From an optimization exercise on the open Yosys and OpenROAD flow, aimed at small area and a short achievable clock period; shortcuts taken in it are not production practice.
At most, simulation tests tie the RTL to the original design; equivalence was not proved.
The series may have gaps, and a smaller design here may also do less where the tests do not look.
Only the layout flow was run in runs 2 to 4; the RTL was not checked for function there.

**flow/design.v**
```verilog
module cpu(clock,rst,inputs,leds3,leds2,leds1,leds0,setButton,displayButton,executeButton,reset,LED4,LED9,LED0,LED8);
	input clock,setButton,executeButton,reset;  
	input rst;  
	reg lastPush,currentPush;
	reg setButtonLast;  
	input displayButton;  
	input [7:0] inputs;  
	reg [2:0] Q;  
	output reg LED4;
	wire [7:0] bytes [7:0];  
	wire [3:0] opCode;  
	wire [2:0] regID1,regID2;
	wire [7:0] immValue;
	wire [17:0] instruction;
	wire [17:0] instructionMem0,instructionMem1,instructionMem2,instructionMem3,instructionMem4,
instructionMem5,instructionMem6,instructionMem7,instructionMem8,instructionMem9;  
	wire [1:7] opCodeDisplay3,opCodeDisplay2,opCodeDisplay1,opCodeDisplay0;  
	wire [1:7] reg1Display3,reg1Display2,reg1Display1,reg1Display0;  
	wire [1:7] reg2Display3,reg2Display2,reg2Display1,reg2Display0;  
	wire [1:7] immDisplay3,immDisplay2,immDisplay1,immDisplay0;
	wire [1:7] display3,display2,display1,display0;  
	output reg [1:7] leds3,leds2,leds1,leds0;  
	reg instructionDone;  
	output LED9,LED0,LED8;
	wire [3:0] instructionsSet;  
	always@(posedge clock) begin
		if(rst) begin
			setButtonLast <= 1;
			currentPush <= 0;
		end
		else begin
			setButtonLast <= setButton;
			if(setButtonLast && !setButton) currentPush <= !currentPush;
		end
	end
	always@(posedge clock)begin
		if(rst) begin
			LED4 <= 0;
			Q <= 0;
			lastPush <= 0;
			instructionDone <= 0;
			leds3 <= 7'b1111111;
			leds2 <= 7'b1111111;
			leds1 <= 7'b1111111;
			leds0 <= 7'b1111111;
		end
		else begin
		if(bytes[0]==0) LED4<=1;
		else LED4 <= 0;
		if(!displayButton)begin  
			leds3 <= display3;
			leds2 <= display2;
			leds1 <= display1;
			leds0 <= display0;
		end
		else if(lastPush!=currentPush)begin
			case(Q)
				0 : begin  
				Q <= 1;
				end
				1 : begin   
				Q <= 2;
				end
				2 : begin  
				Q <= 3;
				end
				3 : begin  
				instructionDone <= 1;
				Q <= 0;
				end
			endcase
			lastPush <= currentPush;
		end
		else begin
		case(Q)
		0 : begin  
		leds3 <= opCodeDisplay3;  
		leds2 <= opCodeDisplay2;
		leds1 <= opCodeDisplay1;
		leds0 <= opCodeDisplay0;
		instructionDone <= 0;
		end
		1 : begin
		leds3 <= reg1Display3;  
		leds2 <= reg1Display2;
		leds1 <= reg1Display1;
		leds0 <= reg1Display0;
		end
		2 : begin
		leds3 <= reg2Display3;  
		leds2 <= reg2Display2;
		leds1 <= reg2Display1;
		leds0 <= reg2Display0;
		end
		3: begin
		leds3 <= immDisplay3;  
		leds2 <= immDisplay2;
		leds1 <= immDisplay1;
		leds0 <= immDisplay0;
		end
		endcase
		end
		end
	end
	setOpCodeDisplay op1(clock,rst,opCode,opCodeDisplay3,opCodeDisplay2,opCodeDisplay1,opCodeDisplay0);
	setRegDisplay regDis1(clock,rst,{1'b0,regID1},reg1Display3,reg1Display2,reg1Display1,reg1Display0);
	setRegDisplay regDis2(clock,rst,{1'b0,regID2},reg2Display3,reg2Display2,reg2Display1,reg2Display0);
	setImmValueDisplay immDis1(clock,rst,Q,immValue,immDisplay3,immDisplay2,immDisplay1,immDisplay0);
	setDisplay stage1(clock,rst,Q,{1'b0,regID1},{1'b0,regID2},bytes[0],bytes[1],bytes[2],bytes[3],bytes[4],bytes[5],bytes[6],
		bytes[7],display3,display2,display1,display0);
	instructionFetcher fetch1(LED0,clock,rst,inputs,Q,instruction,opCode,regID1,regID2,immValue);
	instructionMemory mem1(clock,rst,instruction,instructionDone,reset,Q,instructionMem0,
		instructionMem1,instructionMem2,instructionMem3,instructionMem4,
		instructionMem5,instructionMem6,instructionMem7,instructionMem8,instructionMem9,instructionsSet);
	alu alu1(clock,rst,executeButton,instructionsSet,LED8,LED9,bytes[0],bytes[1],bytes[2],bytes[3],bytes[4],bytes[5],bytes[6],bytes[7],
		instructionMem0,instructionMem1,instructionMem2,instructionMem3,instructionMem4,
		instructionMem5,instructionMem6,instructionMem7,instructionMem8,instructionMem9);
endmodule
module instructionFetcher(LED0,clock,rst,switches,state,instruction,opCode,regID1,regID2,immValue);
input [7:0] switches;  
input clock;  
input rst;
input [2:0] state;  
output reg [17:0] instruction;  
output reg [3:0] opCode;
output reg [2:0] regID1,regID2;
output reg [7:0] immValue;
output reg LED0;
	always@(posedge clock)begin
		if(rst) begin
			instruction <= 0;
			opCode <= 0;
			regID1 <= 0;
			regID2 <= 0;
			immValue <= 0;
			LED0 <= 0;
		end
		else begin
		case(state)
			0 : begin  
				opCode <= switches[3:0];
			end
			1 : begin  
				regID1 <= switches[2:0];
			end
			2 : begin 
				regID2 <= switches[2:0];
			end
			3 : begin 
				immValue <= switches;
				if (immValue==192) LED0<=1;
				else LED0<=0;
			end
		endcase
			instruction[17:14] <= opCode;
			instruction[13:11] <= regID1;
			instruction[10:8] <= regID2;
			instruction[7:0] <= immValue;
		end
	end
endmodule
module instructionMemory(clock,rst,instruction,instructionDone,reset,state,instructionMem0,
instructionMem1,instructionMem2,instructionMem3,instructionMem4,
instructionMem5,instructionMem6,instructionMem7,instructionMem8,instructionMem9,instructionsSet);
input clock,rst,reset;
input [2:0] state;
input[17:0]instruction;
input instructionDone;
reg[3:0] i;
reg instructionDoneLast;  
output reg[3:0] instructionsSet;  
output reg [17:0] instructionMem0,
instructionMem1,instructionMem2,instructionMem3,instructionMem4,
instructionMem5,instructionMem6,instructionMem7,instructionMem8,instructionMem9;
always@(posedge clock)begin
	if(rst) begin
		i <= 0;
		instructionsSet <= 0;
		instructionDoneLast <= 0;
		instructionMem0 <= 0;
		instructionMem1 <= 0;
		instructionMem2 <= 0;
		instructionMem3 <= 0;
		instructionMem4 <= 0;
		instructionMem5 <= 0;
		instructionMem6 <= 0;
		instructionMem7 <= 0;
		instructionMem8 <= 0;
		instructionMem9 <= 0;
	end
	else begin
		instructionDoneLast <= instructionDone;
		if(instructionDone && !instructionDoneLast) begin
		case(i)
			0 : instructionMem0 <= instruction;
			1 : instructionMem1 <= instruction;
			2 : instructionMem2 <= instruction;
			3 : instructionMem3 <= instruction;
			4 : instructionMem4 <= instruction;
			5 : instructionMem5 <= instruction;
			6 : instructionMem6 <= instruction;
			7 : instructionMem7 <= instruction;
			8 : instructionMem8 <= instruction;
			9 : instructionMem9 <= instruction;
		endcase
		instructionsSet <= i;  
		if(reset) i <= 0;  
		else i <= i + 1;
		end
	end
end
endmodule
module alu(clock,rst,executeButton,instructionsSet,LED8,LED9,reg0,reg1,reg2,reg3,reg4,reg5,reg6,reg7,instructionMem0,instructionMem1,instructionMem2,instructionMem3,instructionMem4,
instructionMem5,instructionMem6,instructionMem7,instructionMem8,instructionMem9);
input clock,rst,executeButton;
input [17:0] instructionMem0,instructionMem1,instructionMem2,instructionMem3,instructionMem4,
instructionMem5,instructionMem6,instructionMem7,instructionMem8,instructionMem9;
input [3:0] instructionsSet;  
reg [17:0] instruction;
output reg [7:0] reg0,reg1,reg2,reg3,reg4,reg5,reg6,reg7;
output LED8;
output reg LED9;
assign LED8 = 1'b0;  
reg execute;
reg [7:0] r0,r1,r2,r3,r4,r5,r6,r7;
reg [7:0] opReg1,opReg2;
wire [3:0] j = 0;
always@(posedge clock)begin
if(rst) begin
	execute <= 0;
	LED9 <= 0;
	reg0 <= 2; reg1 <= 4; reg2 <= 44; reg3 <= 0; reg4 <= 0; reg5 <= 0;
	reg6 <= 0; reg7 <= 77;
end
else begin
if(!executeButton)begin
	execute <= 1;
end
if(execute)begin
	r0 = reg0; r1 = reg1; r2 = reg2; r3 = reg3;
	r4 = reg4; r5 = reg5; r6 = reg6; r7 = reg7;
	case(j)
	0 : instruction = instructionMem0;
	1 : instruction = instructionMem1;
	2 : instruction = instructionMem2;
	3 : instruction = instructionMem3;
	4 : instruction = instructionMem4;
	5 : instruction = instructionMem5;
	6 : instruction = instructionMem6;
	7 : instruction = instructionMem7;
	8 : instruction = instructionMem8;
	9 : instruction = instructionMem9;
	default : instruction = instructionMem0;
	endcase
	case(instruction[13:11]) 
	3'b000 : opReg1 = r0;
	3'b001 : opReg1 = r1;
	3'b010 : opReg1 = r2;
	3'b011 : opReg1 = r3;
	3'b100 : opReg1 = r4;
	3'b101 : opReg1 = r5;
	3'b110 : opReg1 = r6;
	3'b111 : opReg1 = r7;
	endcase
	case(instruction[10:8]) 
	3'b000 : opReg2 = r0;
	3'b001 : opReg2 = r1;
	3'b010 : opReg2 = r2;
	3'b011 : opReg2 = r3;
	3'b100 : opReg2 = r4;
	3'b101 : opReg2 = r5;
	3'b110 : opReg2 = r6;
	3'b111 : opReg2 = r7;
	endcase
	case(instruction[17:14]) 
	4'b0000 : begin
		r7 = opReg1 + opReg2;
	end
	4'b0001 : begin
	 	r7 = opReg1 - opReg2;
	 end
	4'b0010 : begin
		opReg1[7] = !opReg1[7];
		opReg1[6] = !opReg1[6];
		opReg1[5] = !opReg1[5];
		opReg1[4] = !opReg1[4];
		opReg1[3] = !opReg1[3];
		opReg1[2] = !opReg1[2];
		opReg1[1] = !opReg1[1];
		opReg1[0] = !opReg1[0];
	end
	4'b0011 : begin
		r7[7] = opReg1[7] & opReg2[7];
		r7[6] = opReg1[6] & opReg2[6];
		r7[5] = opReg1[5] & opReg2[5];
		r7[4] = opReg1[4] & opReg2[4];
		r7[3] = opReg1[3] & opReg2[3];
		r7[2] = opReg1[2] & opReg2[2];
		r7[1] = opReg1[1] & opReg2[1];
		r7[0] = opReg1[0] & opReg2[0];
	end
	4'b0100 : begin
		r7[7] = opReg1[7] | opReg2[7];
		r7[6] = opReg1[6] | opReg2[6];
		r7[5] = opReg1[5] | opReg2[5];
		r7[4] = opReg1[4] | opReg2[4];
		r7[3] = opReg1[3] | opReg2[3];
		r7[2] = opReg1[2] | opReg2[2];
		r7[1] = opReg1[1] | opReg2[1];
		r7[0] = opReg1[0] | opReg2[0];
	end
	4'b0101 : begin
		r7[7] = opReg1[7] ^ opReg2[7];
		r7[6] = opReg1[6] ^ opReg2[6];
		r7[5] = opReg1[5] ^ opReg2[5];
		r7[4] = opReg1[4] ^ opReg2[4];
		r7[3] = opReg1[3] ^ opReg2[3];
		r7[2] = opReg1[2] ^ opReg2[2];
		r7[1] = opReg1[1] ^ opReg2[1];
		r7[0] = opReg1[0] ^ opReg2[0];
	end
	4'b0110 : begin
		opReg1 = opReg1 + 1;
	end
	4'b0111 : begin
		opReg1[0] = opReg1[1];
		opReg1[1] = opReg1[2];
		opReg1[2] = opReg1[3];
		opReg1[3] = opReg1[4];
		opReg1[4] = opReg1[5];
		opReg1[5] = opReg1[6];
		opReg1[6] = opReg1[7];
		opReg1[7] = 0;
	end
	4'b1000 : begin
		opReg1[7] = opReg1[6];
		opReg1[6] = opReg1[5];
		opReg1[5] = opReg1[4];
		opReg1[4] = opReg1[3];
		opReg1[3] = opReg1[2];
		opReg1[2] = opReg1[1];
		opReg1[1] = opReg1[0];
		opReg1[0] = 0;
	end
	4'b1001 : ;
	4'b1010 : begin
		case(opReg1)  
		8'd0 : r0 = instruction[7:0];  
		8'd1 : r1 = instruction[7:0];
		8'd2 : r2 = instruction[7:0];
		8'd3 : r3 = instruction[7:0];
		8'd4 : r4 = instruction[7:0];
		default : ;
		endcase
	end
	4'b1011 : ;
	4'b1100 : begin
		opReg2 = opReg1;
	end
	4'b1101 : ;
	4'b1110 : ;
	4'b1111 : ;
	endcase
	case(instruction[13:11]) 
	3'b000 : r0 = opReg1;
	3'b001 : r1 = opReg1;
	3'b010 : r2 = opReg1;
	3'b011 : r3 = opReg1;
	3'b100 : r4 = opReg1;
	3'b101 : r5 = opReg1;
	3'b110 : r6 = opReg1;
	3'b111 : r7 = opReg1;
	endcase
	case(instruction[10:8]) 
	3'b000 : r0 = opReg2;
	3'b001 : r1 = opReg2;
	3'b010 : r2 = opReg2;
	3'b011 : r3 = opReg2;
	3'b100 : r4 = opReg2;
	3'b101 : r5 = opReg2;
	3'b110 : r6 = opReg2;
	3'b111 : r7 = opReg2;
	endcase
	reg0 <= r0; reg1 <= r1; reg2 <= r2; reg3 <= r3;
	reg4 <= r4; reg5 <= r5; reg6 <= r6; reg7 <= r7;
LED9<=1;  
end  
end  
end  
endmodule
module setOpCodeDisplay(clock, rst, opCode, display3,display2,display1,display0);
input clock;
input rst;
input [3:0] opCode;
output reg [1:7] display3,display2,display1,display0;
always@(posedge clock)
	if(rst) begin
	display3 <= 7'b1111111;
	display2 <= 7'b1111111;
	display1 <= 7'b1111111;
	display0 <= 7'b1111111;
	end
	else
	case(opCode)
	4'b0000 : begin  
	display3 <= 7'b1111111;  
	display2 <= 7'b0001000;  
	display1 <= 7'b1000010;  
	display0 <= 7'b1000010;  
	end
	4'b0001 : begin  
	display3 <= 7'b1111111;  
	display2 <= 7'b0100100;  
	display1 <= 7'b1100011;  
	display0 <= 7'b1100000;  
	end
	4'b0010 : begin  
	display3 <= 7'b1111111;  
	display2 <= 7'b1101111;  
	display1 <= 7'b1101010;  
	display0 <= 7'b1100011;  
	end
	4'b0011 : begin  
	display3 <= 7'b1111111;  
	display2 <= 7'b0001000;  
	display1 <= 7'b1101010;  
	display0 <= 7'b1000010;  
	end
	4'b0100 : begin  
	display3 <= 7'b1111111;  
	display2 <= 7'b1111111;  
	display1 <= 7'b1100010;  
	display0 <= 7'b1111010;  
	end
	4'b0101 : begin  
	display3 <= 7'b0110000;  
	display2 <= 7'b1001000;  
	display1 <= 7'b1100010;  
	display0 <= 7'b1111010;  
	end
	4'b0110 : begin  
	display3 <= 7'b1111111;  
	display2 <= 7'b1101111;  
	display1 <= 7'b1101010;  
	display0 <= 7'b1110010;  
	end
	4'b0111 : begin  
	display3 <= 7'b1111111;  
	display2 <= 7'b1111111;  
	display1 <= 7'b0100100;  
	display0 <= 7'b1111010;  
	end
	4'b1000 : begin  
	display3 <= 7'b1111111;  
	display2 <= 7'b1111111;  
	display1 <= 7'b0100100;  
	display0 <= 7'b1110001;  
	end
	4'b1001 : begin  
	display3 <= 7'b1111111;  
	display2 <= 7'b1111111;  
	display1 <= 7'b1110010;  
	display0 <= 7'b0011000;  
	end
	4'b1010 : begin  
	display3 <= 7'b1110001;  
	display2 <= 7'b0000001;  
	display1 <= 7'b0001000;  
	display0 <= 7'b1000010;  
	end
	4'b1011 : begin  
	display3 <= 7'b1111111;  
	display2 <= 7'b1111111;  
	display1 <= 7'b1111111;  
	display0 <= 7'b0010010;  
	end
	4'b1100 : begin  
	display3 <= 7'b1111010;  
	display2 <= 7'b1101010;  
	display1 <= 7'b1100010;  
	display0 <= 7'b1100011;  
	end
	4'b1101 : begin  
	display3 <= 7'b1111111;  
	display2 <= 7'b1100000;  
	display1 <= 7'b1111010;  
	display0 <= 7'b0110000;  
	end
	4'b1110 : begin  
	display3 <= 7'b1111111;  
	display2 <= 7'b1100000;  
	display1 <= 7'b1111010;  
	display0 <= 7'b0100000;  
	end
	4'b1111 : begin  
	display3 <= 7'b1111111;  
	display2 <= 7'b0001111;  
	display1 <= 7'b1100000;  
	display0 <= 7'b1000010;  
	end
	endcase
endmodule
module setRegDisplay(clock, rst, regID, display3,display2,display1,display0);
input clock;
input rst;
input [3:0] regID;
output reg [1:7] display3,display2,display1,display0;
always@(posedge clock)begin
	if(rst) begin
	display3 <= 7'b1111111;
	display2 <= 7'b1111111;
	display1 <= 7'b1111111;
	display0 <= 7'b1111111;
	end
	else
	case(regID)
	4'b0000 : begin  
	display3 <= 7'b1111010;  
	display2 <= 7'b0110000;  
	display1 <= 7'b0000100;  
	display0 <= 7'b0000001;  
	end
	4'b0001 : begin  
	display3 <= 7'b1111010;  
	display2 <= 7'b0110000;  
	display1 <= 7'b0000100;  
	display0 <= 7'b1001111;  
	end
	4'b0010 : begin  
	display3 <= 7'b1111010;  
	display2 <= 7'b0110000;  
	display1 <= 7'b0000100;  
	display0 <= 7'b0010010;  
	end
	4'b0011 : begin 
	display3 <= 7'b1111010;  
	display2 <= 7'b0110000;  
	display1 <= 7'b0000100;  
	display0 <= 7'b0000110;  
	end
	4'b0100 : begin 
	display3 <= 7'b1111010;  
	display2 <= 7'b0110000;  
	display1 <= 7'b0000100;  
	display0 <= 7'b1001100;  
	end
	4'b0101 : begin 
	display3 <= 7'b1111010;  
	display2 <= 7'b0110000;  
	display1 <= 7'b0000100;  
	display0 <= 7'b0100100;  
	end
	4'b0110 : begin 
	display3 <= 7'b1111010;  
	display2 <= 7'b0110000;  
	display1 <= 7'b0000100;  
	display0 <= 7'b0100000;  
	end
	4'b0111 : begin 
	display3 <= 7'b1111010;  
	display2 <= 7'b0110000;  
	display1 <= 7'b0000100;  
	display0 <= 7'b0001111;  
	end
	endcase
end
endmodule
module setImmValueDisplay(clock,rst,Q,immValue,display3,display2,display1,display0);
	input clock;
	input rst;
	input [2:0] Q;
	output reg [1:7] display3,display2,display1,display0;
	input [7:0] immValue;  
	reg [3:0] noRem1;  
	reg [3:0] noRem2;
	reg [11:0] BCD;  
	always@(posedge clock)begin
		if(rst) begin
		display3 <= 7'b1111111;
		display2 <= 7'b1111111;
		display1 <= 7'b1111111;
		display0 <= 7'b1111111;
		end
		else begin
		BCD[3:0] = immValue % 10;  
		noRem1 = (immValue-BCD[3:0])/10;
		BCD[7:4] = noRem1 % 10;  
		noRem2 = (noRem1-BCD[7:4])/10;
		BCD[11:8] = noRem2 % 10;  
		display3 <= 7'b0000001;  
		case(BCD[11:8])   
			0: display2<=7'b0000001; 
			1: display2<=7'b1001111; 
			2: display2<=7'b0010010; 
			3: display2<=7'b0000110; 
			4: display2<=7'b1001100; 
			5: display2<=7'b0100100; 
			6: display2<=7'b0100000; 
			7: display2<=7'b0001111; 
			8: display2<=7'b0000000; 
			9: display2<=7'b0000100; 
		endcase
		case(BCD[7:4])   
			0: display1<=7'b0000001; 
			1: display1<=7'b1001111; 
			2: display1<=7'b0010010; 
			3: display1<=7'b0000110; 
			4: display1<=7'b1001100; 
			5: display1<=7'b0100100; 
			6: display1<=7'b0100000; 
			7: display1<=7'b0001111; 
			8: display1<=7'b0000000; 
			9: display1<=7'b0000100; 
		endcase
		case(BCD[3:0])   
			0: display0<=7'b0000001; 
			1: display0<=7'b1001111; 
			2: display0<=7'b0010010; 
			3: display0<=7'b0000110; 
			4: display0<=7'b1001100; 
			5: display0<=7'b0100100; 
			6: display0<=7'b0100000; 
			7: display0<=7'b0001111; 
			8: display0<=7'b0000000; 
			9: display0<=7'b0000100; 
		endcase
	end
	end
endmodule
module setDisplay(clock,rst,Q,regID1,regID2,reg0,reg1,reg2,reg3,reg4,
	reg5,reg6,reg7,display3,display2,display1,display0);
	input clock;
	input rst;
	input [2:0] Q;
	input [3:0] regID1,regID2;
	input [7:0] reg0,reg1,reg2,reg3,reg4,reg5,reg6,reg7;
	output reg [1:7] display3,display2,display1,display0;
	reg [7:0] displayReg;  
	reg [3:0] noRem1;  
	reg [3:0] noRem2;
	reg [11:0] BCD;  
	always@(posedge clock)begin
		if(rst) begin
		displayReg <= 0;
		display3 <= 7'b1111111;
		display2 <= 7'b1111111;
		display1 <= 7'b1111111;
		display0 <= 7'b1111111;
		end
		else begin
		case(Q)
		0 : ;
		1 : begin  
			case(regID1)
			4'b0000 : displayReg <= reg0;
			4'b0001 : displayReg <= reg1;
			4'b0010 : displayReg <= reg2;
			4'b0011 : displayReg <= reg3;
			4'b0100 : displayReg <= reg4;
			4'b0101 : displayReg <= reg5;
			4'b0110 : displayReg <= reg6;
			4'b0111 : displayReg <= reg7;
			endcase
		end
		2 : begin  
			case(regID2)
			4'b0000 : displayReg <= reg0;
			4'b0001 : displayReg <= reg1;
			4'b0010 : displayReg <= reg2;
			4'b0011 : displayReg <= reg3;
			4'b0100 : displayReg <= reg4;
			4'b0101 : displayReg <= reg5;
			4'b0110 : displayReg <= reg6;
			4'b0111 : displayReg <= reg7;
			endcase
		end
		3 : begin  
			case(regID1)
			4'b0000 : displayReg <= reg0;
			4'b0001 : displayReg <= reg1;
			4'b0010 : displayReg <= reg2;
			4'b0011 : displayReg <= reg3;
			4'b0100 : displayReg <= reg4;
			4'b0101 : displayReg <= reg5;
			4'b0110 : displayReg <= reg6;
			4'b0111 : displayReg <= reg7;
			endcase
		end
		endcase
		BCD[3:0] = displayReg % 10;  
		noRem1 = (displayReg-BCD[3:0])/10;
		BCD[7:4] = noRem1 % 10;  
		noRem2 = (noRem1-BCD[7:4])/10;
		BCD[11:8] = noRem2 % 10;  
		display3 <= 7'b0000001;  
		case(BCD[11:8])   
			0: display2<=7'b0000001; 
			1: display2<=7'b1001111; 
			2: display2<=7'b0010010; 
			3: display2<=7'b0000110; 
			4: display2<=7'b1001100; 
			5: display2<=7'b0100100; 
			6: display2<=7'b0100000; 
			7: display2<=7'b0001111; 
			8: display2<=7'b0000000; 
			9: display2<=7'b0000100; 
		endcase
		case(BCD[7:4])   
			0: display1<=7'b0000001; 
			1: display1<=7'b1001111; 
			2: display1<=7'b0010010; 
			3: display1<=7'b0000110; 
			4: display1<=7'b1001100; 
			5: display1<=7'b0100100; 
			6: display1<=7'b0100000; 
			7: display1<=7'b0001111; 
			8: display1<=7'b0000000; 
			9: display1<=7'b0000100; 
		endcase
		case(BCD[3:0])   
			0: display0<=7'b0000001; 
			1: display0<=7'b1001111; 
			2: display0<=7'b0010010; 
			3: display0<=7'b0000110; 
			4: display0<=7'b1001100; 
			5: display0<=7'b0100100; 
			6: display0<=7'b0100000; 
			7: display0<=7'b0001111; 
			8: display0<=7'b0000000; 
			9: display0<=7'b0000100; 
		endcase
	end
	end
endmodule
```
**flow/run.sh**
```bash
#!/bin/bash
# synth_recipe.tcl (not shown) runs the flow's synth.tcl, then flattens the netlist and writes it again
# the make line also repeats each setting of config.mk as NAME=value (left out here)
make -C /OpenROAD-flow-scripts/flow DESIGN_CONFIG=/design/flow/config.mk WORK_HOME=/design/flow/orfs CLKGATE_MAP_FILE= SYNTH_SCRIPT=/design/flow/synth_recipe.tcl finish
```
**flow/config.mk**
```make
export PLATFORM = sky130hd
export DESIGN_NAME = cpu
export DESIGN_NICKNAME = cpu
export VERILOG_FILES = /design/flow/design.v
export SDC_FILE = /design/flow/constraint.sdc
export NUM_CORES = 4
export LEC_CHECK = 0
export ABC_AREA = 1
export CAP_MARGIN = 20
export CORE_MARGIN = 2
export CORE_UTILIZATION = 40
export SLEW_MARGIN = 20
```
**flow/constraint.sdc**
```tcl
create_clock -name core_clock -period 12.0 [get_ports {clock}]
set_input_delay 2.4000 -clock core_clock [delete_from_list [all_inputs] [get_ports {clock}]]
set_output_delay 2.4000 -clock core_clock [all_outputs]
set_load 0.01 [all_outputs]
```
==> run_1/clock_map.png <==
Scale: 2 px per um.
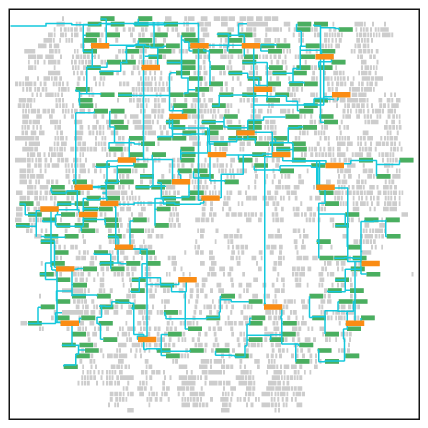
[clock wires] cyan | length: 3570 um
[flip-flops] green | count: 251
[cells driving clock nets] orange | count: 28
flops lie	widely spread
routed clock nets	29
Skew-Pair Late Insertion Delay: 560 ps
Final Skew: 17.3 ps

==> run_1/cell_classes.png <==
Scale: 2 px per um.
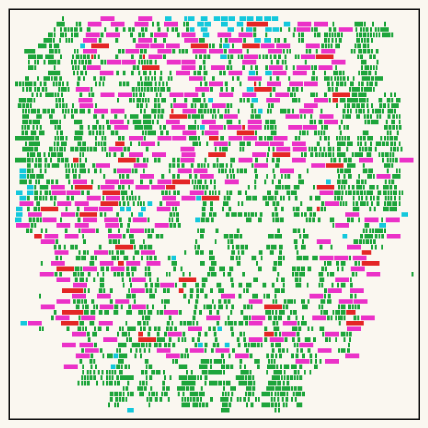
class	colour	cells	share of their area
all other logic	green	2049	62%
clock drivers and dummy loads	red	50	5.6%
other buffers and delay cells	cyan	64	3.4%
flip-flops	magenta	251	29%

==> run_1/zoom.png <==
Region (128, 128) to (178, 178) um. Cells in grey, sequential cells in the stronger grey; small squares are vias.
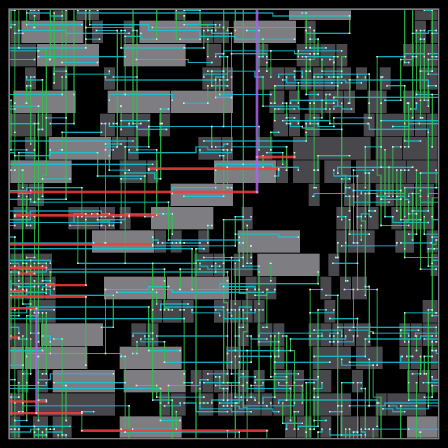
layer	colour
met1	cyan
met2	green
met4	purple
met3	red
cells with their middle in the window	195
most frequent	nand2_1 (54), dfxtp_1 (24), inv_1 (19)
sequential cells in the window	24
netlist names of flops here include	stage1.display0 (7), stage1.display1 (6), regDis2.display0 (3)

## run 1: final timing paths
path | slack, ps | end | from | cells past startpoint
max | 2700 | stage1.display2[4]$_SDFFE_PP1P_ | stage1.displayReg[6]$_SDFFE_PP0P_ | 68
min | 440 | mem1.instructionDoneLast$_SDFF_PP0_ | instructionDone$_SDFFE_PP0P_ | 2
max reg2reg | 2700 | stage1.display2[4]$_SDFFE_PP1P_ | stage1.displayReg[6]$_SDFFE_PP0P_ | 68
min reg2reg | 440 | mem1.instructionDoneLast$_SDFF_PP0_ | instructionDone$_SDFFE_PP0P_ | 2
## run 1: registers in the layout, summed over array words and instances (netlist names), 8 cells and up
register,count
alu1.reg0,8
alu1.reg6,8
alu1.reg4,8
alu1.reg3,8
alu1.reg5,8
mem1.instructionMem0,18
fetch1.instruction,18
alu1.reg7,8
alu1.reg2,8
alu1.reg1,8
stage1.displayReg,8
fetch1.immValue,8
## run 1: critical path: cells and delay by family, from the launching register on
| kind | cells | cell delay, ps |
|---|---|---|
| xor gates and xnor gates | 2 | 500 |
| AOI/OAI and AO/OA | 5 | 1010 |
| buffers and inverters | 16 | 1140 |
| and+or+nand+nor | 39 | 4460 |
| DFF | 1 | 440 |
| adders and majority gates | 6 | 1660 |
## run 1: cell usage in the layout, fill, tap and decap left out, types with 20 or more instances in the layout
master / netlist / final
clkbuf_16: 0 / 29
a221oi_1: 24 / 24
nor2_1: 162 / 162
o21ai_0: 197 / 194
nand2_1: 443 / 443
dfxtp_1: 251 / 251
o22ai_1: 80 / 80
nand4_1: 36 / 36
nand2_2: 36 / 36
buf_4: 5 / 20
inv_2: 32 / 32
ha_1: 65 / 65
a22oi_1: 33 / 33
inv_1: 284 / 284
a21oi_1: 230 / 228
nand3_1: 139 / 139
a31oi_1: 30 / 29
xor2_1: 20 / 20
o211ai_1: 35 / 35
clkdlybuf4s50_1: 0 / 43
o21ai_1: 23 / 26
## run 1: cell usage after synthesis, types with 3 or more instances
| cell | instances |
|---|---|
| a2111oi_0 | 9 |
| a211oi_1 | 7 |
| a21oi_1 | 230 |
| a21oi_2 | 3 |
| a221oi_1 | 24 |
| a22oi_1 | 33 |
| a31oi_1 | 30 |
| a41oi_1 | 7 |
| buf_1 | 12 |
| buf_4 | 5 |
| clkbuf_1 | 58 |
| clkinv_1 | 16 |
| dfxtp_1 | 251 |
| ha_1 | 65 |
| inv_1 | 284 |
| inv_2 | 32 |
| nand2_1 | 443 |
| nand2_2 | 36 |
| nand2_4 | 5 |
| nand3_1 | 139 |
| nand3_2 | 11 |
| nand3b_1 | 5 |
| nand4_1 | 36 |
| nor2_1 | 162 |
| nor2_2 | 9 |
| nor2_4 | 4 |
| nor3_1 | 18 |
| nor4_1 | 5 |
| o2111ai_1 | 12 |
| o211ai_1 | 35 |
| o21ai_0 | 197 |
| o21ai_1 | 23 |
| o21ai_2 | 4 |
| o221ai_1 | 13 |
| o22ai_1 | 80 |
| o31ai_1 | 6 |
| or2_2 | 3 |
| xnor2_1 | 9 |
| xor2_1 | 20 |
## run 1: metal layers
layer / GRT usage (%) / vias to the layer above / share of wire, %
li1: - / 8180 / -
met3: 5.02 / 114 / 9.7
met5: 0 / - / 0
met1: 40.3 / 7943 / 46
met4: 8.41 / 0 / 3.1
met2: 40.2 / 781 / 41
## run 1: logic make-up after synthesis
| family | after synthesis |
|---|---|
| adder cells (fa/ha/maj) | 67 |
| XOR/XNOR | 33 |
| AO/OA/AOI/OAI | 725 |
| other | 2 |
| buffers and inverters | 410 |
| flip-flops | 251 |
| AND/OR/NAND/NOR | 887 |
## run 1: per-stage QoR
stage	hold slack (ps)	setup slack, ps
floorplan	422	4050
global placement	435	3360
detailed placement	439	2840
CTS	441	2770
global route	485	1570
finish	444	2700
==> impl_metrics.csv, run 1 <==
group,metric,value,unit
cells_and_area,utilization,45.4,%
yosys,synthesis.instances,2375,
drt,ant_nets,0,
yosys,yosys.area_share.xor_xnor,2.06,%
timing,final-hold-violation-count,0,
run_status,status,"no timing/DRC/antenna violations",
yosys,synth.ff_latch_count,251,
clocking,post-cts-setup-buffers,0,
yosys,synth_sequential_area_ratio,31.3,%
yosys,biggest_area_contributors_in_the_synthesized_netlist,"dfxtp_1 31%, nand2_1 10%, a21oi_1 7.2%",
yosys,arithmetic_cell_share_of_the_synthesized_area_counting_full_adders_half_adders_and_majority_gates,5.32,%
timing,max_slew_headroom,18.4,%
floorplanning,floorplan.tapcells,525,
yosys,synth-warning-count,8,
clocking,cts_buf_count,28,
cells_and_area,clock_buffer_count,39,
critical_path,worstSetupPathType,"reg -> reg",
critical_path,crit_top_cell,"nand2_1",
yosys,async_reset_ff_share,0,%
clocking,cts.sinks,251,
critical_path,critical_path_arrival,9780,ps
floorplanning,fp.coreArea,39600,um^2
global_routing,grt_antenna_before_repair,0,
clocking,htree_num_levels,1,
global_routing,globalRouteTotalUtil,27.4,%
critical_path,crit_fanout,8,
cells_and_area,sequential_cell_total,251,
yosys,synth.avg_cell_area,6.75,um^2
cells_and_area,buffers_excl_clock,64,
drt,post_drt_via_cell_ratio,5.79,
cells_and_area,largest_class,"multi-input combinational cells",
## Run 2: files that changed since run 1, shown whole
==> flow/design.v <==
module cpu(clock,rst,inputs,leds3,leds2,leds1,leds0,setButton,displayButton,executeButton,reset,LED4,LED9,LED0,LED8);
	input clock,rst,setButton,displayButton,executeButton,reset;
	input [7:0] inputs;
	output [1:7] leds3,leds2,leds1,leds0;
	output reg LED4,LED9,LED0;
	output LED8;
	assign LED8 = 1'b0;
	function [7:0] conv;
		input [7:0] x;
		reg [7:0] q, o;
		begin
			q = x / 8'd10;
			o = x - q * 8'd10;
			conv = {q[3:0], o[3:0]};
		end
	endfunction
	reg setButtonLast, pend;
	reg [1:0] Q;
	wire press = setButtonLast & ~setButton;
	wire consume = displayButton & pend;
	wire [1:0] Qn = consume ? Q + 2'd1 : Q;
	always @(posedge clock)
		if (rst) begin
			setButtonLast <= 1'b1;
			pend <= 1'b0;
			Q <= 2'd0;
		end else begin
			setButtonLast <= setButton;
			pend <= (pend & ~displayButton) ^ press;
			Q <= Qn;
		end
	reg [3:0] opCode;
	reg [2:0] regID1, regID2;
	reg [7:0] immValue;
	reg [7:0] immLast;    
	reg [3:0] viewLast;   
	always @(posedge clock) begin
		if (rst) begin
			opCode <= 0; regID1 <= 0; regID2 <= 0; immValue <= 0; LED0 <= 0;
		end else
			case (Q)
				2'd0: opCode <= inputs[3:0];
				2'd1: regID1 <= inputs[2:0];
				2'd2: regID2 <= inputs[2:0];
				2'd3: begin immValue <= inputs; LED0 <= (immValue == 8'd192); end
			endcase
		immLast <= immValue;
		case (Qn)
			2'd0: viewLast <= opCode;
			2'd1: viewLast <= {1'b0, regID1};
			default: viewLast <= {1'b0, regID2};
		endcase
	end
	reg instructionDone, wr;
	reg [3:0] slot;
	reg [17:0] mem0;
	always @(posedge clock)
		if (rst) begin
			instructionDone <= 0; wr <= 0; slot <= 0; mem0 <= 0;
		end else begin
			wr <= consume & (Q == 2'd3) & ~instructionDone;
			if (consume & (Q == 2'd3)) instructionDone <= 1'b1;
			else if (displayButton & ~pend & (Q == 2'd0)) instructionDone <= 1'b0;
			if (wr) begin
				if (slot == 4'd0) mem0 <= {opCode, regID1, regID2, immLast};
				slot <= reset ? 4'd0 : slot + 4'd1;
			end
		end
	reg execute;
	reg [7:0] r0,r1,r2,r3,r4,r5,r6,r7;
	wire [3:0] op = mem0[17:14];
	wire [2:0] ra = mem0[13:11], rb = mem0[10:8];
	wire [7:0] imm = mem0[7:0];
	reg [7:0] A, B;
	always @* begin
		case (ra)
			3'd0: A = r0; 3'd1: A = r1; 3'd2: A = r2; 3'd3: A = r3;
			3'd4: A = r4; 3'd5: A = r5; 3'd6: A = r6; default: A = r7;
		endcase
		case (rb)
			3'd0: B = r0; 3'd1: B = r1; 3'd2: B = r2; 3'd3: B = r3;
			3'd4: B = r4; 3'd5: B = r5; 3'd6: B = r6; default: B = r7;
		endcase
	end
	wire isSub = (op == 4'd1);
	wire isInc = (op == 4'd6);
	wire [7:0] sum = A + ((B & {8{~isInc}}) ^ {8{isSub}}) + {7'd0, isSub | isInc};
	wire binOp = (op == 4'd0) | (op == 4'd1) | (op == 4'd3) | (op == 4'd4) | (op == 4'd5);
	wire unOp = (op == 4'd2) | (op == 4'd6) | (op == 4'd7) | (op == 4'd8);
	wire mvOp = (op == 4'd12);
	wire ldOp = (op == 4'd10);
	reg [7:0] wd;
	reg [2:0] wa;
	always @* begin
		case (op)
			4'd0, 4'd1, 4'd6: wd = sum;
			4'd3: wd = A & B;
			4'd4: wd = A | B;
			4'd5: wd = A ^ B;
			4'd2: wd = ~A;
			4'd7: wd = {1'b0, A[7:1]};
			4'd8: wd = {A[6:0], 1'b0};
			4'd12: wd = A;
			default: wd = imm;
		endcase
		wa = binOp ? 3'd7 : unOp ? ra : mvOp ? rb : A[2:0];
	end
	wire ldOk = (A[7:3] == 5'd0) & (A[2:0] <= 3'd4) & (A[2:0] != ra) & (A[2:0] != rb);
	wire we = execute & ((binOp & (ra != 3'd7) & (rb != 3'd7)) | (unOp & (ra != rb)) | mvOp | (ldOp & ldOk));
	always @(posedge clock)
		if (rst) begin
			execute <= 0; LED9 <= 0;
			r0 <= 8'd2; r1 <= 8'd4; r2 <= 8'd44; r3 <= 0; r4 <= 0; r5 <= 0; r6 <= 0; r7 <= 8'd77;
		end else begin
			if (!executeButton) execute <= 1'b1;
			LED9 <= execute;
			if (we)
				case (wa)
					3'd0: r0 <= wd; 3'd1: r1 <= wd; 3'd2: r2 <= wd; 3'd3: r3 <= wd;
					3'd4: r4 <= wd; 3'd5: r5 <= wd; 3'd6: r6 <= wd; default: r7 <= wd;
				endcase
		end
	reg [7:0] displayReg;
	reg [7:0] dispDec;    
	reg rstLast;
	reg [7:0] S;
	always @* begin
		case (Q == 2'd2 ? regID2 : regID1)
			3'd0: S = r0; 3'd1: S = r1; 3'd2: S = r2; 3'd3: S = r3;
			3'd4: S = r4; 3'd5: S = r5; 3'd6: S = r6; default: S = r7;
		endcase
	end
	always @(posedge clock) begin
		if (rst) begin
			displayReg <= 0; LED4 <= 0;
		end else begin
			if (Q != 2'd0) displayReg <= S;
			LED4 <= (r0 == 8'd0);
		end
		dispDec <= conv(displayReg);
		rstLast <= rst;
	end
	localparam BLANK = 2'd0, OPV = 2'd1, REGV = 2'd2, DECV = 2'd3;
	reg [1:0] lm;
	reg [7:0] ld;
	always @(posedge clock)
		if (rst) lm <= BLANK;
		else if (!displayButton) begin
			lm <= rstLast ? BLANK : DECV;
			ld <= dispDec;
		end else if (!pend) begin
			lm <= rstLast ? BLANK : (Q == 2'd0) ? OPV : (Q == 2'd3) ? DECV : REGV;
			ld <= (Q == 2'd3) ? conv(immLast) : {4'd0, viewLast};
		end
	localparam [15:0] SEG1 = 16'h4812;
	localparam [15:0] SEG2 = 16'h8060;
	localparam [15:0] SEG3 = 16'h1004;
	localparam [15:0] SEG4 = 16'h4892;
	localparam [15:0] SEG5 = 16'heaba;
	localparam [15:0] SEG6 = 16'h388e;
	localparam [15:0] SEG7 = 16'h0c83;
	localparam [15:0] OP3_1 = 16'hffdf;
	localparam [15:0] OP3_2 = 16'hffff;
	localparam [15:0] OP3_3 = 16'hffff;
	localparam [15:0] OP3_4 = 16'hfbdf;
	localparam [15:0] OP3_5 = 16'hebdf;
	localparam [15:0] OP3_6 = 16'hfbdf;
	localparam [15:0] OP3_7 = 16'hefdf;
	localparam [15:0] OP2_1 = 16'h7bf4;
	localparam [15:0] OP2_2 = 16'h7bd6;
	localparam [15:0] OP2_3 = 16'h0b90;
	localparam [15:0] OP2_4 = 16'h9bfd;
	localparam [15:0] OP2_5 = 16'h8bd6;
	localparam [15:0] OP2_6 = 16'h9bd4;
	localparam [15:0] OP2_7 = 16'h8fd4;
	localparam [15:0] OP1_1 = 16'hfa7f;
	localparam [15:0] OP1_2 = 16'hfbfe;
	localparam [15:0] OP1_3 = 16'h6a00;
	localparam [15:0] OP1_4 = 16'h6c4c;
	localparam [15:0] OP1_5 = 16'h0980;
	localparam [15:0] OP1_6 = 16'h7a7f;
	localparam [15:0] OP1_7 = 16'h0802;
	localparam [15:0] OP0_1 = 16'h95ff;
	localparam [15:0] OP0_2 = 16'h71f6;
	localparam [15:0] OP0_3 = 16'h2bf0;
	localparam [15:0] OP0_4 = 16'h02b0;
	localparam [15:0] OP0_5 = 16'h0000;
	localparam [15:0] OP0_6 = 16'h9cfd;
	localparam [15:0] OP0_7 = 16'h1104;
	function [6:0] seg;   
		input [3:0] d;
		seg = {SEG1[d], SEG2[d], SEG3[d], SEG4[d], SEG5[d], SEG6[d], SEG7[d]};
	endfunction
	wire [3:0] o = ld[3:0];
	wire [27:0] opName = {OP3_1[o], OP3_2[o], OP3_3[o], OP3_4[o], OP3_5[o], OP3_6[o], OP3_7[o],
		OP2_1[o], OP2_2[o], OP2_3[o], OP2_4[o], OP2_5[o], OP2_6[o], OP2_7[o],
		OP1_1[o], OP1_2[o], OP1_3[o], OP1_4[o], OP1_5[o], OP1_6[o], OP1_7[o],
		OP0_1[o], OP0_2[o], OP0_3[o], OP0_4[o], OP0_5[o], OP0_6[o], OP0_7[o]};
	reg [27:0] view;
	always @*
		case (lm)
			BLANK: view = {28{1'b1}};
			OPV:   view = opName;
			REGV:  view = {7'b1111010, 7'b0110000, 7'b0000100, seg(ld[3:0])};
			default: view = {7'b0000001, (ld[7:4] >= 4'd10) ? 7'b1001111 : 7'b0000001, seg(ld[7:4]), seg(ld[3:0])};
		endcase
	assign {leds3, leds2, leds1, leds0} = view;
endmodule
==> run_2/metal_stack.png <==
Scale: 4 px per um. Two of the layers only.
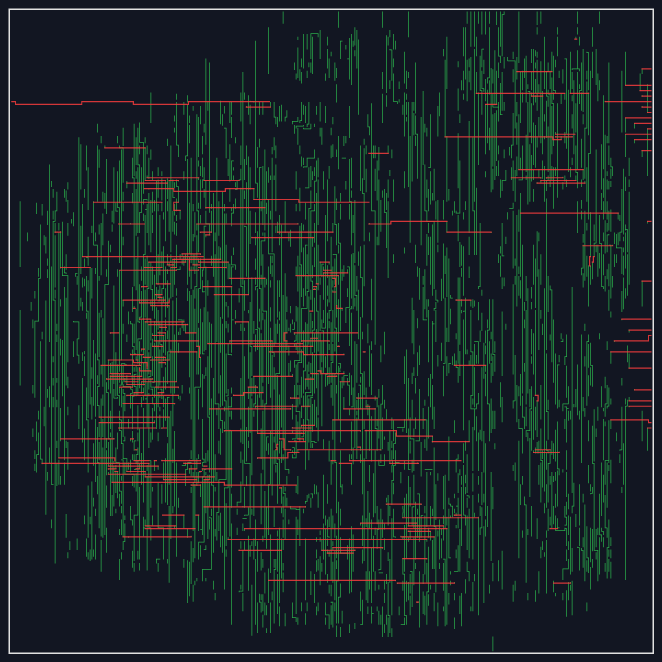
layer	colour	wire length
met2	green	15300 um
met3	red	1930 um
GRT Resource Usage Total: 25.4%
per-cell routed wire length: 17.8 um
final wirelength: 33.0 mm
via count: 10300

==> run_2/final_routing.png <==
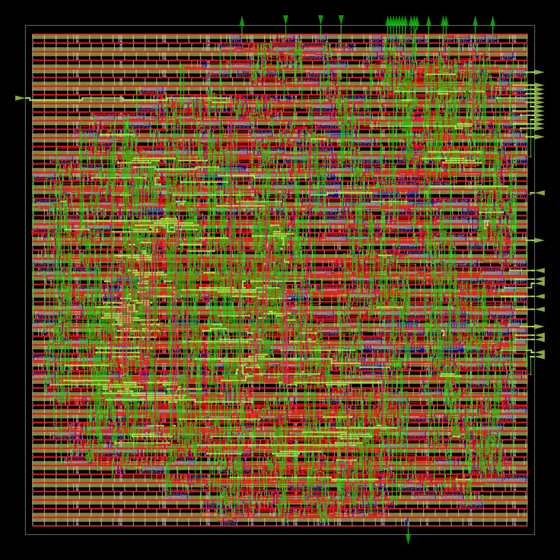
detailed-route wire length on metal 1: 14.8 mm
total met3 wirelength after detailed routing: 1.93 mm
top routing layer in use: met4
detailed route wirelength on metal2: 15.3 mm

==> impl_metrics.csv, run 2 <==
group,metric,value,unit
cells_and_area,max_flop_register,"mem0",
clocking,cts_buf_count,17,
timing,max_slew_headroom,25.4,%
cells_and_area,largest_register_ff_count,18,
cells_and_area,layout.cells.most_common,"nand2_1",
floorplanning,fp.coreArea,24200,um^2
critical_path,critical_path_arrival,2700,ps
critical_path,r2r_setup_slack,7500,ps
critical_path,r2r_end,"r7[6]$_SDFFE_PP1P_",
critical_path,crit_top_cell,"o21ai_0",
critical_path,cpLargestDelayFamily,"buffers and inverters",
clocking,post-cts-setup-buffers,0,
hold_path,min_path_cells,0,
cells_and_area,mostFrequentLayoutCells,"311 x nand2_1, 201 x inv_1, 182 x nor2_1, 145 x dfxtp_1, 110 x nand3_1",
timing,fin_worst_skew,13.3,ps
yosys,biggest_area_contributors_in_the_synthesized_netlist,"dfxtp_1 30%, nand2_1 12%, inv_1 7.7%",
yosys,synth.ff_latch_count,153,
drt,ant_nets,0,
timing,postLayoutSetupSlackWorst,6900,ps
drt,post_drt_via_cell_ratio,5.57,
yosys,synth_top_cells_by_count,"311 x nand2_1, 201 x inv_1, 182 x nor2_1, 145 x dfxtp_1, 110 x nand3_1",
hold_path,timing.hold.worst.start,"displayReg[0]$_SDFFE_PP0N_",
yosys,yosys.area_share.xor_xnor,1.70,%
yosys,synthesis.instances,1492,
yosys,synth_sequential_area_ratio,32.0,%
yosys,async_reset_ff_share,0,%
timing,hold-worst-slack,357,ps
critical_path,worstRegToRegCells,25,
clocking,cts.sinks,153,
placed_design,pre_cts_ws,7380,ps
hold_path,whs_endpoint,"dispDec[0]$_DFF_P_",
critical_path,timing.critical_path.buf_inv,3,
cells_and_area,utilization,46.0,%
run_status,status,"no timing/DRC/antenna violations",
## run 2: worst max-delay path by stage
stage	startpoint	endpoint	cells after the start
2_1_floorplan	ld[1]$_DFFE_PP_	leds2[4]	7
3_3_place_gp	ld[2]$_DFFE_PP_	leds2[4]	7
3_5_place_dp	ld[2]$_DFFE_PP_	leds2[4]	7
4_1_cts	ld[2]$_DFFE_PP_	leds2[4]	7
5_1_grt	ld[2]$_DFFE_PP_	leds2[4]	7
6_report	ld[2]$_DFFE_PP_	leds2[4]	7
## run 2: cell type report
cell class	count	area [um^2]	area share [%]
inverters	215	812	7.30
clock inverters	14	175	1.58
well taps	324	405	3.65
repair buffers	51	488	4.39
multi-input cells	1079	5650	50.8
flip-flops and latches	153	3140	28.3
clock buffers	18	450	4.05
## run 2: logic make-up after synthesis
logic type                 count (synthesis)
AOI/OAI and AO/OA                        358
and+or+nand+nor                          655
DFF                                      153
other                                      1
xor gates and xnor gates                  19
buffers and inverters                    260
adders and majority gates                 46
## run 2: per-layer routing
metal	track usage, %	up-vias
met5	0	-
met3	4.00	75
met1	33.7	4811
met4	8.11	0
li1	-	5035
met2	42.3	411
==> run 3: changes to the inputs <==
--- a/flow/design.v
+++ b/flow/design.v
@@ -141,16 +141,4 @@
 		rstLast <= rst;
 	end
-	localparam BLANK = 2'd0, OPV = 2'd1, REGV = 2'd2, DECV = 2'd3;
-	reg [1:0] lm;
-	reg [7:0] ld;
-	always @(posedge clock)
-		if (rst) lm <= BLANK;
-		else if (!displayButton) begin
-			lm <= rstLast ? BLANK : DECV;
-			ld <= dispDec;
-		end else if (!pend) begin
-			lm <= rstLast ? BLANK : (Q == 2'd0) ? OPV : (Q == 2'd3) ? DECV : REGV;
-			ld <= (Q == 2'd3) ? conv(immLast) : {4'd0, viewLast};
-		end
 	localparam [15:0] SEG1 = 16'h4812;
 	localparam [15:0] SEG2 = 16'h8060;
@@ -192,17 +180,21 @@
 		seg = {SEG1[d], SEG2[d], SEG3[d], SEG4[d], SEG5[d], SEG6[d], SEG7[d]};
 	endfunction
-	wire [3:0] o = ld[3:0];
+	wire [3:0] o = viewLast;
 	wire [27:0] opName = {OP3_1[o], OP3_2[o], OP3_3[o], OP3_4[o], OP3_5[o], OP3_6[o], OP3_7[o],
 		OP2_1[o], OP2_2[o], OP2_3[o], OP2_4[o], OP2_5[o], OP2_6[o], OP2_7[o],
 		OP1_1[o], OP1_2[o], OP1_3[o], OP1_4[o], OP1_5[o], OP1_6[o], OP1_7[o],
 		OP0_1[o], OP0_2[o], OP0_3[o], OP0_4[o], OP0_5[o], OP0_6[o], OP0_7[o]};
-	reg [27:0] view;
-	always @*
-		case (lm)
-			BLANK: view = {28{1'b1}};
-			OPV:   view = opName;
-			REGV:  view = {7'b1111010, 7'b0110000, 7'b0000100, seg(ld[3:0])};
-			default: view = {7'b0000001, (ld[7:4] >= 4'd10) ? 7'b1001111 : 7'b0000001, seg(ld[7:4]), seg(ld[3:0])};
-		endcase
-	assign {leds3, leds2, leds1, leds0} = view;
+	function [27:0] decView;
+		input [7:0] d;
+		decView = {7'b0000001, (d[7:4] >= 4'd10) ? 7'b1001111 : 7'b0000001, seg(d[7:4]), seg(d[3:0])};
+	endfunction
+	wire [27:0] regView = {7'b1111010, 7'b0110000, 7'b0000100, seg(viewLast)};
+	wire [27:0] normView = rstLast ? {28{1'b1}} : (Q == 2'd0) ? opName : (Q == 2'd3) ? decView(conv(immLast)) : regView;
+	wire [27:0] dispView = rstLast ? {28{1'b1}} : decView(dispDec);
+	reg [27:0] leds;
+	always @(posedge clock)
+		if (rst) leds <= {28{1'b1}};
+		else if (!displayButton) leds <= dispView;
+		else if (!pend) leds <= normView;
+	assign {leds3, leds2, leds1, leds0} = leds;
 endmodule
==> flow/flow/run.sh (new file) <==
#!/bin/bash
# Standard layout with fast port buffers and timing repair aimed at a short period.
set -uo pipefail
export BUFFER_PORTS_ARGS="-buffer_cell sky130_fd_sc_hd__buf_2"
export SETUP_SLACK_MARGIN=8.6
bash standard.sh > make.log 2>&1
==> flow/standard.sh (new file) <==
#!/bin/bash
# synth_recipe.tcl (not shown) runs the flow's synth.tcl, then flattens the netlist and writes it again
# the make line also repeats each setting of config.mk as NAME=value (left out here)
make -C /OpenROAD-flow-scripts/flow DESIGN_CONFIG=/design/flow/config.mk WORK_HOME=/design/flow/orfs CLKGATE_MAP_FILE= SYNTH_SCRIPT=/design/flow/synth_recipe.tcl "${@:-finish}"
removed: flow/run.sh
==> run_3/registers.png <==
Scale: 3 px per um. Other sequential cells in the stronger grey, the rest of the logic in the fainter grey.
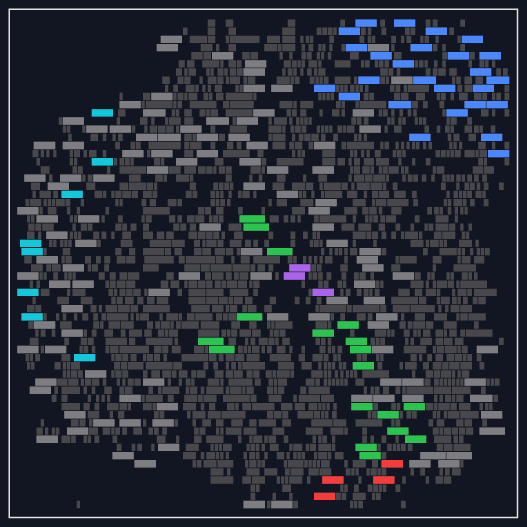
name in the netlist	colour	placed flops
slot	red	4
leds	blue	26
mem0	green	18
regID2	purple	3
r2	cyan	8
not coloured	110

==> run_3/metal_stack.png <==
Scale: 4 px per um. Two of the layers only.
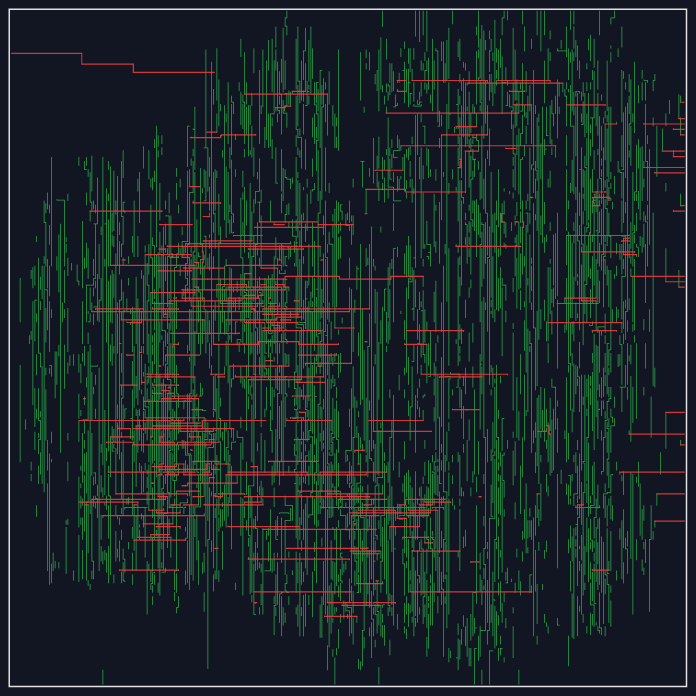
layer	colour	wire length
met3	red	2480 um
met2	green	18300 um

==> impl_metrics.csv, run 3 <==
group,metric,value,unit
yosys,synth.ff_latch_count,169,
cells_and_area,max_flop_register,"leds",
critical_path,slowest_delay,530,ps
yosys,yosys.area_share.xor_xnor,1.85,%
cells_and_area,largest_register_ff_count,26,
critical_path,critical_path_arrival,4350,ps
cells_and_area,layout.nets,1798,
clocking,clock_insertion_delay_worst_skew,450,ps
critical_path,worstSetupPathType,"reg -> reg",
placed_design,pre_cts_ws,7420,ps
timing,grt_setup_unrepaired,"true",
timing,fin_worst_skew,19.8,ps
yosys,synth-compound-area-share,25.0,%
yosys,biggest_area_contributors_in_the_synthesized_netlist,"dfxtp_1 31%, nand2_1 9.6%, inv_1 7.7%",
drt,via_count,11800,
yosys,synth_sequential_area_ratio,31.1,%
timing,postLayoutSetupSlackWorst,8000,ps
critical_path,worstRegToRegCells,32,
critical_path,crit_top_cell,"nand2_1",
global_routing,globalRouteTotalUtil,26.0,%
drt,ant_nets,0,
yosys,synth-warning-count,1,
floorplanning,fp.coreArea,26800,um^2
critical_path,setup.worst_path.end_class,"flip-flop",
placed_design,half_perimeter_wire_length_after_placement,25.9,mm
cells_and_area,biggestRegsByFlops,"leds x26, mem0 x18",
yosys,arithmetic_cell_share_of_the_synthesized_area_counting_full_adders_half_adders_and_majority_gates,7.87,%
yosys,synthesis.instances,1604,
yosys,synth_top_cells_by_count,"279 x nand2_1, 223 x inv_1, 186 x nor2_1, 169 x dfxtp_1, 144 x o21ai_0",
clocking,cts_buf_count,17,
drt,detail_route.wirelength,38.8,mm
global_routing,grt_antenna_before_repair,0,
cells_and_area,layout.cells.most_common,"nand2_1",
timing,max_slew_headroom,40.5,%
yosys,synth.avg_cell_area,6.78,um^2
drt,wl_per_cell,18.7,um
timing,hold-worst-slack,353,ps
drt,post_drt_via_cell_ratio,5.70,
clocking,htree_num_levels,4,
run_status,status,"no timing/DRC/antenna violations",
timing,final-hold-violation-count,0,
critical_path,crit_fanout,8,
clocking,cts.sinks,169,
yosys,async_reset_ff_share,0,%
yosys,synth.most_common_cell,"nand2_1",
-- run 3: cell types whose count changed in the layout (fill, tap and decap cells not counted), moves of 14 or more --
cell / before / now
nand2_4: 0 / 14
buf_6: 0 / 17
nand3_2: 2 / 26
nor2_1: 182 / 158
nand2_1: 311 / 229
nand2_2: 8 / 44
buf_2: 1 / 42
nand3_1: 110 / 43
o21ai_2: 3 / 36
a21oi_1: 85 / 99
clkdlybuf4s50_1: 43 / 0
buf_4: 7 / 83
nor2_4: 0 / 14
-- run 3: area by class of cell --
| type | count | area [um^2] | area share [%] |
|---|---|---|---|
| Clock inverter | 15 | 178 | 1.25 |
| Timing Repair inverter | 2 | 12.5 | 0.0880 |
| Multi-Input combinational cell | 1142 | 7610 | 53.6 |
| Timing Repair Buffer | 151 | 1200 | 8.48 |
| Inverter | 235 | 930 | 6.54 |
| Sequential cell | 169 | 3430 | 24.1 |
| Tap cell | 341 | 427 | 3.00 |
| Clock buffer | 17 | 425 | 2.99 |
-- run 3: kinds of logic (layout without fill, tap and decap cells) --
kind of cell / Yosys count / after routing
simple gates: 604 / 604
fa+ha+maj: 66 / 66
flops: 169 / 169
xor+xnor: 23 / 23
compound gates: 448 / 448
other cells: 1 / 1
buf+inv: 293 / 420
-- run 3: what timing repair did --
| item | in CTS | in global routing |
|---|---|---|
| endpoints found under the setup margin | 147 | 96 |
| resized for setup | 183 | 181 |
| cloned | 2 | 1 |
| buffers inserted | 65 | 36 |
| pin swaps | 95 | 112 |
-- run 3: critical path: cells and delay by family (launching register included) --
| kind | cells | cell delay (ps) |
|---|---|---|
| and+or+nand+nor | 21 | 1740 |
| adders and majority gates | 3 | 970 |
| AOI/OAI and AO/OA | 5 | 560 |
| DFF | 1 | 410 |
| buffers and inverters | 3 | 200 |
-- run 3: layer usage --
metal,GRT usage (%),wire [um]
met5,0,0
met4,11.2,1510
met3,3.65,2480
met2,42.8,18300
met1,34.1,16500
-- run 3: worst paths after layout --
kind	start	end	slack [ps]
worst max-delay path	immLast[7]$_DFF_P_	leds[0]$_SDFFE_PP1N_	8000
worst min-delay path	displayReg[0]$_SDFFE_PP0N_	dispDec[0]$_DFF_P_	350
worst max register to register	immLast[7]$_DFF_P_	leds[0]$_SDFFE_PP1N_	8000
worst min register to register	displayReg[0]$_SDFFE_PP0N_	dispDec[0]$_DFF_P_	350
==> run 4: changes to the inputs <==
==> flow/run.sh (new file) <==
#!/bin/bash
# synth_recipe.tcl (not shown) runs the flow's synth.tcl, then flattens the netlist and writes it again
# the make line also repeats each setting of config.mk as NAME=value (left out here)
make -C /OpenROAD-flow-scripts/flow DESIGN_CONFIG=/design/flow/config.mk WORK_HOME=/design/flow/orfs CLKGATE_MAP_FILE= SYNTH_SCRIPT=/design/flow/synth_recipe.tcl finish
--- a/flow/config.mk
+++ b/flow/config.mk
@@ -10,3 +10,4 @@
 export CORE_MARGIN = 2
 export CORE_UTILIZATION = 40
+export SETUP_SLACK_MARGIN = 5
 export SLEW_MARGIN = 20
removed: flow/flow/run.sh
removed: flow/standard.sh
==> run_4/final_routing.png <==
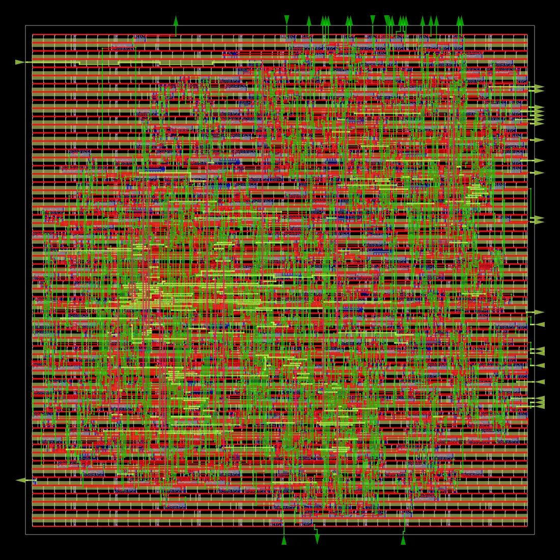
detailed route wirelength on metal2: 15.8 mm
via count: 10900
final wirelength: 34.3 mm
detailed-route wire length on metal 1: 16.0 mm
per-cell routed wire length: 17.4 um

==> run_4/metal_stack.png <==
Scale: 4 px per um. Two of the layers only.
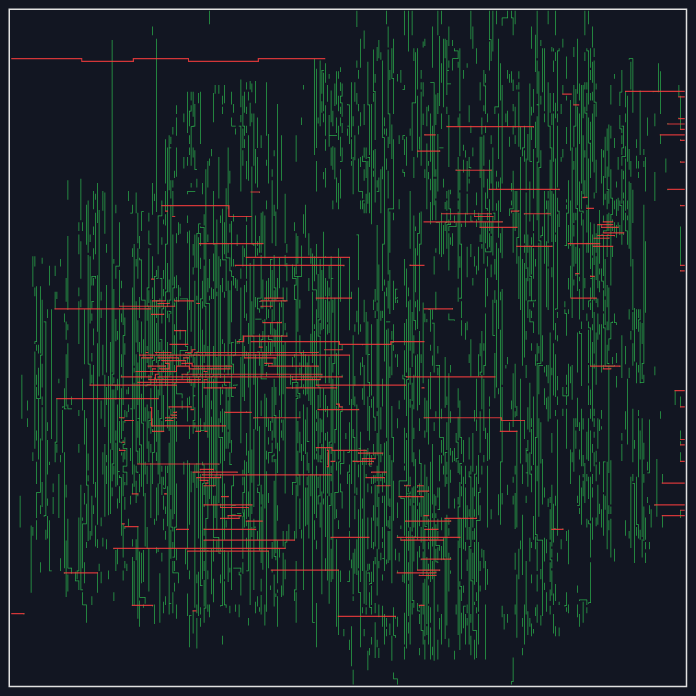
layer	colour	wire length
met2	green	15800 um
met3	red	1510 um

==> impl_metrics.csv, run 4 <==
group,metric,value,unit
cells_and_area,mostFrequentLayoutCells,"279 x nand2_1, 222 x inv_1, 186 x nor2_1, 169 x dfxtp_1, 144 x o21ai_0",
timing,fin_worst_skew,14.4,ps
critical_path,critical_path_arrival,5650,ps
yosys,synth_sequential_area_ratio,31.1,%
clocking,clock_insertion_delay_worst_skew,450,ps
cells_and_area,utilization,45.1,%
critical_path,slowest_delay,490,ps
cells_and_area,layout.cells.most_common,"nand2_1",
critical_path,worstRegToRegCells,34,
timing,max_slew_headroom,34.9,%
clocking,post-cts-setup-buffers,0,
timing,grt_setup_unrepaired,"false",
critical_path,setup.worst_path.start,"immLast[7]$_DFF_P_",
critical_path,worstSetupPathType,"reg -> reg",
placed_design,pre_cts_ws,6750,ps
clocking,cts.sinks,169,
clocking,cts_buf_count,17,
cells_and_area,layout.nets,1696,
drt,ant_nets,0,
yosys,biggest_area_contributors_in_the_synthesized_netlist,"dfxtp_1 31%, nand2_1 9.6%, inv_1 7.7%",
hold_path,min_path_cells,0,
placed_design,half_perimeter_wire_length_after_placement,25.2,mm
critical_path,crit_fanout,11,
clocking,htree_num_levels,4,
global_routing,grt_antenna_before_repair,0,
cells_and_area,max_flop_register,"leds",
drt,post_drt_via_cell_ratio,5.53,
critical_path,setup.worst_path.end_class,"flip-flop",
critical_path,crit_top_cell,"nand2_1",
yosys,synth.most_common_cell,"nand2_1",
yosys,synth.avg_cell_area,6.78,um^2
run_status,status,"no timing/DRC/antenna violations",
critical_path,r2r_end,"leds[6]$_SDFFE_PP1N_",
yosys,synthesis.instances,1604,
yosys,synth.ff_latch_count,169,
critical_path,crit-reg2reg-launch,"immLast[7]$_DFF_P_",
drt,dr.max_layer_used,"met4",
yosys,async_reset_ff_share,0,%
timing,postLayoutSetupSlackWorst,6690,ps
global_routing,globalRouteTotalUtil,24.3,%
floorplanning,fp.coreArea,26800,um^2
-- run 4: how the worst min path moves through the flow --
stage / to / slack [ps] / start
5_1_grt: dispDec[0]$_DFF_P_ / 370 / displayReg[0]$_SDFFE_PP0N_
6_report: dispDec[0]$_DFF_P_ / 350 / displayReg[0]$_SDFFE_PP0N_
4_1_cts: dispDec[0]$_DFF_P_ / 350 / displayReg[0]$_SDFFE_PP0N_
3_3_place_gp: dispDec[0]$_DFF_P_ / 330 / displayReg[0]$_SDFFE_PP0N_
3_5_place_dp: dispDec[0]$_DFF_P_ / 340 / displayReg[0]$_SDFFE_PP0N_
2_1_floorplan: dispDec[0]$_DFF_P_ / 330 / displayReg[0]$_SDFFE_PP0N_
-- run 4: area by class of cell --
| type | instances | area, um^2 | share of cell area (%) |
|---|---|---|---|
| Inverter | 235 | 882 | 7.30 |
| Sequential cell | 169 | 3380 | 28.0 |
| Multi-Input combinational cell | 1142 | 6330 | 52.4 |
| Clock inverter | 13 | 111 | 0.922 |
| Timing Repair Buffer | 51 | 497 | 4.11 |
| Tap cell | 341 | 427 | 3.53 |
| Clock buffer | 19 | 453 | 3.75 |
-- run 4: per-layer routing --
layer	global-route usage, %	up-vias
met1	32.3	5055
met4	8.21	0
met2	40.1	318
met3	3.81	65
li1	-	5447
met5	0	-
-- run 4: critical path, delay by kind of cell, from the launching register on --
kind,cells,cell delay [ps]
adder cells (fa/ha/maj),3,1050
AND/OR/NAND/NOR,23,2440
buffers and inverters,5,690
flip-flops,1,430
AO/OA/AOI/OAI,3,620
-- run 4: kinds of logic after synthesis --
kind of cell	Yosys count	share of synthesized area, %
AO/OA/AOI/OAI	448	25.0
XOR/XNOR	23	1.85
adder cells (fa/ha/maj)	66	7.87
buffers and inverters	293	10.7
flip-flops	169	31.1
other	1	0.0345
AND/OR/NAND/NOR	604	23.4
-- run 4: metrics by stage --
step                      hold WS [ps]
after floorplan                    326
after global placement             335
after detailed placement           336
final                              353
after global routing               368
after CTS                          350
==> run 5: changes to the inputs <==
--- a/flow/design.v
+++ b/flow/design.v
@@ -34,4 +34,5 @@
 	reg [7:0] immValue;
 	reg [7:0] immLast;    
+	reg [7:0] immDec;     
 	reg [3:0] viewLast;   
 	always @(posedge clock) begin
@@ -46,4 +47,5 @@
 			endcase
 		immLast <= immValue;
+		immDec <= conv(immValue);
 		case (Qn)
 			2'd0: viewLast <= opCode;
@@ -67,4 +69,11 @@
 			end
 		end
+	reg [7:0] S;
+	always @* begin
+		case (Q == 2'd2 ? regID2 : regID1)
+			3'd0: S = r0; 3'd1: S = r1; 3'd2: S = r2; 3'd3: S = r3;
+			3'd4: S = r4; 3'd5: S = r5; 3'd6: S = r6; default: S = r7;
+		endcase
+	end
 	reg execute;
 	reg [7:0] r0,r1,r2,r3,r4,r5,r6,r7;
@@ -72,10 +81,7 @@
 	wire [2:0] ra = mem0[13:11], rb = mem0[10:8];
 	wire [7:0] imm = mem0[7:0];
-	reg [7:0] A, B;
+	reg [7:0] A;
+	reg [7:0] B;
 	always @* begin
-		case (ra)
-			3'd0: A = r0; 3'd1: A = r1; 3'd2: A = r2; 3'd3: A = r3;
-			3'd4: A = r4; 3'd5: A = r5; 3'd6: A = r6; default: A = r7;
-		endcase
 		case (rb)
 			3'd0: B = r0; 3'd1: B = r1; 3'd2: B = r2; 3'd3: B = r3;
@@ -112,5 +118,8 @@
 			execute <= 0; LED9 <= 0;
 			r0 <= 8'd2; r1 <= 8'd4; r2 <= 8'd44; r3 <= 0; r4 <= 0; r5 <= 0; r6 <= 0; r7 <= 8'd77;
-		end else begin
+			A <= 8'd2;
+		end else begin
+			if (wr & (slot == 4'd0)) A <= (we & (wa == regID1)) ? wd : S;
+			else if (we & unOp) A <= wd;
 			if (!executeButton) execute <= 1'b1;
 			LED9 <= execute;
@@ -124,11 +133,4 @@
 	reg [7:0] dispDec;    
 	reg rstLast;
-	reg [7:0] S;
-	always @* begin
-		case (Q == 2'd2 ? regID2 : regID1)
-			3'd0: S = r0; 3'd1: S = r1; 3'd2: S = r2; 3'd3: S = r3;
-			3'd4: S = r4; 3'd5: S = r5; 3'd6: S = r6; default: S = r7;
-		endcase
-	end
 	always @(posedge clock) begin
 		if (rst) begin
@@ -190,5 +192,5 @@
 	endfunction
 	wire [27:0] regView = {7'b1111010, 7'b0110000, 7'b0000100, seg(viewLast)};
-	wire [27:0] normView = rstLast ? {28{1'b1}} : (Q == 2'd0) ? opName : (Q == 2'd3) ? decView(conv(immLast)) : regView;
+	wire [27:0] normView = rstLast ? {28{1'b1}} : (Q == 2'd0) ? opName : (Q == 2'd3) ? decView(immDec) : regView;
 	wire [27:0] dispView = rstLast ? {28{1'b1}} : decView(dispDec);
 	reg [27:0] leds;
@@ -197,4 +199,5 @@
 		else if (!displayButton) leds <= dispView;
 		else if (!pend) leds <= normView;
-	assign {leds3, leds2, leds1, leds0} = leds;
+	assign leds3 = {leds[27:26], leds[26], leds[24:23], leds[24], leds[21]};
+	assign {leds2, leds1, leds0} = leds[20:0];
 endmodule
==> flow/flow/run.sh (new file) <==
#!/bin/bash
# Standard layout with fast port buffers and timing repair aimed at a short period.
set -uo pipefail
export BUFFER_PORTS_ARGS="-buffer_cell sky130_fd_sc_hd__buf_2"
export SETUP_SLACK_MARGIN=8.6
bash standard.sh > make.log 2>&1
==> flow/standard.sh (new file) <==
#!/bin/bash
# synth_recipe.tcl (not shown) runs the flow's synth.tcl, then flattens the netlist and writes it again
# the make line also repeats each setting of config.mk as NAME=value (left out here)
make -C /OpenROAD-flow-scripts/flow DESIGN_CONFIG=/design/flow/config.mk WORK_HOME=/design/flow/orfs CLKGATE_MAP_FILE= SYNTH_SCRIPT=/design/flow/synth_recipe.tcl "${@:-finish}"
--- a/flow/config.mk
+++ b/flow/config.mk
@@ -10,4 +10,3 @@
 export CORE_MARGIN = 2
 export CORE_UTILIZATION = 40
-export SETUP_SLACK_MARGIN = 5
 export SLEW_MARGIN = 20
removed: flow/run.sh
==> run_5/zoom.png <==
Region (103, 103) to (153, 153) um. Cells in grey, sequential cells in the stronger grey; small squares are vias.
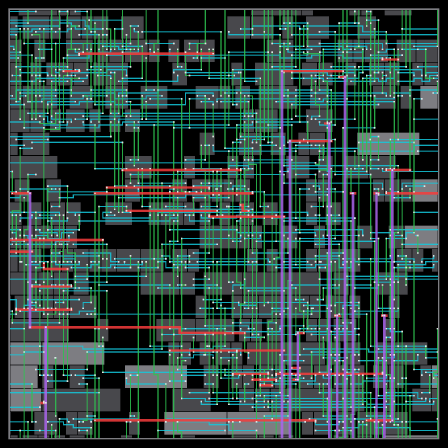
layer	colour
met4	purple
met2	green
met3	red
met1	cyan
cells with their middle in the window	225
most frequent	nand2_1 (35), o21ai_0 (34), nor2_1 (27)
netlist names of flops here include	leds (3), viewLast (3)
sequential cells in the window	8

==> run_5/registers.png <==
Scale: 3 px per um. Other sequential cells in the stronger grey, the rest of the logic in the fainter grey.
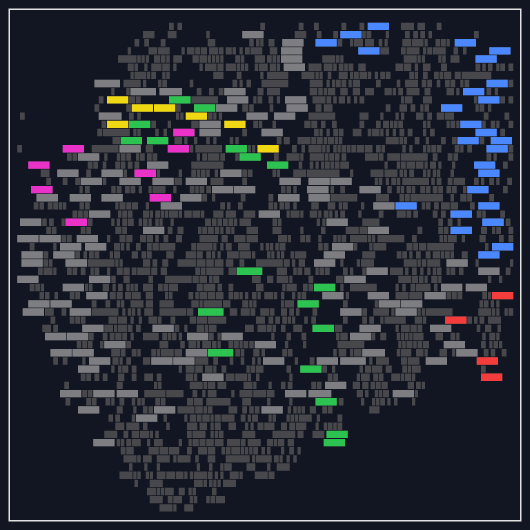
name in the netlist	colour	placed flops
leds	blue	26
immLast	yellow	7
r2	magenta	8
mem0	green	18
slot	red	4

==> impl_metrics.csv, run 5 <==
group,metric,value,unit
global_routing,grt.busiest_layer,"met2",
clocking,clock_insertion_delay_worst_skew,450,ps
global_routing,globalRouteTotalUtil,23.5,%
yosys,synthesis.instances,1556,
cells_and_area,mostFrequentLayoutCells,"198 x inv_1, 194 x nand2_1, 174 x dfxtp_1, 164 x o21ai_0, 152 x a21oi_1",
timing,final-hold-violation-count,0,
critical_path,crit_fanout,7,
drt,via_count,11000,
floorplanning,fp.coreArea,27000,um^2
cells_and_area,layout.cells.most_common,"inv_1",
placed_design,half_perimeter_wire_length_after_placement,24.3,mm
timing,fin_worst_skew,16.4,ps
critical_path,worstSetupPathType,"reg -> reg",
yosys,synth-warning-count,1,
drt,post_drt_via_cell_ratio,5.64,
yosys,async_reset_ff_share,0,%
critical_path,setup.worst_path.end_class,"flip-flop",
yosys,synth.most_common_cell,"nand2_1",
run_status,status,"no timing/DRC/antenna violations",
cells_and_area,biggestRegsByFlops,"leds x26, mem0 x18",
drt,detail_route.wirelength,34.2,mm
## run 5: cell count changes after synthesis, sizes merged, moves of 9 or more
cell    change
a211oi      -9
a21oi      +52
dfxtp      +15
nand2      -55
nand3      +18
nor2       -65
o21ai      +41
o22ai      -24
## run 5: final timing paths
path                                            startpoint            endpoint  cells past startpoint
worst min register to register  displayReg[0]$_SDFFE_PP0N_  dispDec[0]$_DFF_P_                      0
worst max-delay path                  mem0[8]$_SDFFE_PP0P_   A[2]$_SDFFE_PP0P_                     20
worst min-delay path            displayReg[0]$_SDFFE_PP0N_  dispDec[0]$_DFF_P_                      0
worst max register to register        mem0[8]$_SDFFE_PP0P_   A[2]$_SDFFE_PP0P_                     20
## run 5: cell families (layout without fill, tap and decap cells)
logic type | after synthesis | count (layout) | synth area share [%]
other | 1 | 1 | 0.0340
buffers and inverters | 292 | 348 | 10.6
and+or+nand+nor | 493 | 493 | 20.4
AOI/OAI and AO/OA | 503 | 504 | 26.6
DFF | 184 | 184 | 33.4
adders and majority gates | 64 | 64 | 7.54
xor gates and xnor gates | 19 | 19 | 1.51
## run 5: layout make-up
cell class / instances / area (um^2) / area share (%)
timing repair buffer: 84 / 566 / 4.42
inverter: 233 / 912 / 7.12
sequential: 184 / 3710 / 29.0
clock buffer: 22 / 474 / 3.70
clock inverter: 7 / 119 / 0.928
timing repair inverter: 2 / 12.5 / 0.0977
multi-input combinational: 1081 / 6590 / 51.4
tap: 341 / 427 / 3.33
## run 5: repair_timing
action,4_1_cts,5_1_grt
endpoints found under the setup margin,149,78
gates resized for setup,62,89
gates cloned,2,1
buffers inserted,20,16
pin swaps,10,26
## run 5: layer usage
metal	routed length, um	vias up	share of wire [%]
li1	-	5389	-
met1	15200	5086	44
met2	15300	428	45
met3	1950	112	5.7
met4	1750	0	5.1
met5	0	-	0
## run 5: worst max-delay path, cell delays in order, from the launching register on
cell,delay (ps)
dfxtp_4,410
clkinvlp_4,150
nand3_4,140
o22ai_2,100
nor3_2,200
o221ai_2,160
o21ai_2,100
nor2_1,70
xor2_1,170
fa_2,230
inv_2,50
fa_2,350
buf_4,150
nor2_2,90
nor2_1,70
a221oi_2,270
nand3_2,250
inv_4,180
nand2_1,80
nand2_1,80
a21oi_1,60
==> run 6: changes to the inputs <==
==> flow/flow/run.sh (replaced) <==
#!/bin/bash
# Layout flow: the standard synthesis, its combinational logic re-mapped with a
# stronger ABC script (flip-flops kept, equivalence proven, else the standard
# netlist is used), then the standard layout with buf_2 port buffers and timing
# repair aimed at a short clock period.
set -uo pipefail
export BUFFER_PORTS_ARGS="-buffer_cell sky130_fd_sc_hd__buf_2"
export SETUP_SLACK_MARGIN=8.6
R=orfs/results/${FLOW_PLATFORM}/cpu/base
bash standard.sh synth > make_synth.log 2>&1 || exit 1
cp $R/1_2_yosys.v std_synth.v
if yosys -c flow/resyn.tcl > resyn.log 2>&1 && yosys -c flow/equiv.tcl > equiv.log 2>&1 && grep -q '^RESYN_EQUIV_OK' equiv.log; then
  cp resyn.v $R/1_2_yosys.v
  rm -f $R/1_synth.odb
  echo "using re-mapped netlist" > resyn_used.txt
else
  echo "using standard netlist" > resyn_used.txt
fi
bash standard.sh > make.log 2>&1
==> flow/flow/deep.abc (new file) <==
strash
&get -n
&deepsyn -T 30
&put
dch -f
amap
topo
==> flow/flow/equiv.tcl (new file) <==
# Proves resyn.v equivalent to std_synth.v (same flip-flops, paired by name).
set lib $::env(FLOW_HOME)/platforms/sky130hd/lib/sky130_fd_sc_hd__tt_025C_1v80.lib
yosys read_liberty -ignore_miss_func $lib
yosys read_verilog std_synth.v
yosys rename cpu gold
yosys read_verilog resyn.v
yosys rename cpu gate
yosys hierarchy -check
yosys flatten gold gate
yosys opt_clean
yosys equiv_make gold gate equiv
yosys hierarchy -top equiv
yosys equiv_simple
yosys equiv_induct
yosys equiv_status -assert
puts "RESYN_EQUIV_OK"
==> flow/flow/resyn.tcl (new file) <==
# Re-maps the combinational logic of the standard synthesis (std_synth.v) with a
# stronger ABC script; flip-flops and tie cells are kept as they are, by name.
set lib $::env(FLOW_HOME)/platforms/sky130hd/lib/sky130_fd_sc_hd__tt_025C_1v80.lib
yosys read_liberty -ignore_miss_func $lib
yosys read_verilog std_synth.v
yosys hierarchy -top cpu
yosys setattr -mod -set keep_hierarchy 1 sky130_fd_sc_hd__dfxtp_* sky130_fd_sc_hd__edfxtp_* sky130_fd_sc_hd__conb_1
yosys flatten
yosys opt_clean
yosys opt -fast
yosys abc -script flow/deep.abc -liberty $lib -dont_use sky130_fd_sc_hd__probe_p_8 -dont_use sky130_fd_sc_hd__probec_p_8 -dont_use *lpflow*
yosys opt_clean -purge
yosys hilomap -singleton -hicell sky130_fd_sc_hd__conb_1 HI -locell sky130_fd_sc_hd__conb_1 LO
yosys splitnets
yosys opt_clean -purge
yosys insbuf -buf sky130_fd_sc_hd__buf_4 A X
yosys tee -o resyn_stat.txt stat -liberty $lib
yosys select -module cpu
yosys write_verilog -noattr -noexpr -selected resyn.v
==> run_6/zoom.png <==
Region (89, 89) to (139, 139) um. Cells in grey, sequential cells in the stronger grey; small squares are vias.
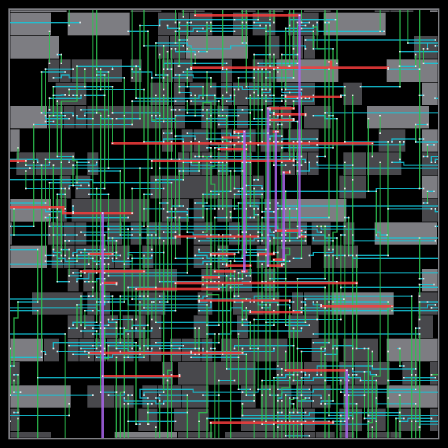
layer	colour
met4	purple
met2	green
met3	red
met1	cyan
netlist names of flops here include	leds (10), immDec (4), A (2)
sequential cells in the window	18
cells with their middle in the window	195
most frequent	nor2_1 (43), clkinv_1 (23), dfxtp_1 (18)

==> run_6/final_routing.png <==
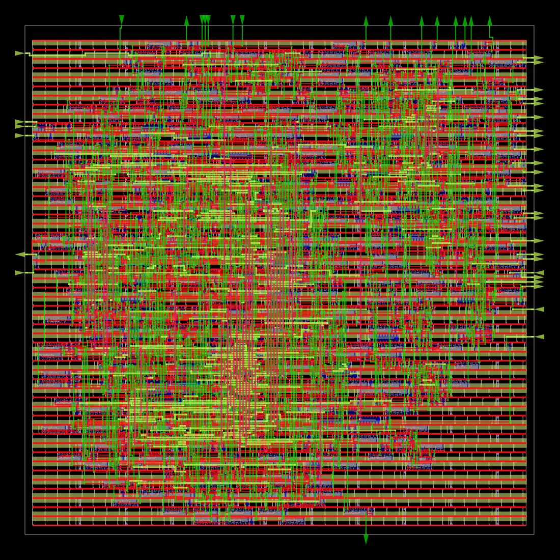
via count: 9279
final wirelength: 31.1 mm
detailed route wirelength on metal2: 13.4 mm

==> impl_metrics.csv, run 6 <==
group,metric,value,unit
drt,post_drt_via_cell_ratio,6.10,
global_routing,globalRouteTotalUtil,27.1,%
global_routing,grt.busiest_layer,"met2",
run_status,status,"no timing/DRC/antenna violations",
cells_and_area,multi_input_gate_area,4930,um^2
cells_and_area,largest_register_ff_count,26,
cells_and_area,max_flop_register,"leds",
cells_and_area,layout.nets,1246,
hold_path,whs_endpoint,"immLast[4]$_DFF_P_",
global_routing,grt_antenna_before_repair,0,
timing,fin_worst_skew,10.7,ps
timing,max_slew_headroom,7.13,%
clocking,cts.sinks,184,
hold_path,min_path_cells,0,
global_routing,grtUsageMet2,41.5,%
critical_path,r2r_end,"A[7]$_SDFFE_PP0P_",
critical_path,r2r_setup_slack,7810,ps
cells_and_area,utilization,52.0,%
critical_path,crit-reg2reg-launch,"mem0[10]$_SDFFE_PP0P_",
clocking,cts_buf_count,17,
critical_path,crit_fanout,6,
critical_path,worstRegToRegCells,22,
cells_and_area,mostFrequentLayoutCells,"177 x dfxtp_1, 156 x clkinv_1, 155 x o22ai_1, 132 x nor2_1, 71 x nand2_1",
yosys,synth.avg_cell_area,7.62,um^2
yosys,synth-warning-count,1,
placed_design,half_perimeter_wire_length_after_placement,21.6,mm
timing,grt_setup_unrepaired,"true",
cells_and_area,seq_area,3700,um^2
hold_path,timing.hold.worst.start,"immValue[4]$_SDFFE_PP0P_",
clocking,clock_insertion_delay_worst_skew,430,ps
floorplanning,io_pins,46,
floorplanning,fp.coreArea,21200,um^2
cells_and_area,layout.cells.most_common,"dfxtp_1",
clocking,htree_num_levels,4,
yosys,synthesis.instances,1140,
global_routing,grt_use_met3,5.06,%
run 6: worst max-delay path, stage by stage, from the launching register on:
cell	delay, ps
dfxtp_4	390
buf_4	150
nand3_4	120
buf_4	140
o22ai_1	110
nor4_4	380
clkinv_1	160
o22ai_1	330
nand2_1	130
o21ai_0	260
nor2_2	120
a21oi_2	170
nor2_2	70
a21oi_2	160
nor2_2	70
a21oi_2	160
nor2_1	70
a21oi_2	220
o21ai_2	120
o311ai_4	160
o2111ai_4	220
o21ai_4	180
a311oi_1	140
run 6: worst max-delay path by stage:
stage                                from                end  depth (start not counted)
finish              mem0[10]$_SDFFE_PP0P_  A[7]$_SDFFE_PP0P_                         22
global route        mem0[10]$_SDFFE_PP0P_  A[7]$_SDFFE_PP0P_                         27
CTS                  mem0[8]$_SDFFE_PP0P_  A[7]$_SDFFE_PP0P_                         26
detailed placement   mem0[9]$_SDFFE_PP0P_  A[7]$_SDFFE_PP0P_                         24
global placement    mem0[17]$_SDFFE_PP0P_  A[1]$_SDFFE_PP1P_                         10
floorplan           mem0[10]$_SDFFE_PP0P_  A[7]$_SDFFE_PP0P_                         24
run 6: metrics by stage:
stage               instances  instance area [um^2]  setup slack (ps)  hold slack, ps
finish                   1520                 11000              7810             352
global route             1520                 11000              7630             355
CTS                      1501                 10500              8010             354
detailed placement       1434                  9320              7700             342
global placement         1434                  9320              7700             344
floorplan                1140                  8920              8400             338
run 6: area by class of cell:
class,instances,area share [%]
repair buffers,96,6.17
inverters,185,7.20
multi-input cells,747,44.8
flip-flops and latches,184,33.7
well taps,275,3.13
clock buffers,21,4.18
clock inverters,11,0.830
repair inverters,1,0.0796
run 6: layer usage:
layer | wire length [um] | vias up
li1 | - | 4340
met1 | 13400 | 4285
met5 | 0 | -
met3 | 2760 | 117
met4 | 1590 | 0
met2 | 13400 | 537
run 6: repair_timing:
item,CTS,global route
buffers inserted,31,18
cloned,4,1
pin swaps,27,19
endpoints found under the setup margin,124,83
endpoints found under the hold margin,0,0
gates resized for setup,83,70
hold buffers,0,0
==> run 7: changes to the inputs <==
==> flow/flow/deep.abc (replaced) <==
strash
&get -n
&deepsyn -T 30
&put
dch -f
map -D 1500
topo
==> run_7/registers.png <==
Scale: 4 px per um. Other sequential cells in the stronger grey, the rest of the logic in the fainter grey.
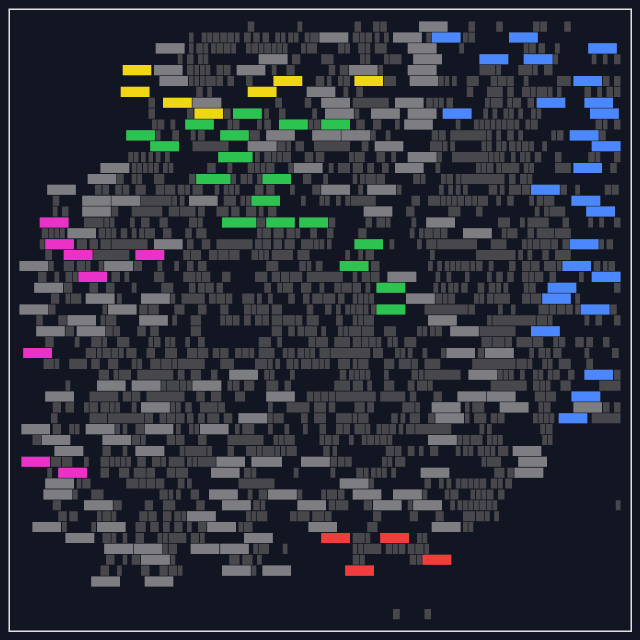
name in the netlist	colour	placed flops
r2	magenta	8
immLast	yellow	7
leds	blue	26
slot	red	4
mem0	green	18
not coloured	121
post-layout utilization of the core: 48.4%

==> run_7/metal_stack.png <==
Scale: 4 px per um. Two of the layers only.
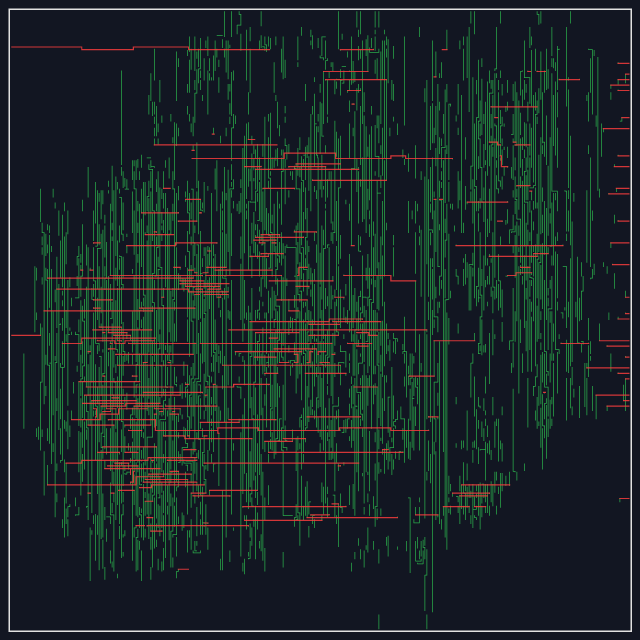
layer	colour	wire length
met3	red	2080 um
met2	green	14300 um

==> impl_metrics.csv, run 7 <==
group,metric,value,unit
run_status,status,"no timing/DRC/antenna violations",
critical_path,worstSetupPathType,"reg -> out",
hold_path,timing.hold.worst.start,"displayReg[0]$_SDFFE_PP0N_",
clocking,clock_insertion_delay_worst_skew,450,ps
drt,post_drt_via_cell_ratio,5.76,
cells_and_area,layout.cells.most_common,"clkinv_1",
critical_path,critical_path_arrival,930,ps
critical_path,crit_slowest_cell,"dfxtp_1",
critical_path,r2r_end,"r2[7]$_SDFFE_PP0P_",
placed_design,postPlaceCellArea,9720,um^2
critical_path,crit_fanout,2,
floorplanning,io_pins,46,
hold_path,whs_endpoint,"dispDec[0]$_DFF_P_",
critical_path,timing.critical_path.buf_inv,1,
drt,wl_per_cell,18.7,um
cells_and_area,mostFrequentLayoutCells,"209 x clkinv_1, 180 x dfxtp_1, 160 x nand2_1, 138 x nor2_1, 106 x o22ai_1",
cells_and_area,fin_area,10900,um^2
critical_path,cpLargestDelayFamily,"flip-flops",
global_routing,globalRouteMet1Util,31.9,%
timing,fin_worst_skew,15.2,ps
cells_and_area,max_flop_register,"leds",
cells_and_area,largest_register_ff_count,26,
drt,ant_nets,0,
critical_path,worstRegToRegCells,15,
yosys,synthesis.instances,1280,
placed_design,pre_cts_ws,7590,ps
timing,max_slew_headroom,46.0,%
timing,grt_setup_unrepaired,"true",
critical_path,setup.worst_path.end_class,"output pin",
yosys,synth-warning-count,1,
==> run 7: area by class of cell <==
type,instances,area (um^2),share of cell area (%)
Inverter,225,918,8.44
Timing Repair Buffer,79,508,4.67
Clock buffer,20,447,4.10
Sequential cell,184,3700,34.0
Multi-Input combinational cell,844,4820,44.3
Tap cell,285,357,3.28
Clock inverter,12,141,1.30
==> run 7: what timing repair did <==
action	CTS	global route
pin swaps	4	7
buffers inserted	14	14
gates resized for setup	38	49
cloned	0	1
setup endpoints to repair	128	71
==> run 7: worst max path at each step <==
stage,startpoint,end,slack (ps)
6_report,leds[0]$_SDFFE_PP1N_,leds0[7],8670
5_1_grt,mem0[8]$_SDFFE_PP0P_,r1[7]$_SDFFE_PP0P_,8550
4_1_cts,displayButton,leds[0]$_SDFFE_PP1N_,8600
3_5_place_dp,displayButton,wr$_SDFF_PP0_,7590
3_3_place_gp,displayButton,wr$_SDFF_PP0_,7580
2_1_floorplan,displayButton,leds[14]$_SDFFE_PP1N_,8470
==> run 7: per-stage QoR <==
step / hold WS, ps / cells / util [%]
finish: 355 / 1649 / 48.4
floorplan: 331 / 1280 / -
CTS: 355 / 1634 / 47.0
global route: 366 / 1649 / 48.4
detailed placement: 341 / 1588 / 43.2
global placement: 339 / 1588 / 43.2
==> run 7: per-layer routing <==
metal | up-vias | part of all wire, %
li1 | 4647 | -
met4 | 0 | 4.7
met2 | 408 | 46
met5 | - | 0
met3 | 98 | 6.7
met1 | 4343 | 42
==> run 8: changes to the inputs <==
--- a/flow/design.v
+++ b/flow/design.v
@@ -90,28 +90,31 @@
 	end
 	wire isSub = (op == 4'd1);
-	wire isInc = (op == 4'd6);
-	wire [7:0] sum = A + ((B & {8{~isInc}}) ^ {8{isSub}}) + {7'd0, isSub | isInc};
 	wire binOp = (op == 4'd0) | (op == 4'd1) | (op == 4'd3) | (op == 4'd4) | (op == 4'd5);
 	wire unOp = (op == 4'd2) | (op == 4'd6) | (op == 4'd7) | (op == 4'd8);
 	wire mvOp = (op == 4'd12);
 	wire ldOp = (op == 4'd10);
-	reg [7:0] wd;
-	reg [2:0] wa;
-	always @* begin
+	wire [7:0] sum = A + (B ^ {8{isSub}}) + {7'd0, isSub};
+	reg [7:0] wdBin;
+	always @*
+		case (op[2:0])
+			3'd3: wdBin = A & B;
+			3'd4: wdBin = A | B;
+			3'd5: wdBin = A ^ B;
+			default: wdBin = sum;
+		endcase
+	reg [7:0] wdNb;
+	always @*
 		case (op)
-			4'd0, 4'd1, 4'd6: wd = sum;
-			4'd3: wd = A & B;
-			4'd4: wd = A | B;
-			4'd5: wd = A ^ B;
-			4'd2: wd = ~A;
-			4'd7: wd = {1'b0, A[7:1]};
-			4'd8: wd = {A[6:0], 1'b0};
-			4'd12: wd = A;
-			default: wd = imm;
-		endcase
-		wa = binOp ? 3'd7 : unOp ? ra : mvOp ? rb : A[2:0];
-	end
+			4'd2: wdNb = ~A;
+			4'd6: wdNb = A + 8'd1;
+			4'd7: wdNb = {1'b0, A[7:1]};
+			4'd8: wdNb = {A[6:0], 1'b0};
+			4'd12: wdNb = A;
+			default: wdNb = imm;
+		endcase
+	wire [2:0] waNb = unOp ? ra : mvOp ? rb : A[2:0];
 	wire ldOk = (A[7:3] == 5'd0) & (A[2:0] <= 3'd4) & (A[2:0] != ra) & (A[2:0] != rb);
-	wire we = execute & ((binOp & (ra != 3'd7) & (rb != 3'd7)) | (unOp & (ra != rb)) | mvOp | (ldOp & ldOk));
+	wire weBin = execute & binOp & (ra != 3'd7) & (rb != 3'd7);
+	wire weNb = execute & ((unOp & (ra != rb)) | mvOp | (ldOp & ldOk));
 	always @(posedge clock)
 		if (rst) begin
@@ -120,12 +123,14 @@
 			A <= 8'd2;
 		end else begin
-			if (wr & (slot == 4'd0)) A <= (we & (wa == regID1)) ? wd : S;
-			else if (we & unOp) A <= wd;
+			if (wr & (slot == 4'd0))
+				A <= (weBin & (regID1 == 3'd7)) ? wdBin : (weNb & (waNb == regID1)) ? wdNb : S;
+			else if (weNb & unOp) A <= wdNb;
 			if (!executeButton) execute <= 1'b1;
 			LED9 <= execute;
-			if (we)
-				case (wa)
-					3'd0: r0 <= wd; 3'd1: r1 <= wd; 3'd2: r2 <= wd; 3'd3: r3 <= wd;
-					3'd4: r4 <= wd; 3'd5: r5 <= wd; 3'd6: r6 <= wd; default: r7 <= wd;
+			if (weBin) r7 <= wdBin;
+			if (weNb)
+				case (waNb)
+					3'd0: r0 <= wdNb; 3'd1: r1 <= wdNb; 3'd2: r2 <= wdNb; 3'd3: r3 <= wdNb;
+					3'd4: r4 <= wdNb; 3'd5: r5 <= wdNb; 3'd6: r6 <= wdNb; default: r7 <= wdNb;
 				endcase
 		end
==> run_8/clock_map.png <==
Scale: 2 px per um.
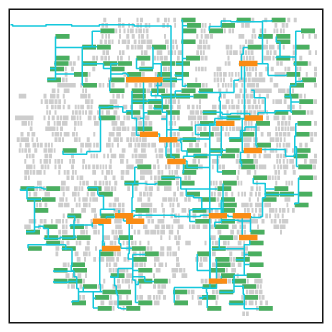
[clock wires] cyan | length: 2360 um
[flip-flops] green | count: 184
[cells driving clock nets] orange | count: 17
flops lie	widely spread
Final Skew: 10.5 ps
Skew-Pair Late Insertion Delay: 440 ps

==> run_8/final_routing.png <==
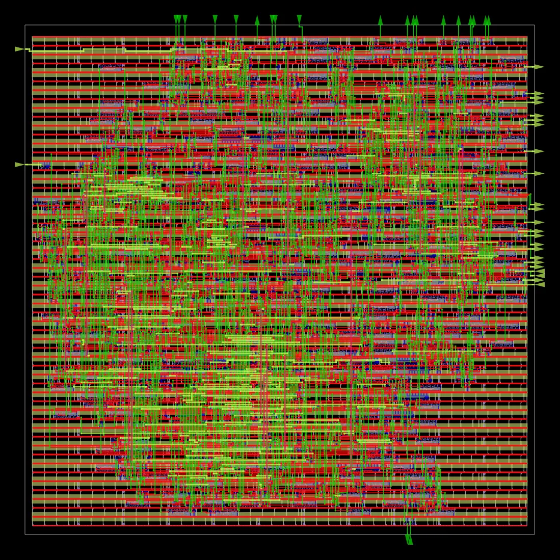
via count: 9694
detailed-route wire length on metal 1: 14.4 mm
total met3 wirelength after detailed routing: 2.56 mm

==> impl_metrics.csv, run 8 <==
group,metric,value,unit
run_status,status,"no timing/DRC/antenna violations",
timing,final-hold-violation-count,0,
critical_path,crit_fanout,25,
clocking,post_cts_hold_buffer_count,0,
floorplanning,floorplan.rows,55,
placed_design,half_perimeter_wire_length_after_placement,23.8,mm
drt,detail_route.wirelength,31.9,mm
timing,postLayoutSetupSlackWorst,8610,ps
critical_path,worstSetupPathType,"in -> reg",
cells_and_area,layout.cells.most_common,"clkinv_1",
critical_path,slowest_delay,400,ps
cells_and_area,mostFrequentLayoutCells,"183 x clkinv_1, 177 x dfxtp_1, 168 x nand2_1, 122 x nor2_1, 98 x nand3_1",
drt,drcViolationCount,0,
placed_design,dp_cells,1597,
floorplanning,fp.coreArea,22600,um^2
critical_path,crit_slowest_cell,"nand2_1",
cells_and_area,layout.nets,1354,
floorplanning,io_pins,46,
critical_path,cpLargestDelayFamily,"simple AND/OR/NAND/NOR gates",
cells_and_area,layout.cells.non_filler,1638,
drt,ant_nets,0,
yosys,synth.avg_cell_area,7.17,um^2
critical_path,cp_cell_sequence,"buf_6 > nor3_1 > nand2_1 > nand2_1 > o22ai_1",
timing,grt_setup_unrepaired,"true",
yosys,synth-warning-count,1,
critical_path,crit_top_cell,"nand2_1",
critical_path,critical_path_arrival,3690,ps
global_routing,grt_antenna_before_repair,0,
yosys,synthesis.instances,1288,
critical_path,timing.critical_path.buf_inv,1,
cells_and_area,max_flop_register,"leds",
critical_path,setup.worst_path.end_class,"flip-flop",
yosys,synth_area,9240,um^2
global_routing,globalRouteTotalUtil,26.2,%
drt,wl_per_cell,19.5,um
timing,max_slew_headroom,20.6,%
clocking,cts_buf_count,17,
drt,post_drt_via_cell_ratio,5.92,
cells_and_area,biggestRegsByFlops,"leds x26, mem0 x18",
==> run 8: per-layer routing <==
metal  up-vias  GRT usage [%]  wire length, um
met2       431           41.3            14200
met3        43           5.14             2560
li1       4700              -                -
met4         0           7.86              719
met5         -              0                0
met1      4520           36.4            14400
==> run 8: worst paths after layout <==
| path | start | to | slack [ps] | depth (start not counted) |
|---|---|---|---|---|
| min | displayReg[0]$_SDFFE_PP0N_ | dispDec[0]$_DFF_P_ | 360 | 0 |
| max | rst | r5[3]$_SDFFE_PP0P_ | 8610 | 5 |
| min reg2reg | displayReg[0]$_SDFFE_PP0N_ | dispDec[0]$_DFF_P_ | 360 | 0 |
| max reg2reg | Q[1]$_SDFF_PP0_ | A[6]$_SDFFE_PP0P_ | 8700 | 13 |
==> run 8: timing repair <==
action,CTS,global route
hold endpoints to repair,0,0
setup endpoints to repair,154,88
resized for setup,35,39
pin swaps,4,4
setup buffers,5,4
==> run 8: final cells by class <==
class,instances,area [um^2],share of cell area [%]
Clock buffer,17,425,3.97
Clock inverter,15,214,2.00
Tap cell,285,357,3.33
Sequential cell,184,3690,34.5
Multi-Input combinational cell,876,4860,45.4
Inverter,200,801,7.47
Timing Repair Buffer,61,364,3.40
==> run 8: through the flow <==
step,cell area (um^2),utilization (%)
global placement,9760,43.1
CTS,10600,46.6
floorplan,9320,-
global route,10700,47.4
finish,10700,47.4
detailed placement,9760,43.1
==> run 9: changes to the inputs <==
--- a/flow/config.mk
+++ b/flow/config.mk
@@ -9,4 +9,5 @@
 export CAP_MARGIN = 20
 export CORE_MARGIN = 2
-export CORE_UTILIZATION = 40
+export CORE_UTILIZATION = 60
+export CTS_BUF_LIST = sky130_fd_sc_hd__clkbuf_4 sky130_fd_sc_hd__clkbuf_8
 export SLEW_MARGIN = 20
==> run_9/metal_stack.png <==
Scale: 6 px per um. Two of the layers only.
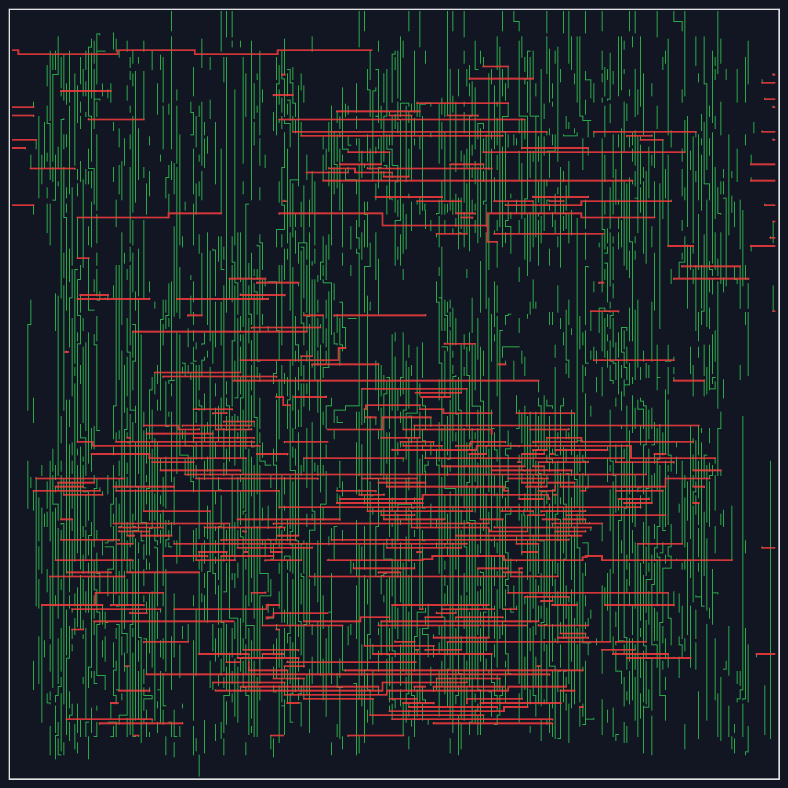
layer	colour	wire length
met2	green	12600 um
met3	red	3510 um

==> run_9/zoom.png <==
Region (71, 71) to (121, 121) um. Cells in grey, sequential cells in the stronger grey; small squares are vias.
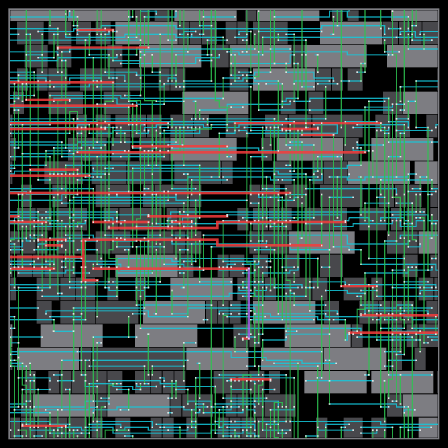
layer	colour
met2	green
met1	cyan
met3	red
met4	purple
cells with their middle in the window	228
sequential cells in the window	30
netlist names of flops here include	leds (16), dispDec (6), displayReg (4)
most frequent	nor2_1 (34), dfxtp_1 (25)

==> impl_metrics.csv, run 9 <==
group,metric,value,unit
run_status,status,"no timing/DRC/antenna violations",
clocking,htree_num_levels,4,
yosys,synth-warning-count,1,
cells_and_area,layout.nets,1350,
drt,drt_first_iter_violations,1241,
clocking,cts_root_buffer,"clkbuf_8",
global_routing,grt_antenna_before_repair,0,
clocking,post_cts_hold_buffer_count,0,
timing,post-route-period-util,28.5,%
drt,via_count,9789,
critical_path,critical_path_arrival,3740,ps
floorplanning,floorplan.rows,45,
critical_path,crit_slowest_cell,"nor2_2",
timing,finalSetupViolCount,0,
drt,wl_per_cell,19.3,um
timing,final-hold-violation-count,0,
placed_design,half_perimeter_wire_length_after_placement,22.4,mm
critical_path,slowest_delay,300,ps
cells_and_area,fin_area,10400,um^2
timing,hold-worst-slack,360,ps
critical_path,setup.worst_path.end_class,"flip-flop",
global_routing,globalRouteTotalUtil,36.6,%
clocking,cts_buf_count,17,
placed_design,postPlaceCellArea,9640,um^2
floorplanning,io_pins,46,
drt,post_drt_via_cell_ratio,6.37,
yosys,synth_area,9240,um^2
timing,max_slew_headroom,27.1,%
critical_path,worstSetupPathType,"in -> reg",
cells_and_area,max_flop_register,"leds",
drt,detail_route.wirelength,29.7,mm
yosys,synthesis.instances,1288,
yosys,synth.avg_cell_area,7.17,um^2
cells_and_area,layout.cells.most_common,"clkinv_1",
cells_and_area,biggestRegsByFlops,"leds x26, mem0 x18",
critical_path,cp_cell_sequence,"buf_6 > nor2_1 > clkinv_1 > nor2_4 > nor2_2 > nand3_4 > nand2_2 > o22ai_1",
floorplanning,fp.coreArea,15100,um^2
timing,fin_worst_skew,13.8,ps
timing,grt_setup_unrepaired,"true",
cells_and_area,mostFrequentLayoutCells,"183 x clkinv_1, 172 x dfxtp_1, 169 x nand2_1, 123 x nor2_1, 98 x nand3_1",
placed_design,routabilityCongestion,1.04,
clocking,cts.sinks,184,
cells_and_area,largest_register_ff_count,26,
drt,ant_nets,0,
critical_path,crit_fanout,25,
clocking,clock_insertion_delay_worst_skew,480,ps
[run 9: cell types whose count changed in the layout (fill, tap and decap cells not counted), moves of 3 or more]
cell,previous run,this run
dfxtp_2,6,10
clkbuf_16,17,0
buf_4,16,12
clkinvlp_4,7,4
clkbuf_4,0,3
dfxtp_1,177,172
clkbuf_8,0,18
[run 9: final timing paths]
path	startpoint	end	slack (ps)	cells after the start
hold reg to reg	immValue[0]$_SDFFE_PP0P_	immDec[0]$_DFF_P_	360	0
setup / recovery	rst	r3[5]$_SDFFE_PP0P_	8580	8
hold / removal	immValue[0]$_SDFFE_PP0P_	immDec[0]$_DFF_P_	360	0
setup reg to reg	mem0[10]$_SDFFE_PP0P_	A[6]$_SDFFE_PP0P_	8640	14
[run 9: final cells by class]
type	instances	area, um^2
multi-input combinational	876	4830
fill	1359	4790
sequential	184	3700
inverter	200	790
timing repair buffer	57	344
clock buffer	21	270
tap	188	235
clock inverter	11	184
[run 9: routing by layer]
metal / wire length, um / up-vias / global-route usage [%]
met1: 13000 / 4473 / 53.3
met4: 613 / 0 / 10.1
li1: - / 4664 / -
met3: 3510 / 58 / 11.0
met2: 12600 / 594 / 52.6
met5: 0 / - / 0
[run 9: through the flow]
step | util, % | instances | setup slack, ps
after floorplan | - | 1288 | 8440
after global placement | 63.6 | 1499 | 7390
after detailed placement | 63.6 | 1499 | 7360
after CTS | 67.3 | 1533 | 8570
after global routing | 68.4 | 1537 | 8500
final | 68.4 | 1537 | 8580
[run 9: worst max-delay path, delay by kind of cell]
kind / cells / cell delay [ps]
AOI/OAI and AO/OA: 1 / 90
buffers and inverters: 2 / 340
and+or+nand+nor: 5 / 890
[run 9: timing repair]
item / CTS / global route
setup buffers: 2 / 4
endpoints found under the setup margin: 151 / 70
pin swaps: 2 / 6
gates resized for setup: 31 / 40
cloned: 0 / 0
==> run 10: changes to the inputs <==
--- a/flow/flow/run.sh
+++ b/flow/flow/run.sh
@@ -6,5 +6,5 @@
 set -uo pipefail
 export BUFFER_PORTS_ARGS="-buffer_cell sky130_fd_sc_hd__buf_2"
-export SETUP_SLACK_MARGIN=8.6
+export SETUP_SLACK_MARGIN=8.85
 R=orfs/results/${FLOW_PLATFORM}/cpu/base
 bash standard.sh synth > make_synth.log 2>&1 || exit 1
==> run_10/metal_stack.png <==
Scale: 6 px per um. Two of the layers only.
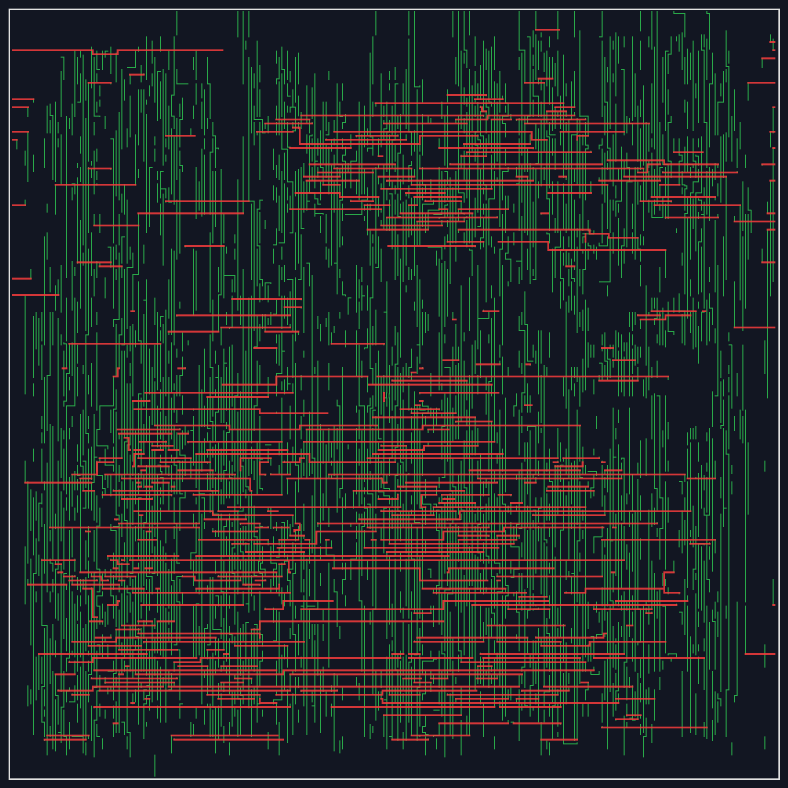
layer	colour	wire length
met2	green	13800 um
met3	red	4280 um
GRT Resource Usage Total: 39.3%
per-cell routed wire length: 20.4 um
final wirelength: 32.5 mm
via count: 10400

==> run_10/final_routing.png <==
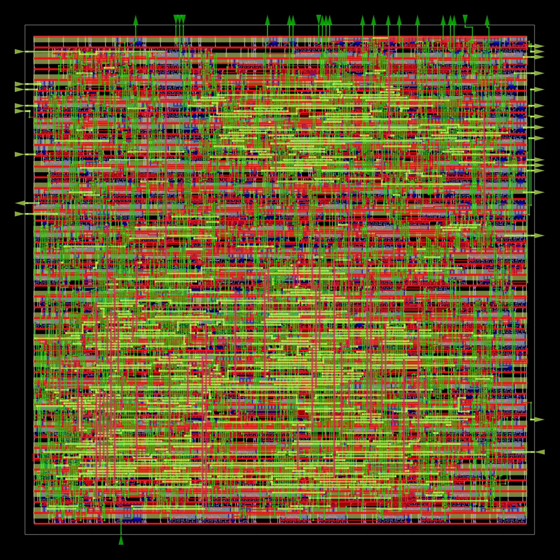
total met3 wirelength after detailed routing: 4.28 mm
detailed-route wire length on metal 1: 13.4 mm
detailed route wirelength on metal2: 13.8 mm

==> impl_metrics.csv, run 10 <==
group,metric,value,unit
hold_path,timing.hold.worst.start,"immValue[0]$_SDFFE_PP0P_",
clocking,htree_num_levels,4,
floorplanning,floorplan.rows,45,
clocking,cts_root_buffer,"clkbuf_8",
clocking,cts_buf_count,17,
clocking,cts.sinks,184,
run_status,status,"no timing/DRC/antenna violations",
placed_design,half_perimeter_wire_length_after_placement,22.9,mm
critical_path,cp_cell_sequence,"buf_6",
drt,drt_first_iter_violations,1650,
cells_and_area,mostFrequentLayoutCells,"172 x clkinv_1, 161 x nand2_1, 149 x dfxtp_1, 119 x nor2_1, 89 x nand3_1",
global_routing,grt_antenna_before_repair,0,
cells_and_area,seq_area,3740,um^2
yosys,synth.avg_cell_area,7.17,um^2
placed_design,routabilityCongestion,1.06,
critical_path,worstSetupPathType,"reg -> out",
floorplanning,fp.coreArea,15100,um^2
cells_and_area,multi_input_gate_area,5190,um^2
clocking,post_cts_hold_buffer_count,0,
drt,ant_nets,0,
critical_path,crit-reg2reg-launch,"mem0[16]$_SDFFE_PP0P_",
cells_and_area,biggestRegsByFlops,"leds x26, mem0 x18",
cells_and_area,layout.cells.most_common,"clkinv_1",
drt,post_drt_via_cell_ratio,6.52,
cells_and_area,num-fill-cells,1192,
timing,grt_setup_unrepaired,"true",
timing,final-hold-violation-count,0,
yosys,synth_area,9240,um^2
drt,drcViolationCount,0,
yosys,synth-warning-count,1,
critical_path,crit_slowest_cell,"dfxtp_4",
clocking,clock_insertion_delay_worst_skew,480,ps
timing,post-route-period-util,28.1,%
critical_path,setup.worst_path.start,"leds[26]$_SDFFE_PP1N_",
timing,max_slew_headroom,26.8,%
run 10: layout make-up:
cell class / count / share of cell area, %
repair buffers: 113 / 9.02
inverters: 200 / 7.35
flip-flops and latches: 184 / 32.7
multi-input cells: 877 / 45.4
clock inverters: 10 / 0.963
clock buffers: 22 / 2.48
well taps: 188 / 2.06
run 10: path summary, 6_finish.rpt:
| kind | to | slack, ps | cells after the start |
|---|---|---|---|
| setup reg to reg | r7[2]$_SDFF_PP1_ | 8960 | 9 |
| hold reg to reg | immDec[0]$_DFF_P_ | 360 | 0 |
| hold / removal | immDec[0]$_DFF_P_ | 360 | 0 |
| setup / recovery | leds3[3] | 8630 | 1 |
run 10: what timing repair did:
| action | 4_1_cts | 5_1_grt |
|---|---|---|
| gates resized for setup | 109 | 74 |
| buffers inserted | 31 | 30 |
| setup endpoints to repair | 176 | 114 |
| cloned | 3 | 0 |
| pin swaps | 18 | 17 |
run 10: worst reg2reg max path, stage by stage (launching register included):
cell and delay (ps):
dfxtp_2 490, clkinvlp_4 250, nor2_1 430, clkinv_1 270
nor2_1 300, nor3_1 120, a2111oi_4 690, nor2_1 120
a21oi_1 140, o211ai_1 100
run 10: stage by stage:
stage | hold WS, ps | worst slack (ps) | area [um^2] | instances
global route | 382 | 8600 | 11400 | 1594
global placement | 336 | 7750 | 9810 | 1498
floorplan | 331 | 8440 | 9500 | 1288
finish | 364 | 8630 | 11400 | 1594
CTS | 366 | 8620 | 10900 | 1564
detailed placement | 353 | 7730 | 9820 | 1498
run 10: layer usage:
layer | vias to the layer above | wire length (um) | GRT usage (%)
met5 | - | 0 | 0
met4 | 0 | 1060 | 12.6
met3 | 117 | 4280 | 12.0
met2 | 732 | 13800 | 57.5
met1 | 4743 | 13400 | 55.4
li1 | 4796 | - | -
==> run 11: changes to the inputs <==
--- a/flow/flow/run.sh
+++ b/flow/flow/run.sh
@@ -6,5 +6,5 @@
 set -uo pipefail
 export BUFFER_PORTS_ARGS="-buffer_cell sky130_fd_sc_hd__buf_2"
-export SETUP_SLACK_MARGIN=8.85
+export SETUP_SLACK_MARGIN=8.3
 R=orfs/results/${FLOW_PLATFORM}/cpu/base
 bash standard.sh synth > make_synth.log 2>&1 || exit 1
==> run_11/final_routing.png <==
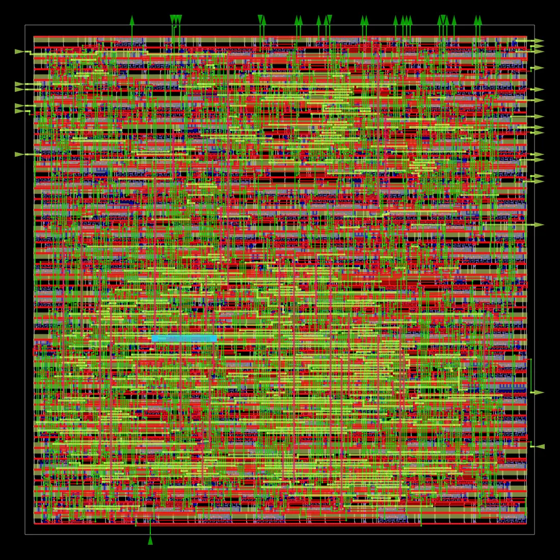
GRT Resource Usage Total: 36.6%
final wirelength: 30.0 mm
via count: 9929
detailed route wirelength on metal2: 12.5 mm

==> run_11/zoom.png <==
Region (71, 71) to (121, 121) um. Cells in grey, sequential cells in the stronger grey; small squares are vias.
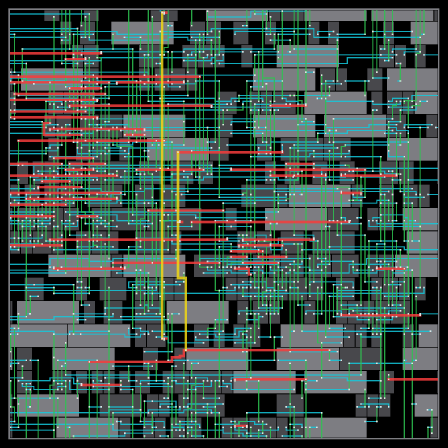
layer	colour
met1	cyan
met2	green
met4	yellow
met3	red
cells with their middle in the window	225
sequential cells in the window	32
netlist names of flops here include	leds (17), dispDec (7), displayReg (3)
most frequent	nor2_1 (37), dfxtp_1 (32)

==> impl_metrics.csv, run 11 <==
group,metric,value,unit
critical_path,worstSetupPathType,"in -> reg",
yosys,synth.avg_cell_area,7.17,um^2
critical_path,critical_path_arrival,3950,ps
cells_and_area,biggestRegsByFlops,"leds x26, mem0 x18",
yosys,synth_area,9240,um^2
drt,drt_first_iter_violations,1358,
clocking,cts.sinks,184,
cells_and_area,mostFrequentLayoutCells,"191 x clkinv_1, 180 x dfxtp_1, 172 x nand2_1, 130 x nor2_1, 99 x nand3_1",
cells_and_area,num-fill-cells,1383,
timing,finalSetupViolCount,0,
drt,post_drt_via_cell_ratio,6.46,
timing,grt_setup_unrepaired,"true",
clocking,htree_num_levels,4,
cells_and_area,largest_register_ff_count,26,
critical_path,crit_slowest_cell,"buf_4",
global_routing,grt_antenna_before_repair,0,
critical_path,crit_top_cell,"nor2_1",
clocking,cts_buf_count,17,
cells_and_area,max_flop_register,"leds",
critical_path,cp_cell_sequence,"buf_4 > nor2_1 > clkinv_1 > nor2_1 > nor2_1 > nand3_2 > nand2_1 > o22ai_1",
critical_path,slowest_delay,300,ps
clocking,clock_insertion_delay_worst_skew,480,ps
critical_path,crit_fanout,25,
hold_path,min_path_cells,0,
yosys,synth-warning-count,1,
placed_design,routabilityCongestion,1.01,
critical_path,timing.critical_path.buf_inv,2,
placed_design,dp_cells,1497,
timing,max_slew_headroom,19.5,%
floorplanning,io_pins,46,
critical_path,r2r_setup_slack,8430,ps
timing,fin_worst_skew,16.3,ps
clocking,post_cts_hold_buffer_count,0,
critical_path,setup.worst_path.start,"rst",
hold_path,whs_endpoint,"dispDec[0]$_DFF_P_",
placed_design,half_perimeter_wire_length_after_placement,22.4,mm
clocking,cts_root_buffer,"clkbuf_8",
floorplanning,fp.coreArea,15100,um^2
drt,drcViolationCount,0,
run_status,status,"no timing/DRC/antenna violations",
cells_and_area,layout.cells.non_filler,1537,
floorplanning,floorplan.rows,45,
==> run 11: cell type report <==
class / instances / area [um^2] / share of cell area [%]
clock inverter: 12 / 154 / 1.52
sequential: 184 / 3690 / 36.3
multi-input combinational: 876 / 4700 / 46.3
inverter: 200 / 781 / 7.69
tap: 188 / 235 / 2.32
clock buffer: 19 / 262 / 2.58
timing repair buffer: 58 / 330 / 3.25
==> run 11: repair_timing <==
item | CTS | global route
setup buffers | 2 | 5
pin swaps | 1 | 2
resized for setup | 15 | 22
setup endpoints to repair | 136 | 46
gates cloned | 0 | 0
==> run 11: worst max-delay path by stage <==
stage,end,slack [ps],cells past startpoint
finish,r3[5]$_SDFFE_PP0P_,8390,8
global route,A[2]$_SDFFE_PP0P_,8270,14
CTS,r3[6]$_SDFFE_PP0P_,8310,8
floorplan,leds[2]$_SDFFE_PP1N_,8300,9
detailed placement,mem0[8]$_SDFFE_PP0P_,7370,4
global placement,mem0[3]$_SDFFE_PP0P_,7480,4
==> run 11: metal layers <==
metal / wire length, um / share of wire (%) / GRT usage [%]
met5: 14 / 0.047 / 0
met4: 775 / 2.6 / 12.1
met3: 3830 / 13 / 9.22
met2: 12500 / 42 / 52.4
met1: 12900 / 43 / 53.8
==> run 11: stage by stage <==
stage	hold WS [ps]	util (%)	worst slack [ps]	instance area (um^2)
6_report	348	67.0	8390	10200
5_1_grt	359	67.0	8270	10200
4_1_cts	348	66.2	8310	10000
3_5_place_dp	337	63.1	7370	9550
3_3_place_gp	339	63.1	7480	9550
2_1_floorplan	331	-	8300	9250
==> run 12: changes to the inputs <==
--- a/flow/flow/run.sh
+++ b/flow/flow/run.sh
@@ -6,5 +6,5 @@
 set -uo pipefail
 export BUFFER_PORTS_ARGS="-buffer_cell sky130_fd_sc_hd__buf_2"
-export SETUP_SLACK_MARGIN=8.3
+export SETUP_SLACK_MARGIN=8.75
 R=orfs/results/${FLOW_PLATFORM}/cpu/base
 bash standard.sh synth > make_synth.log 2>&1 || exit 1
==> flow/flow/deep.abc (replaced) <==
strash
&get -n
&deepsyn -T 30
&put
&get -n
&dch -f
&nf -D 1500
&put
topo
==> run_12/metal_stack.png <==
Scale: 6 px per um. Two of the layers only.
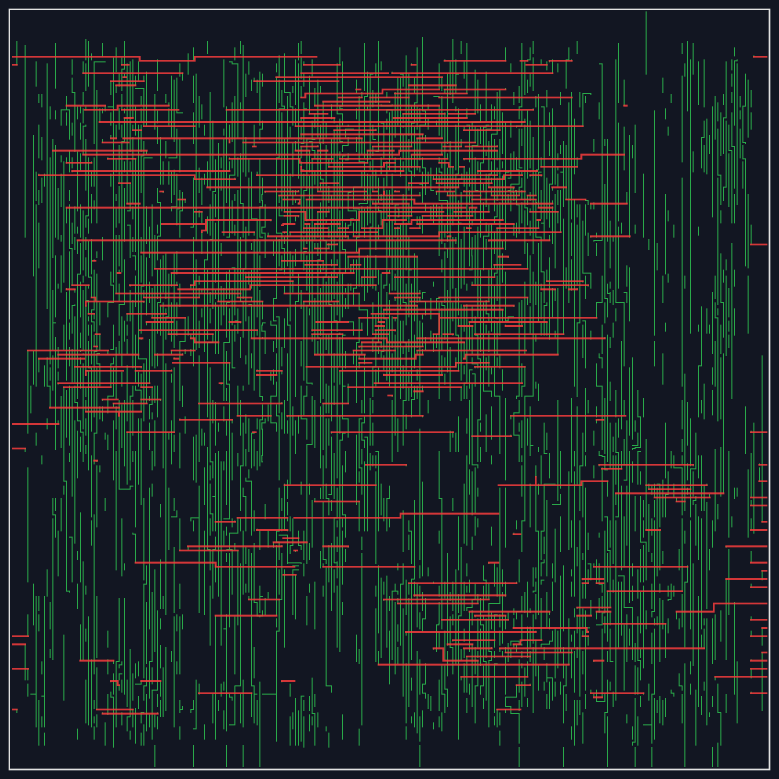
layer	colour	wire length
met2	green	12400 um
met3	red	3500 um
GRT Resource Usage Total: 35.2%
via count: 9272
final wirelength: 29.7 mm
per-cell routed wire length: 22.3 um

==> run_12/final_routing.png <==
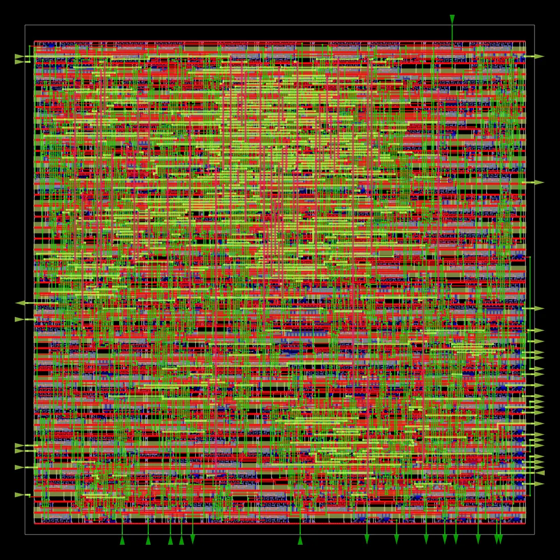
detailed-route wire length on metal 1: 12.6 mm
detailed route wirelength on metal2: 12.4 mm
total met3 wirelength after detailed routing: 3.50 mm

==> impl_metrics.csv, run 12 <==
group,metric,value,unit
cells_and_area,fin_area,10900,um^2
critical_path,timing.critical_path.buf_inv,1,
cells_and_area,biggestRegsByFlops,"leds x26, mem0 x18",
run_status,status,"no timing/DRC/antenna violations",
timing,final-hold-violation-count,0,
critical_path,worstSetupPathType,"reg -> out",
clocking,htree_num_levels,4,
critical_path,setup.worst_path.end_class,"output pin",
floorplanning,fp.coreArea,14600,um^2
timing,finalSetupViolCount,0,
clocking,cts_buf_count,17,
hold_path,timing.hold.worst.start,"displayReg[0]$_SDFFE_PP0N_",
hold_path,min_path_cells,0,
critical_path,worstRegToRegCells,12,
cells_and_area,layout.nets,1149,
critical_path,cpLargestDelayFamily,"flip-flops",
critical_path,slowest_delay,370,ps
yosys,synth-warning-count,1,
critical_path,path_depth,1,
clocking,clock_insertion_delay_worst_skew,490,ps
critical_path,crit_slowest_cell,"dfxtp_2",
timing,hold-worst-slack,359,ps
cells_and_area,max_flop_register,"leds",
drt,drcViolationCount,0,
floorplanning,floorplan.rows,44,
timing,grt_setup_unrepaired,"true",
critical_path,critical_path_arrival,970,ps
drt,ant_nets,0,
clocking,post_cts_hold_buffer_count,0,
cells_and_area,layout.cells.most_common,"dfxtp_1",
placed_design,routabilityCongestion,1.03,
clocking,cts_root_buffer,"clkbuf_8",
critical_path,cp_cell_sequence,"buf_6",
hold_path,whs_endpoint,"dispDec[0]$_DFF_P_",
yosys,synthesis.instances,1046,
cells_and_area,num-fill-cells,1103,
critical_path,r2r_end,"A[6]$_SDFFE_PP0P_",
timing,max_slew_headroom,21.4,%
run 12: final cells by class:
| cell class | count | area (um^2) | area share (%) |
|---|---|---|---|
| multi-input cells | 809 | 5510 | 50.6 |
| clock buffers | 20 | 263 | 2.41 |
| inverters | 26 | 140 | 1.29 |
| clock inverters | 12 | 111 | 1.02 |
| repair buffers | 97 | 903 | 8.30 |
| flip-flops and latches | 184 | 3740 | 34.3 |
| well taps | 184 | 230 | 2.11 |
run 12: worst max path at each step:
stage                                     start                 end  slack [ps]
after floorplan                             rst  r4[1]$_SDFFE_PP0P_        8690
after global placement                      rst  r3[3]$_SDFFE_PP0P_        7820
after detailed placement                    rst  r3[4]$_SDFFE_PP0P_        7790
after CTS                 leds[24]$_SDFFE_PP1N_            leds3[4]        8630
after global routing       mem0[8]$_SDFFE_PP0P_   A[6]$_SDFFE_PP0P_        8590
final                     leds[26]$_SDFFE_PP1N_            leds3[2]        8630
run 12: stage by stage:
step                setup slack, ps  instances
floorplan                      8690       1046
global placement               7820       1254
detailed placement             7790       1255
CTS                            8630       1301
global route                   8590       1332
finish                         8630       1332
run 12: what timing repair did:
action,4_1_cts,5_1_grt
endpoints found under the hold margin,0,0
pin swaps,6,18
cloned,2,1
setup buffers,12,30
endpoints found under the setup margin,170,84
resized for setup,95,63
run 12: metal layers:
metal | track usage [%] | share of wire, % | vias to the layer above
li1 | - | - | 4188
met1 | 49.6 | 42 | 4332
met2 | 52.4 | 42 | 628
met3 | 10.1 | 12 | 124
met4 | 10.9 | 4.2 | 0
met5 | 0 | 0 | -

-- afterwards: timing with drivers on the ports --
How much do the figures lean on ideal ports? The routed layouts below were timed once more, with nothing changed but the port constraints.
Step 1: set_driving_cell puts a clkbuf_16 on clock and a buf_2 on each other input, an assumption about the parent block.
Step 2 also shifts input and output timing later by t, the mid clock arrival at the registers, as if the neighbouring blocks saw the same clock.
a / b / c = ideal / step 1 / step 2; a / b = the first two.
run	shift t [ns]	setup slack, ns	clock arrival spread, ns	slew at the worst register clock pin (ns)
run 1	0.603	2.700 / 2.700 / 2.700	0.018 / 0.017	0.07 / 0.07
run 2	0.477	6.901 / 6.851 / 7.328	0.015 / 0.014	0.07 / 0.07
run 3	0.493	8.005 / 8.005 / 8.005	0.021 / 0.022	0.09 / 0.09
run 4	0.486	6.685 / 6.685 / 6.685	0.015 / 0.015	0.08 / 0.08
run 5	0.486	8.499 / 8.499 / 8.232	0.016 / 0.017	0.08 / 0.08
run 6	0.471	7.812 / 7.812 / 7.812	0.011 / 0.010	0.07 / 0.07
run 7	0.491	8.668 / 8.621 / 8.199	0.016 / 0.015	0.08 / 0.08
run 8	0.481	8.608 / 8.625 / 8.144	0.010 / 0.011	0.08 / 0.08
run 9	0.510	8.582 / 8.588 / 8.078	0.014 / 0.015	0.10 / 0.10
run 10	0.517	8.626 / 8.585 / 8.312	0.016 / 0.016	0.10 / 0.10
run 11	0.518	8.389 / 8.410 / 7.891	0.017 / 0.017	0.11 / 0.11
run 12	0.517	8.633 / 8.595 / 8.218	0.017 / 0.018	0.11 / 0.11
After both steps every run listed still meets setup and hold. For run 9, which loses most, drivers alone change the setup slack by +0.006 ns; drivers and shift together by -0.504 ns.
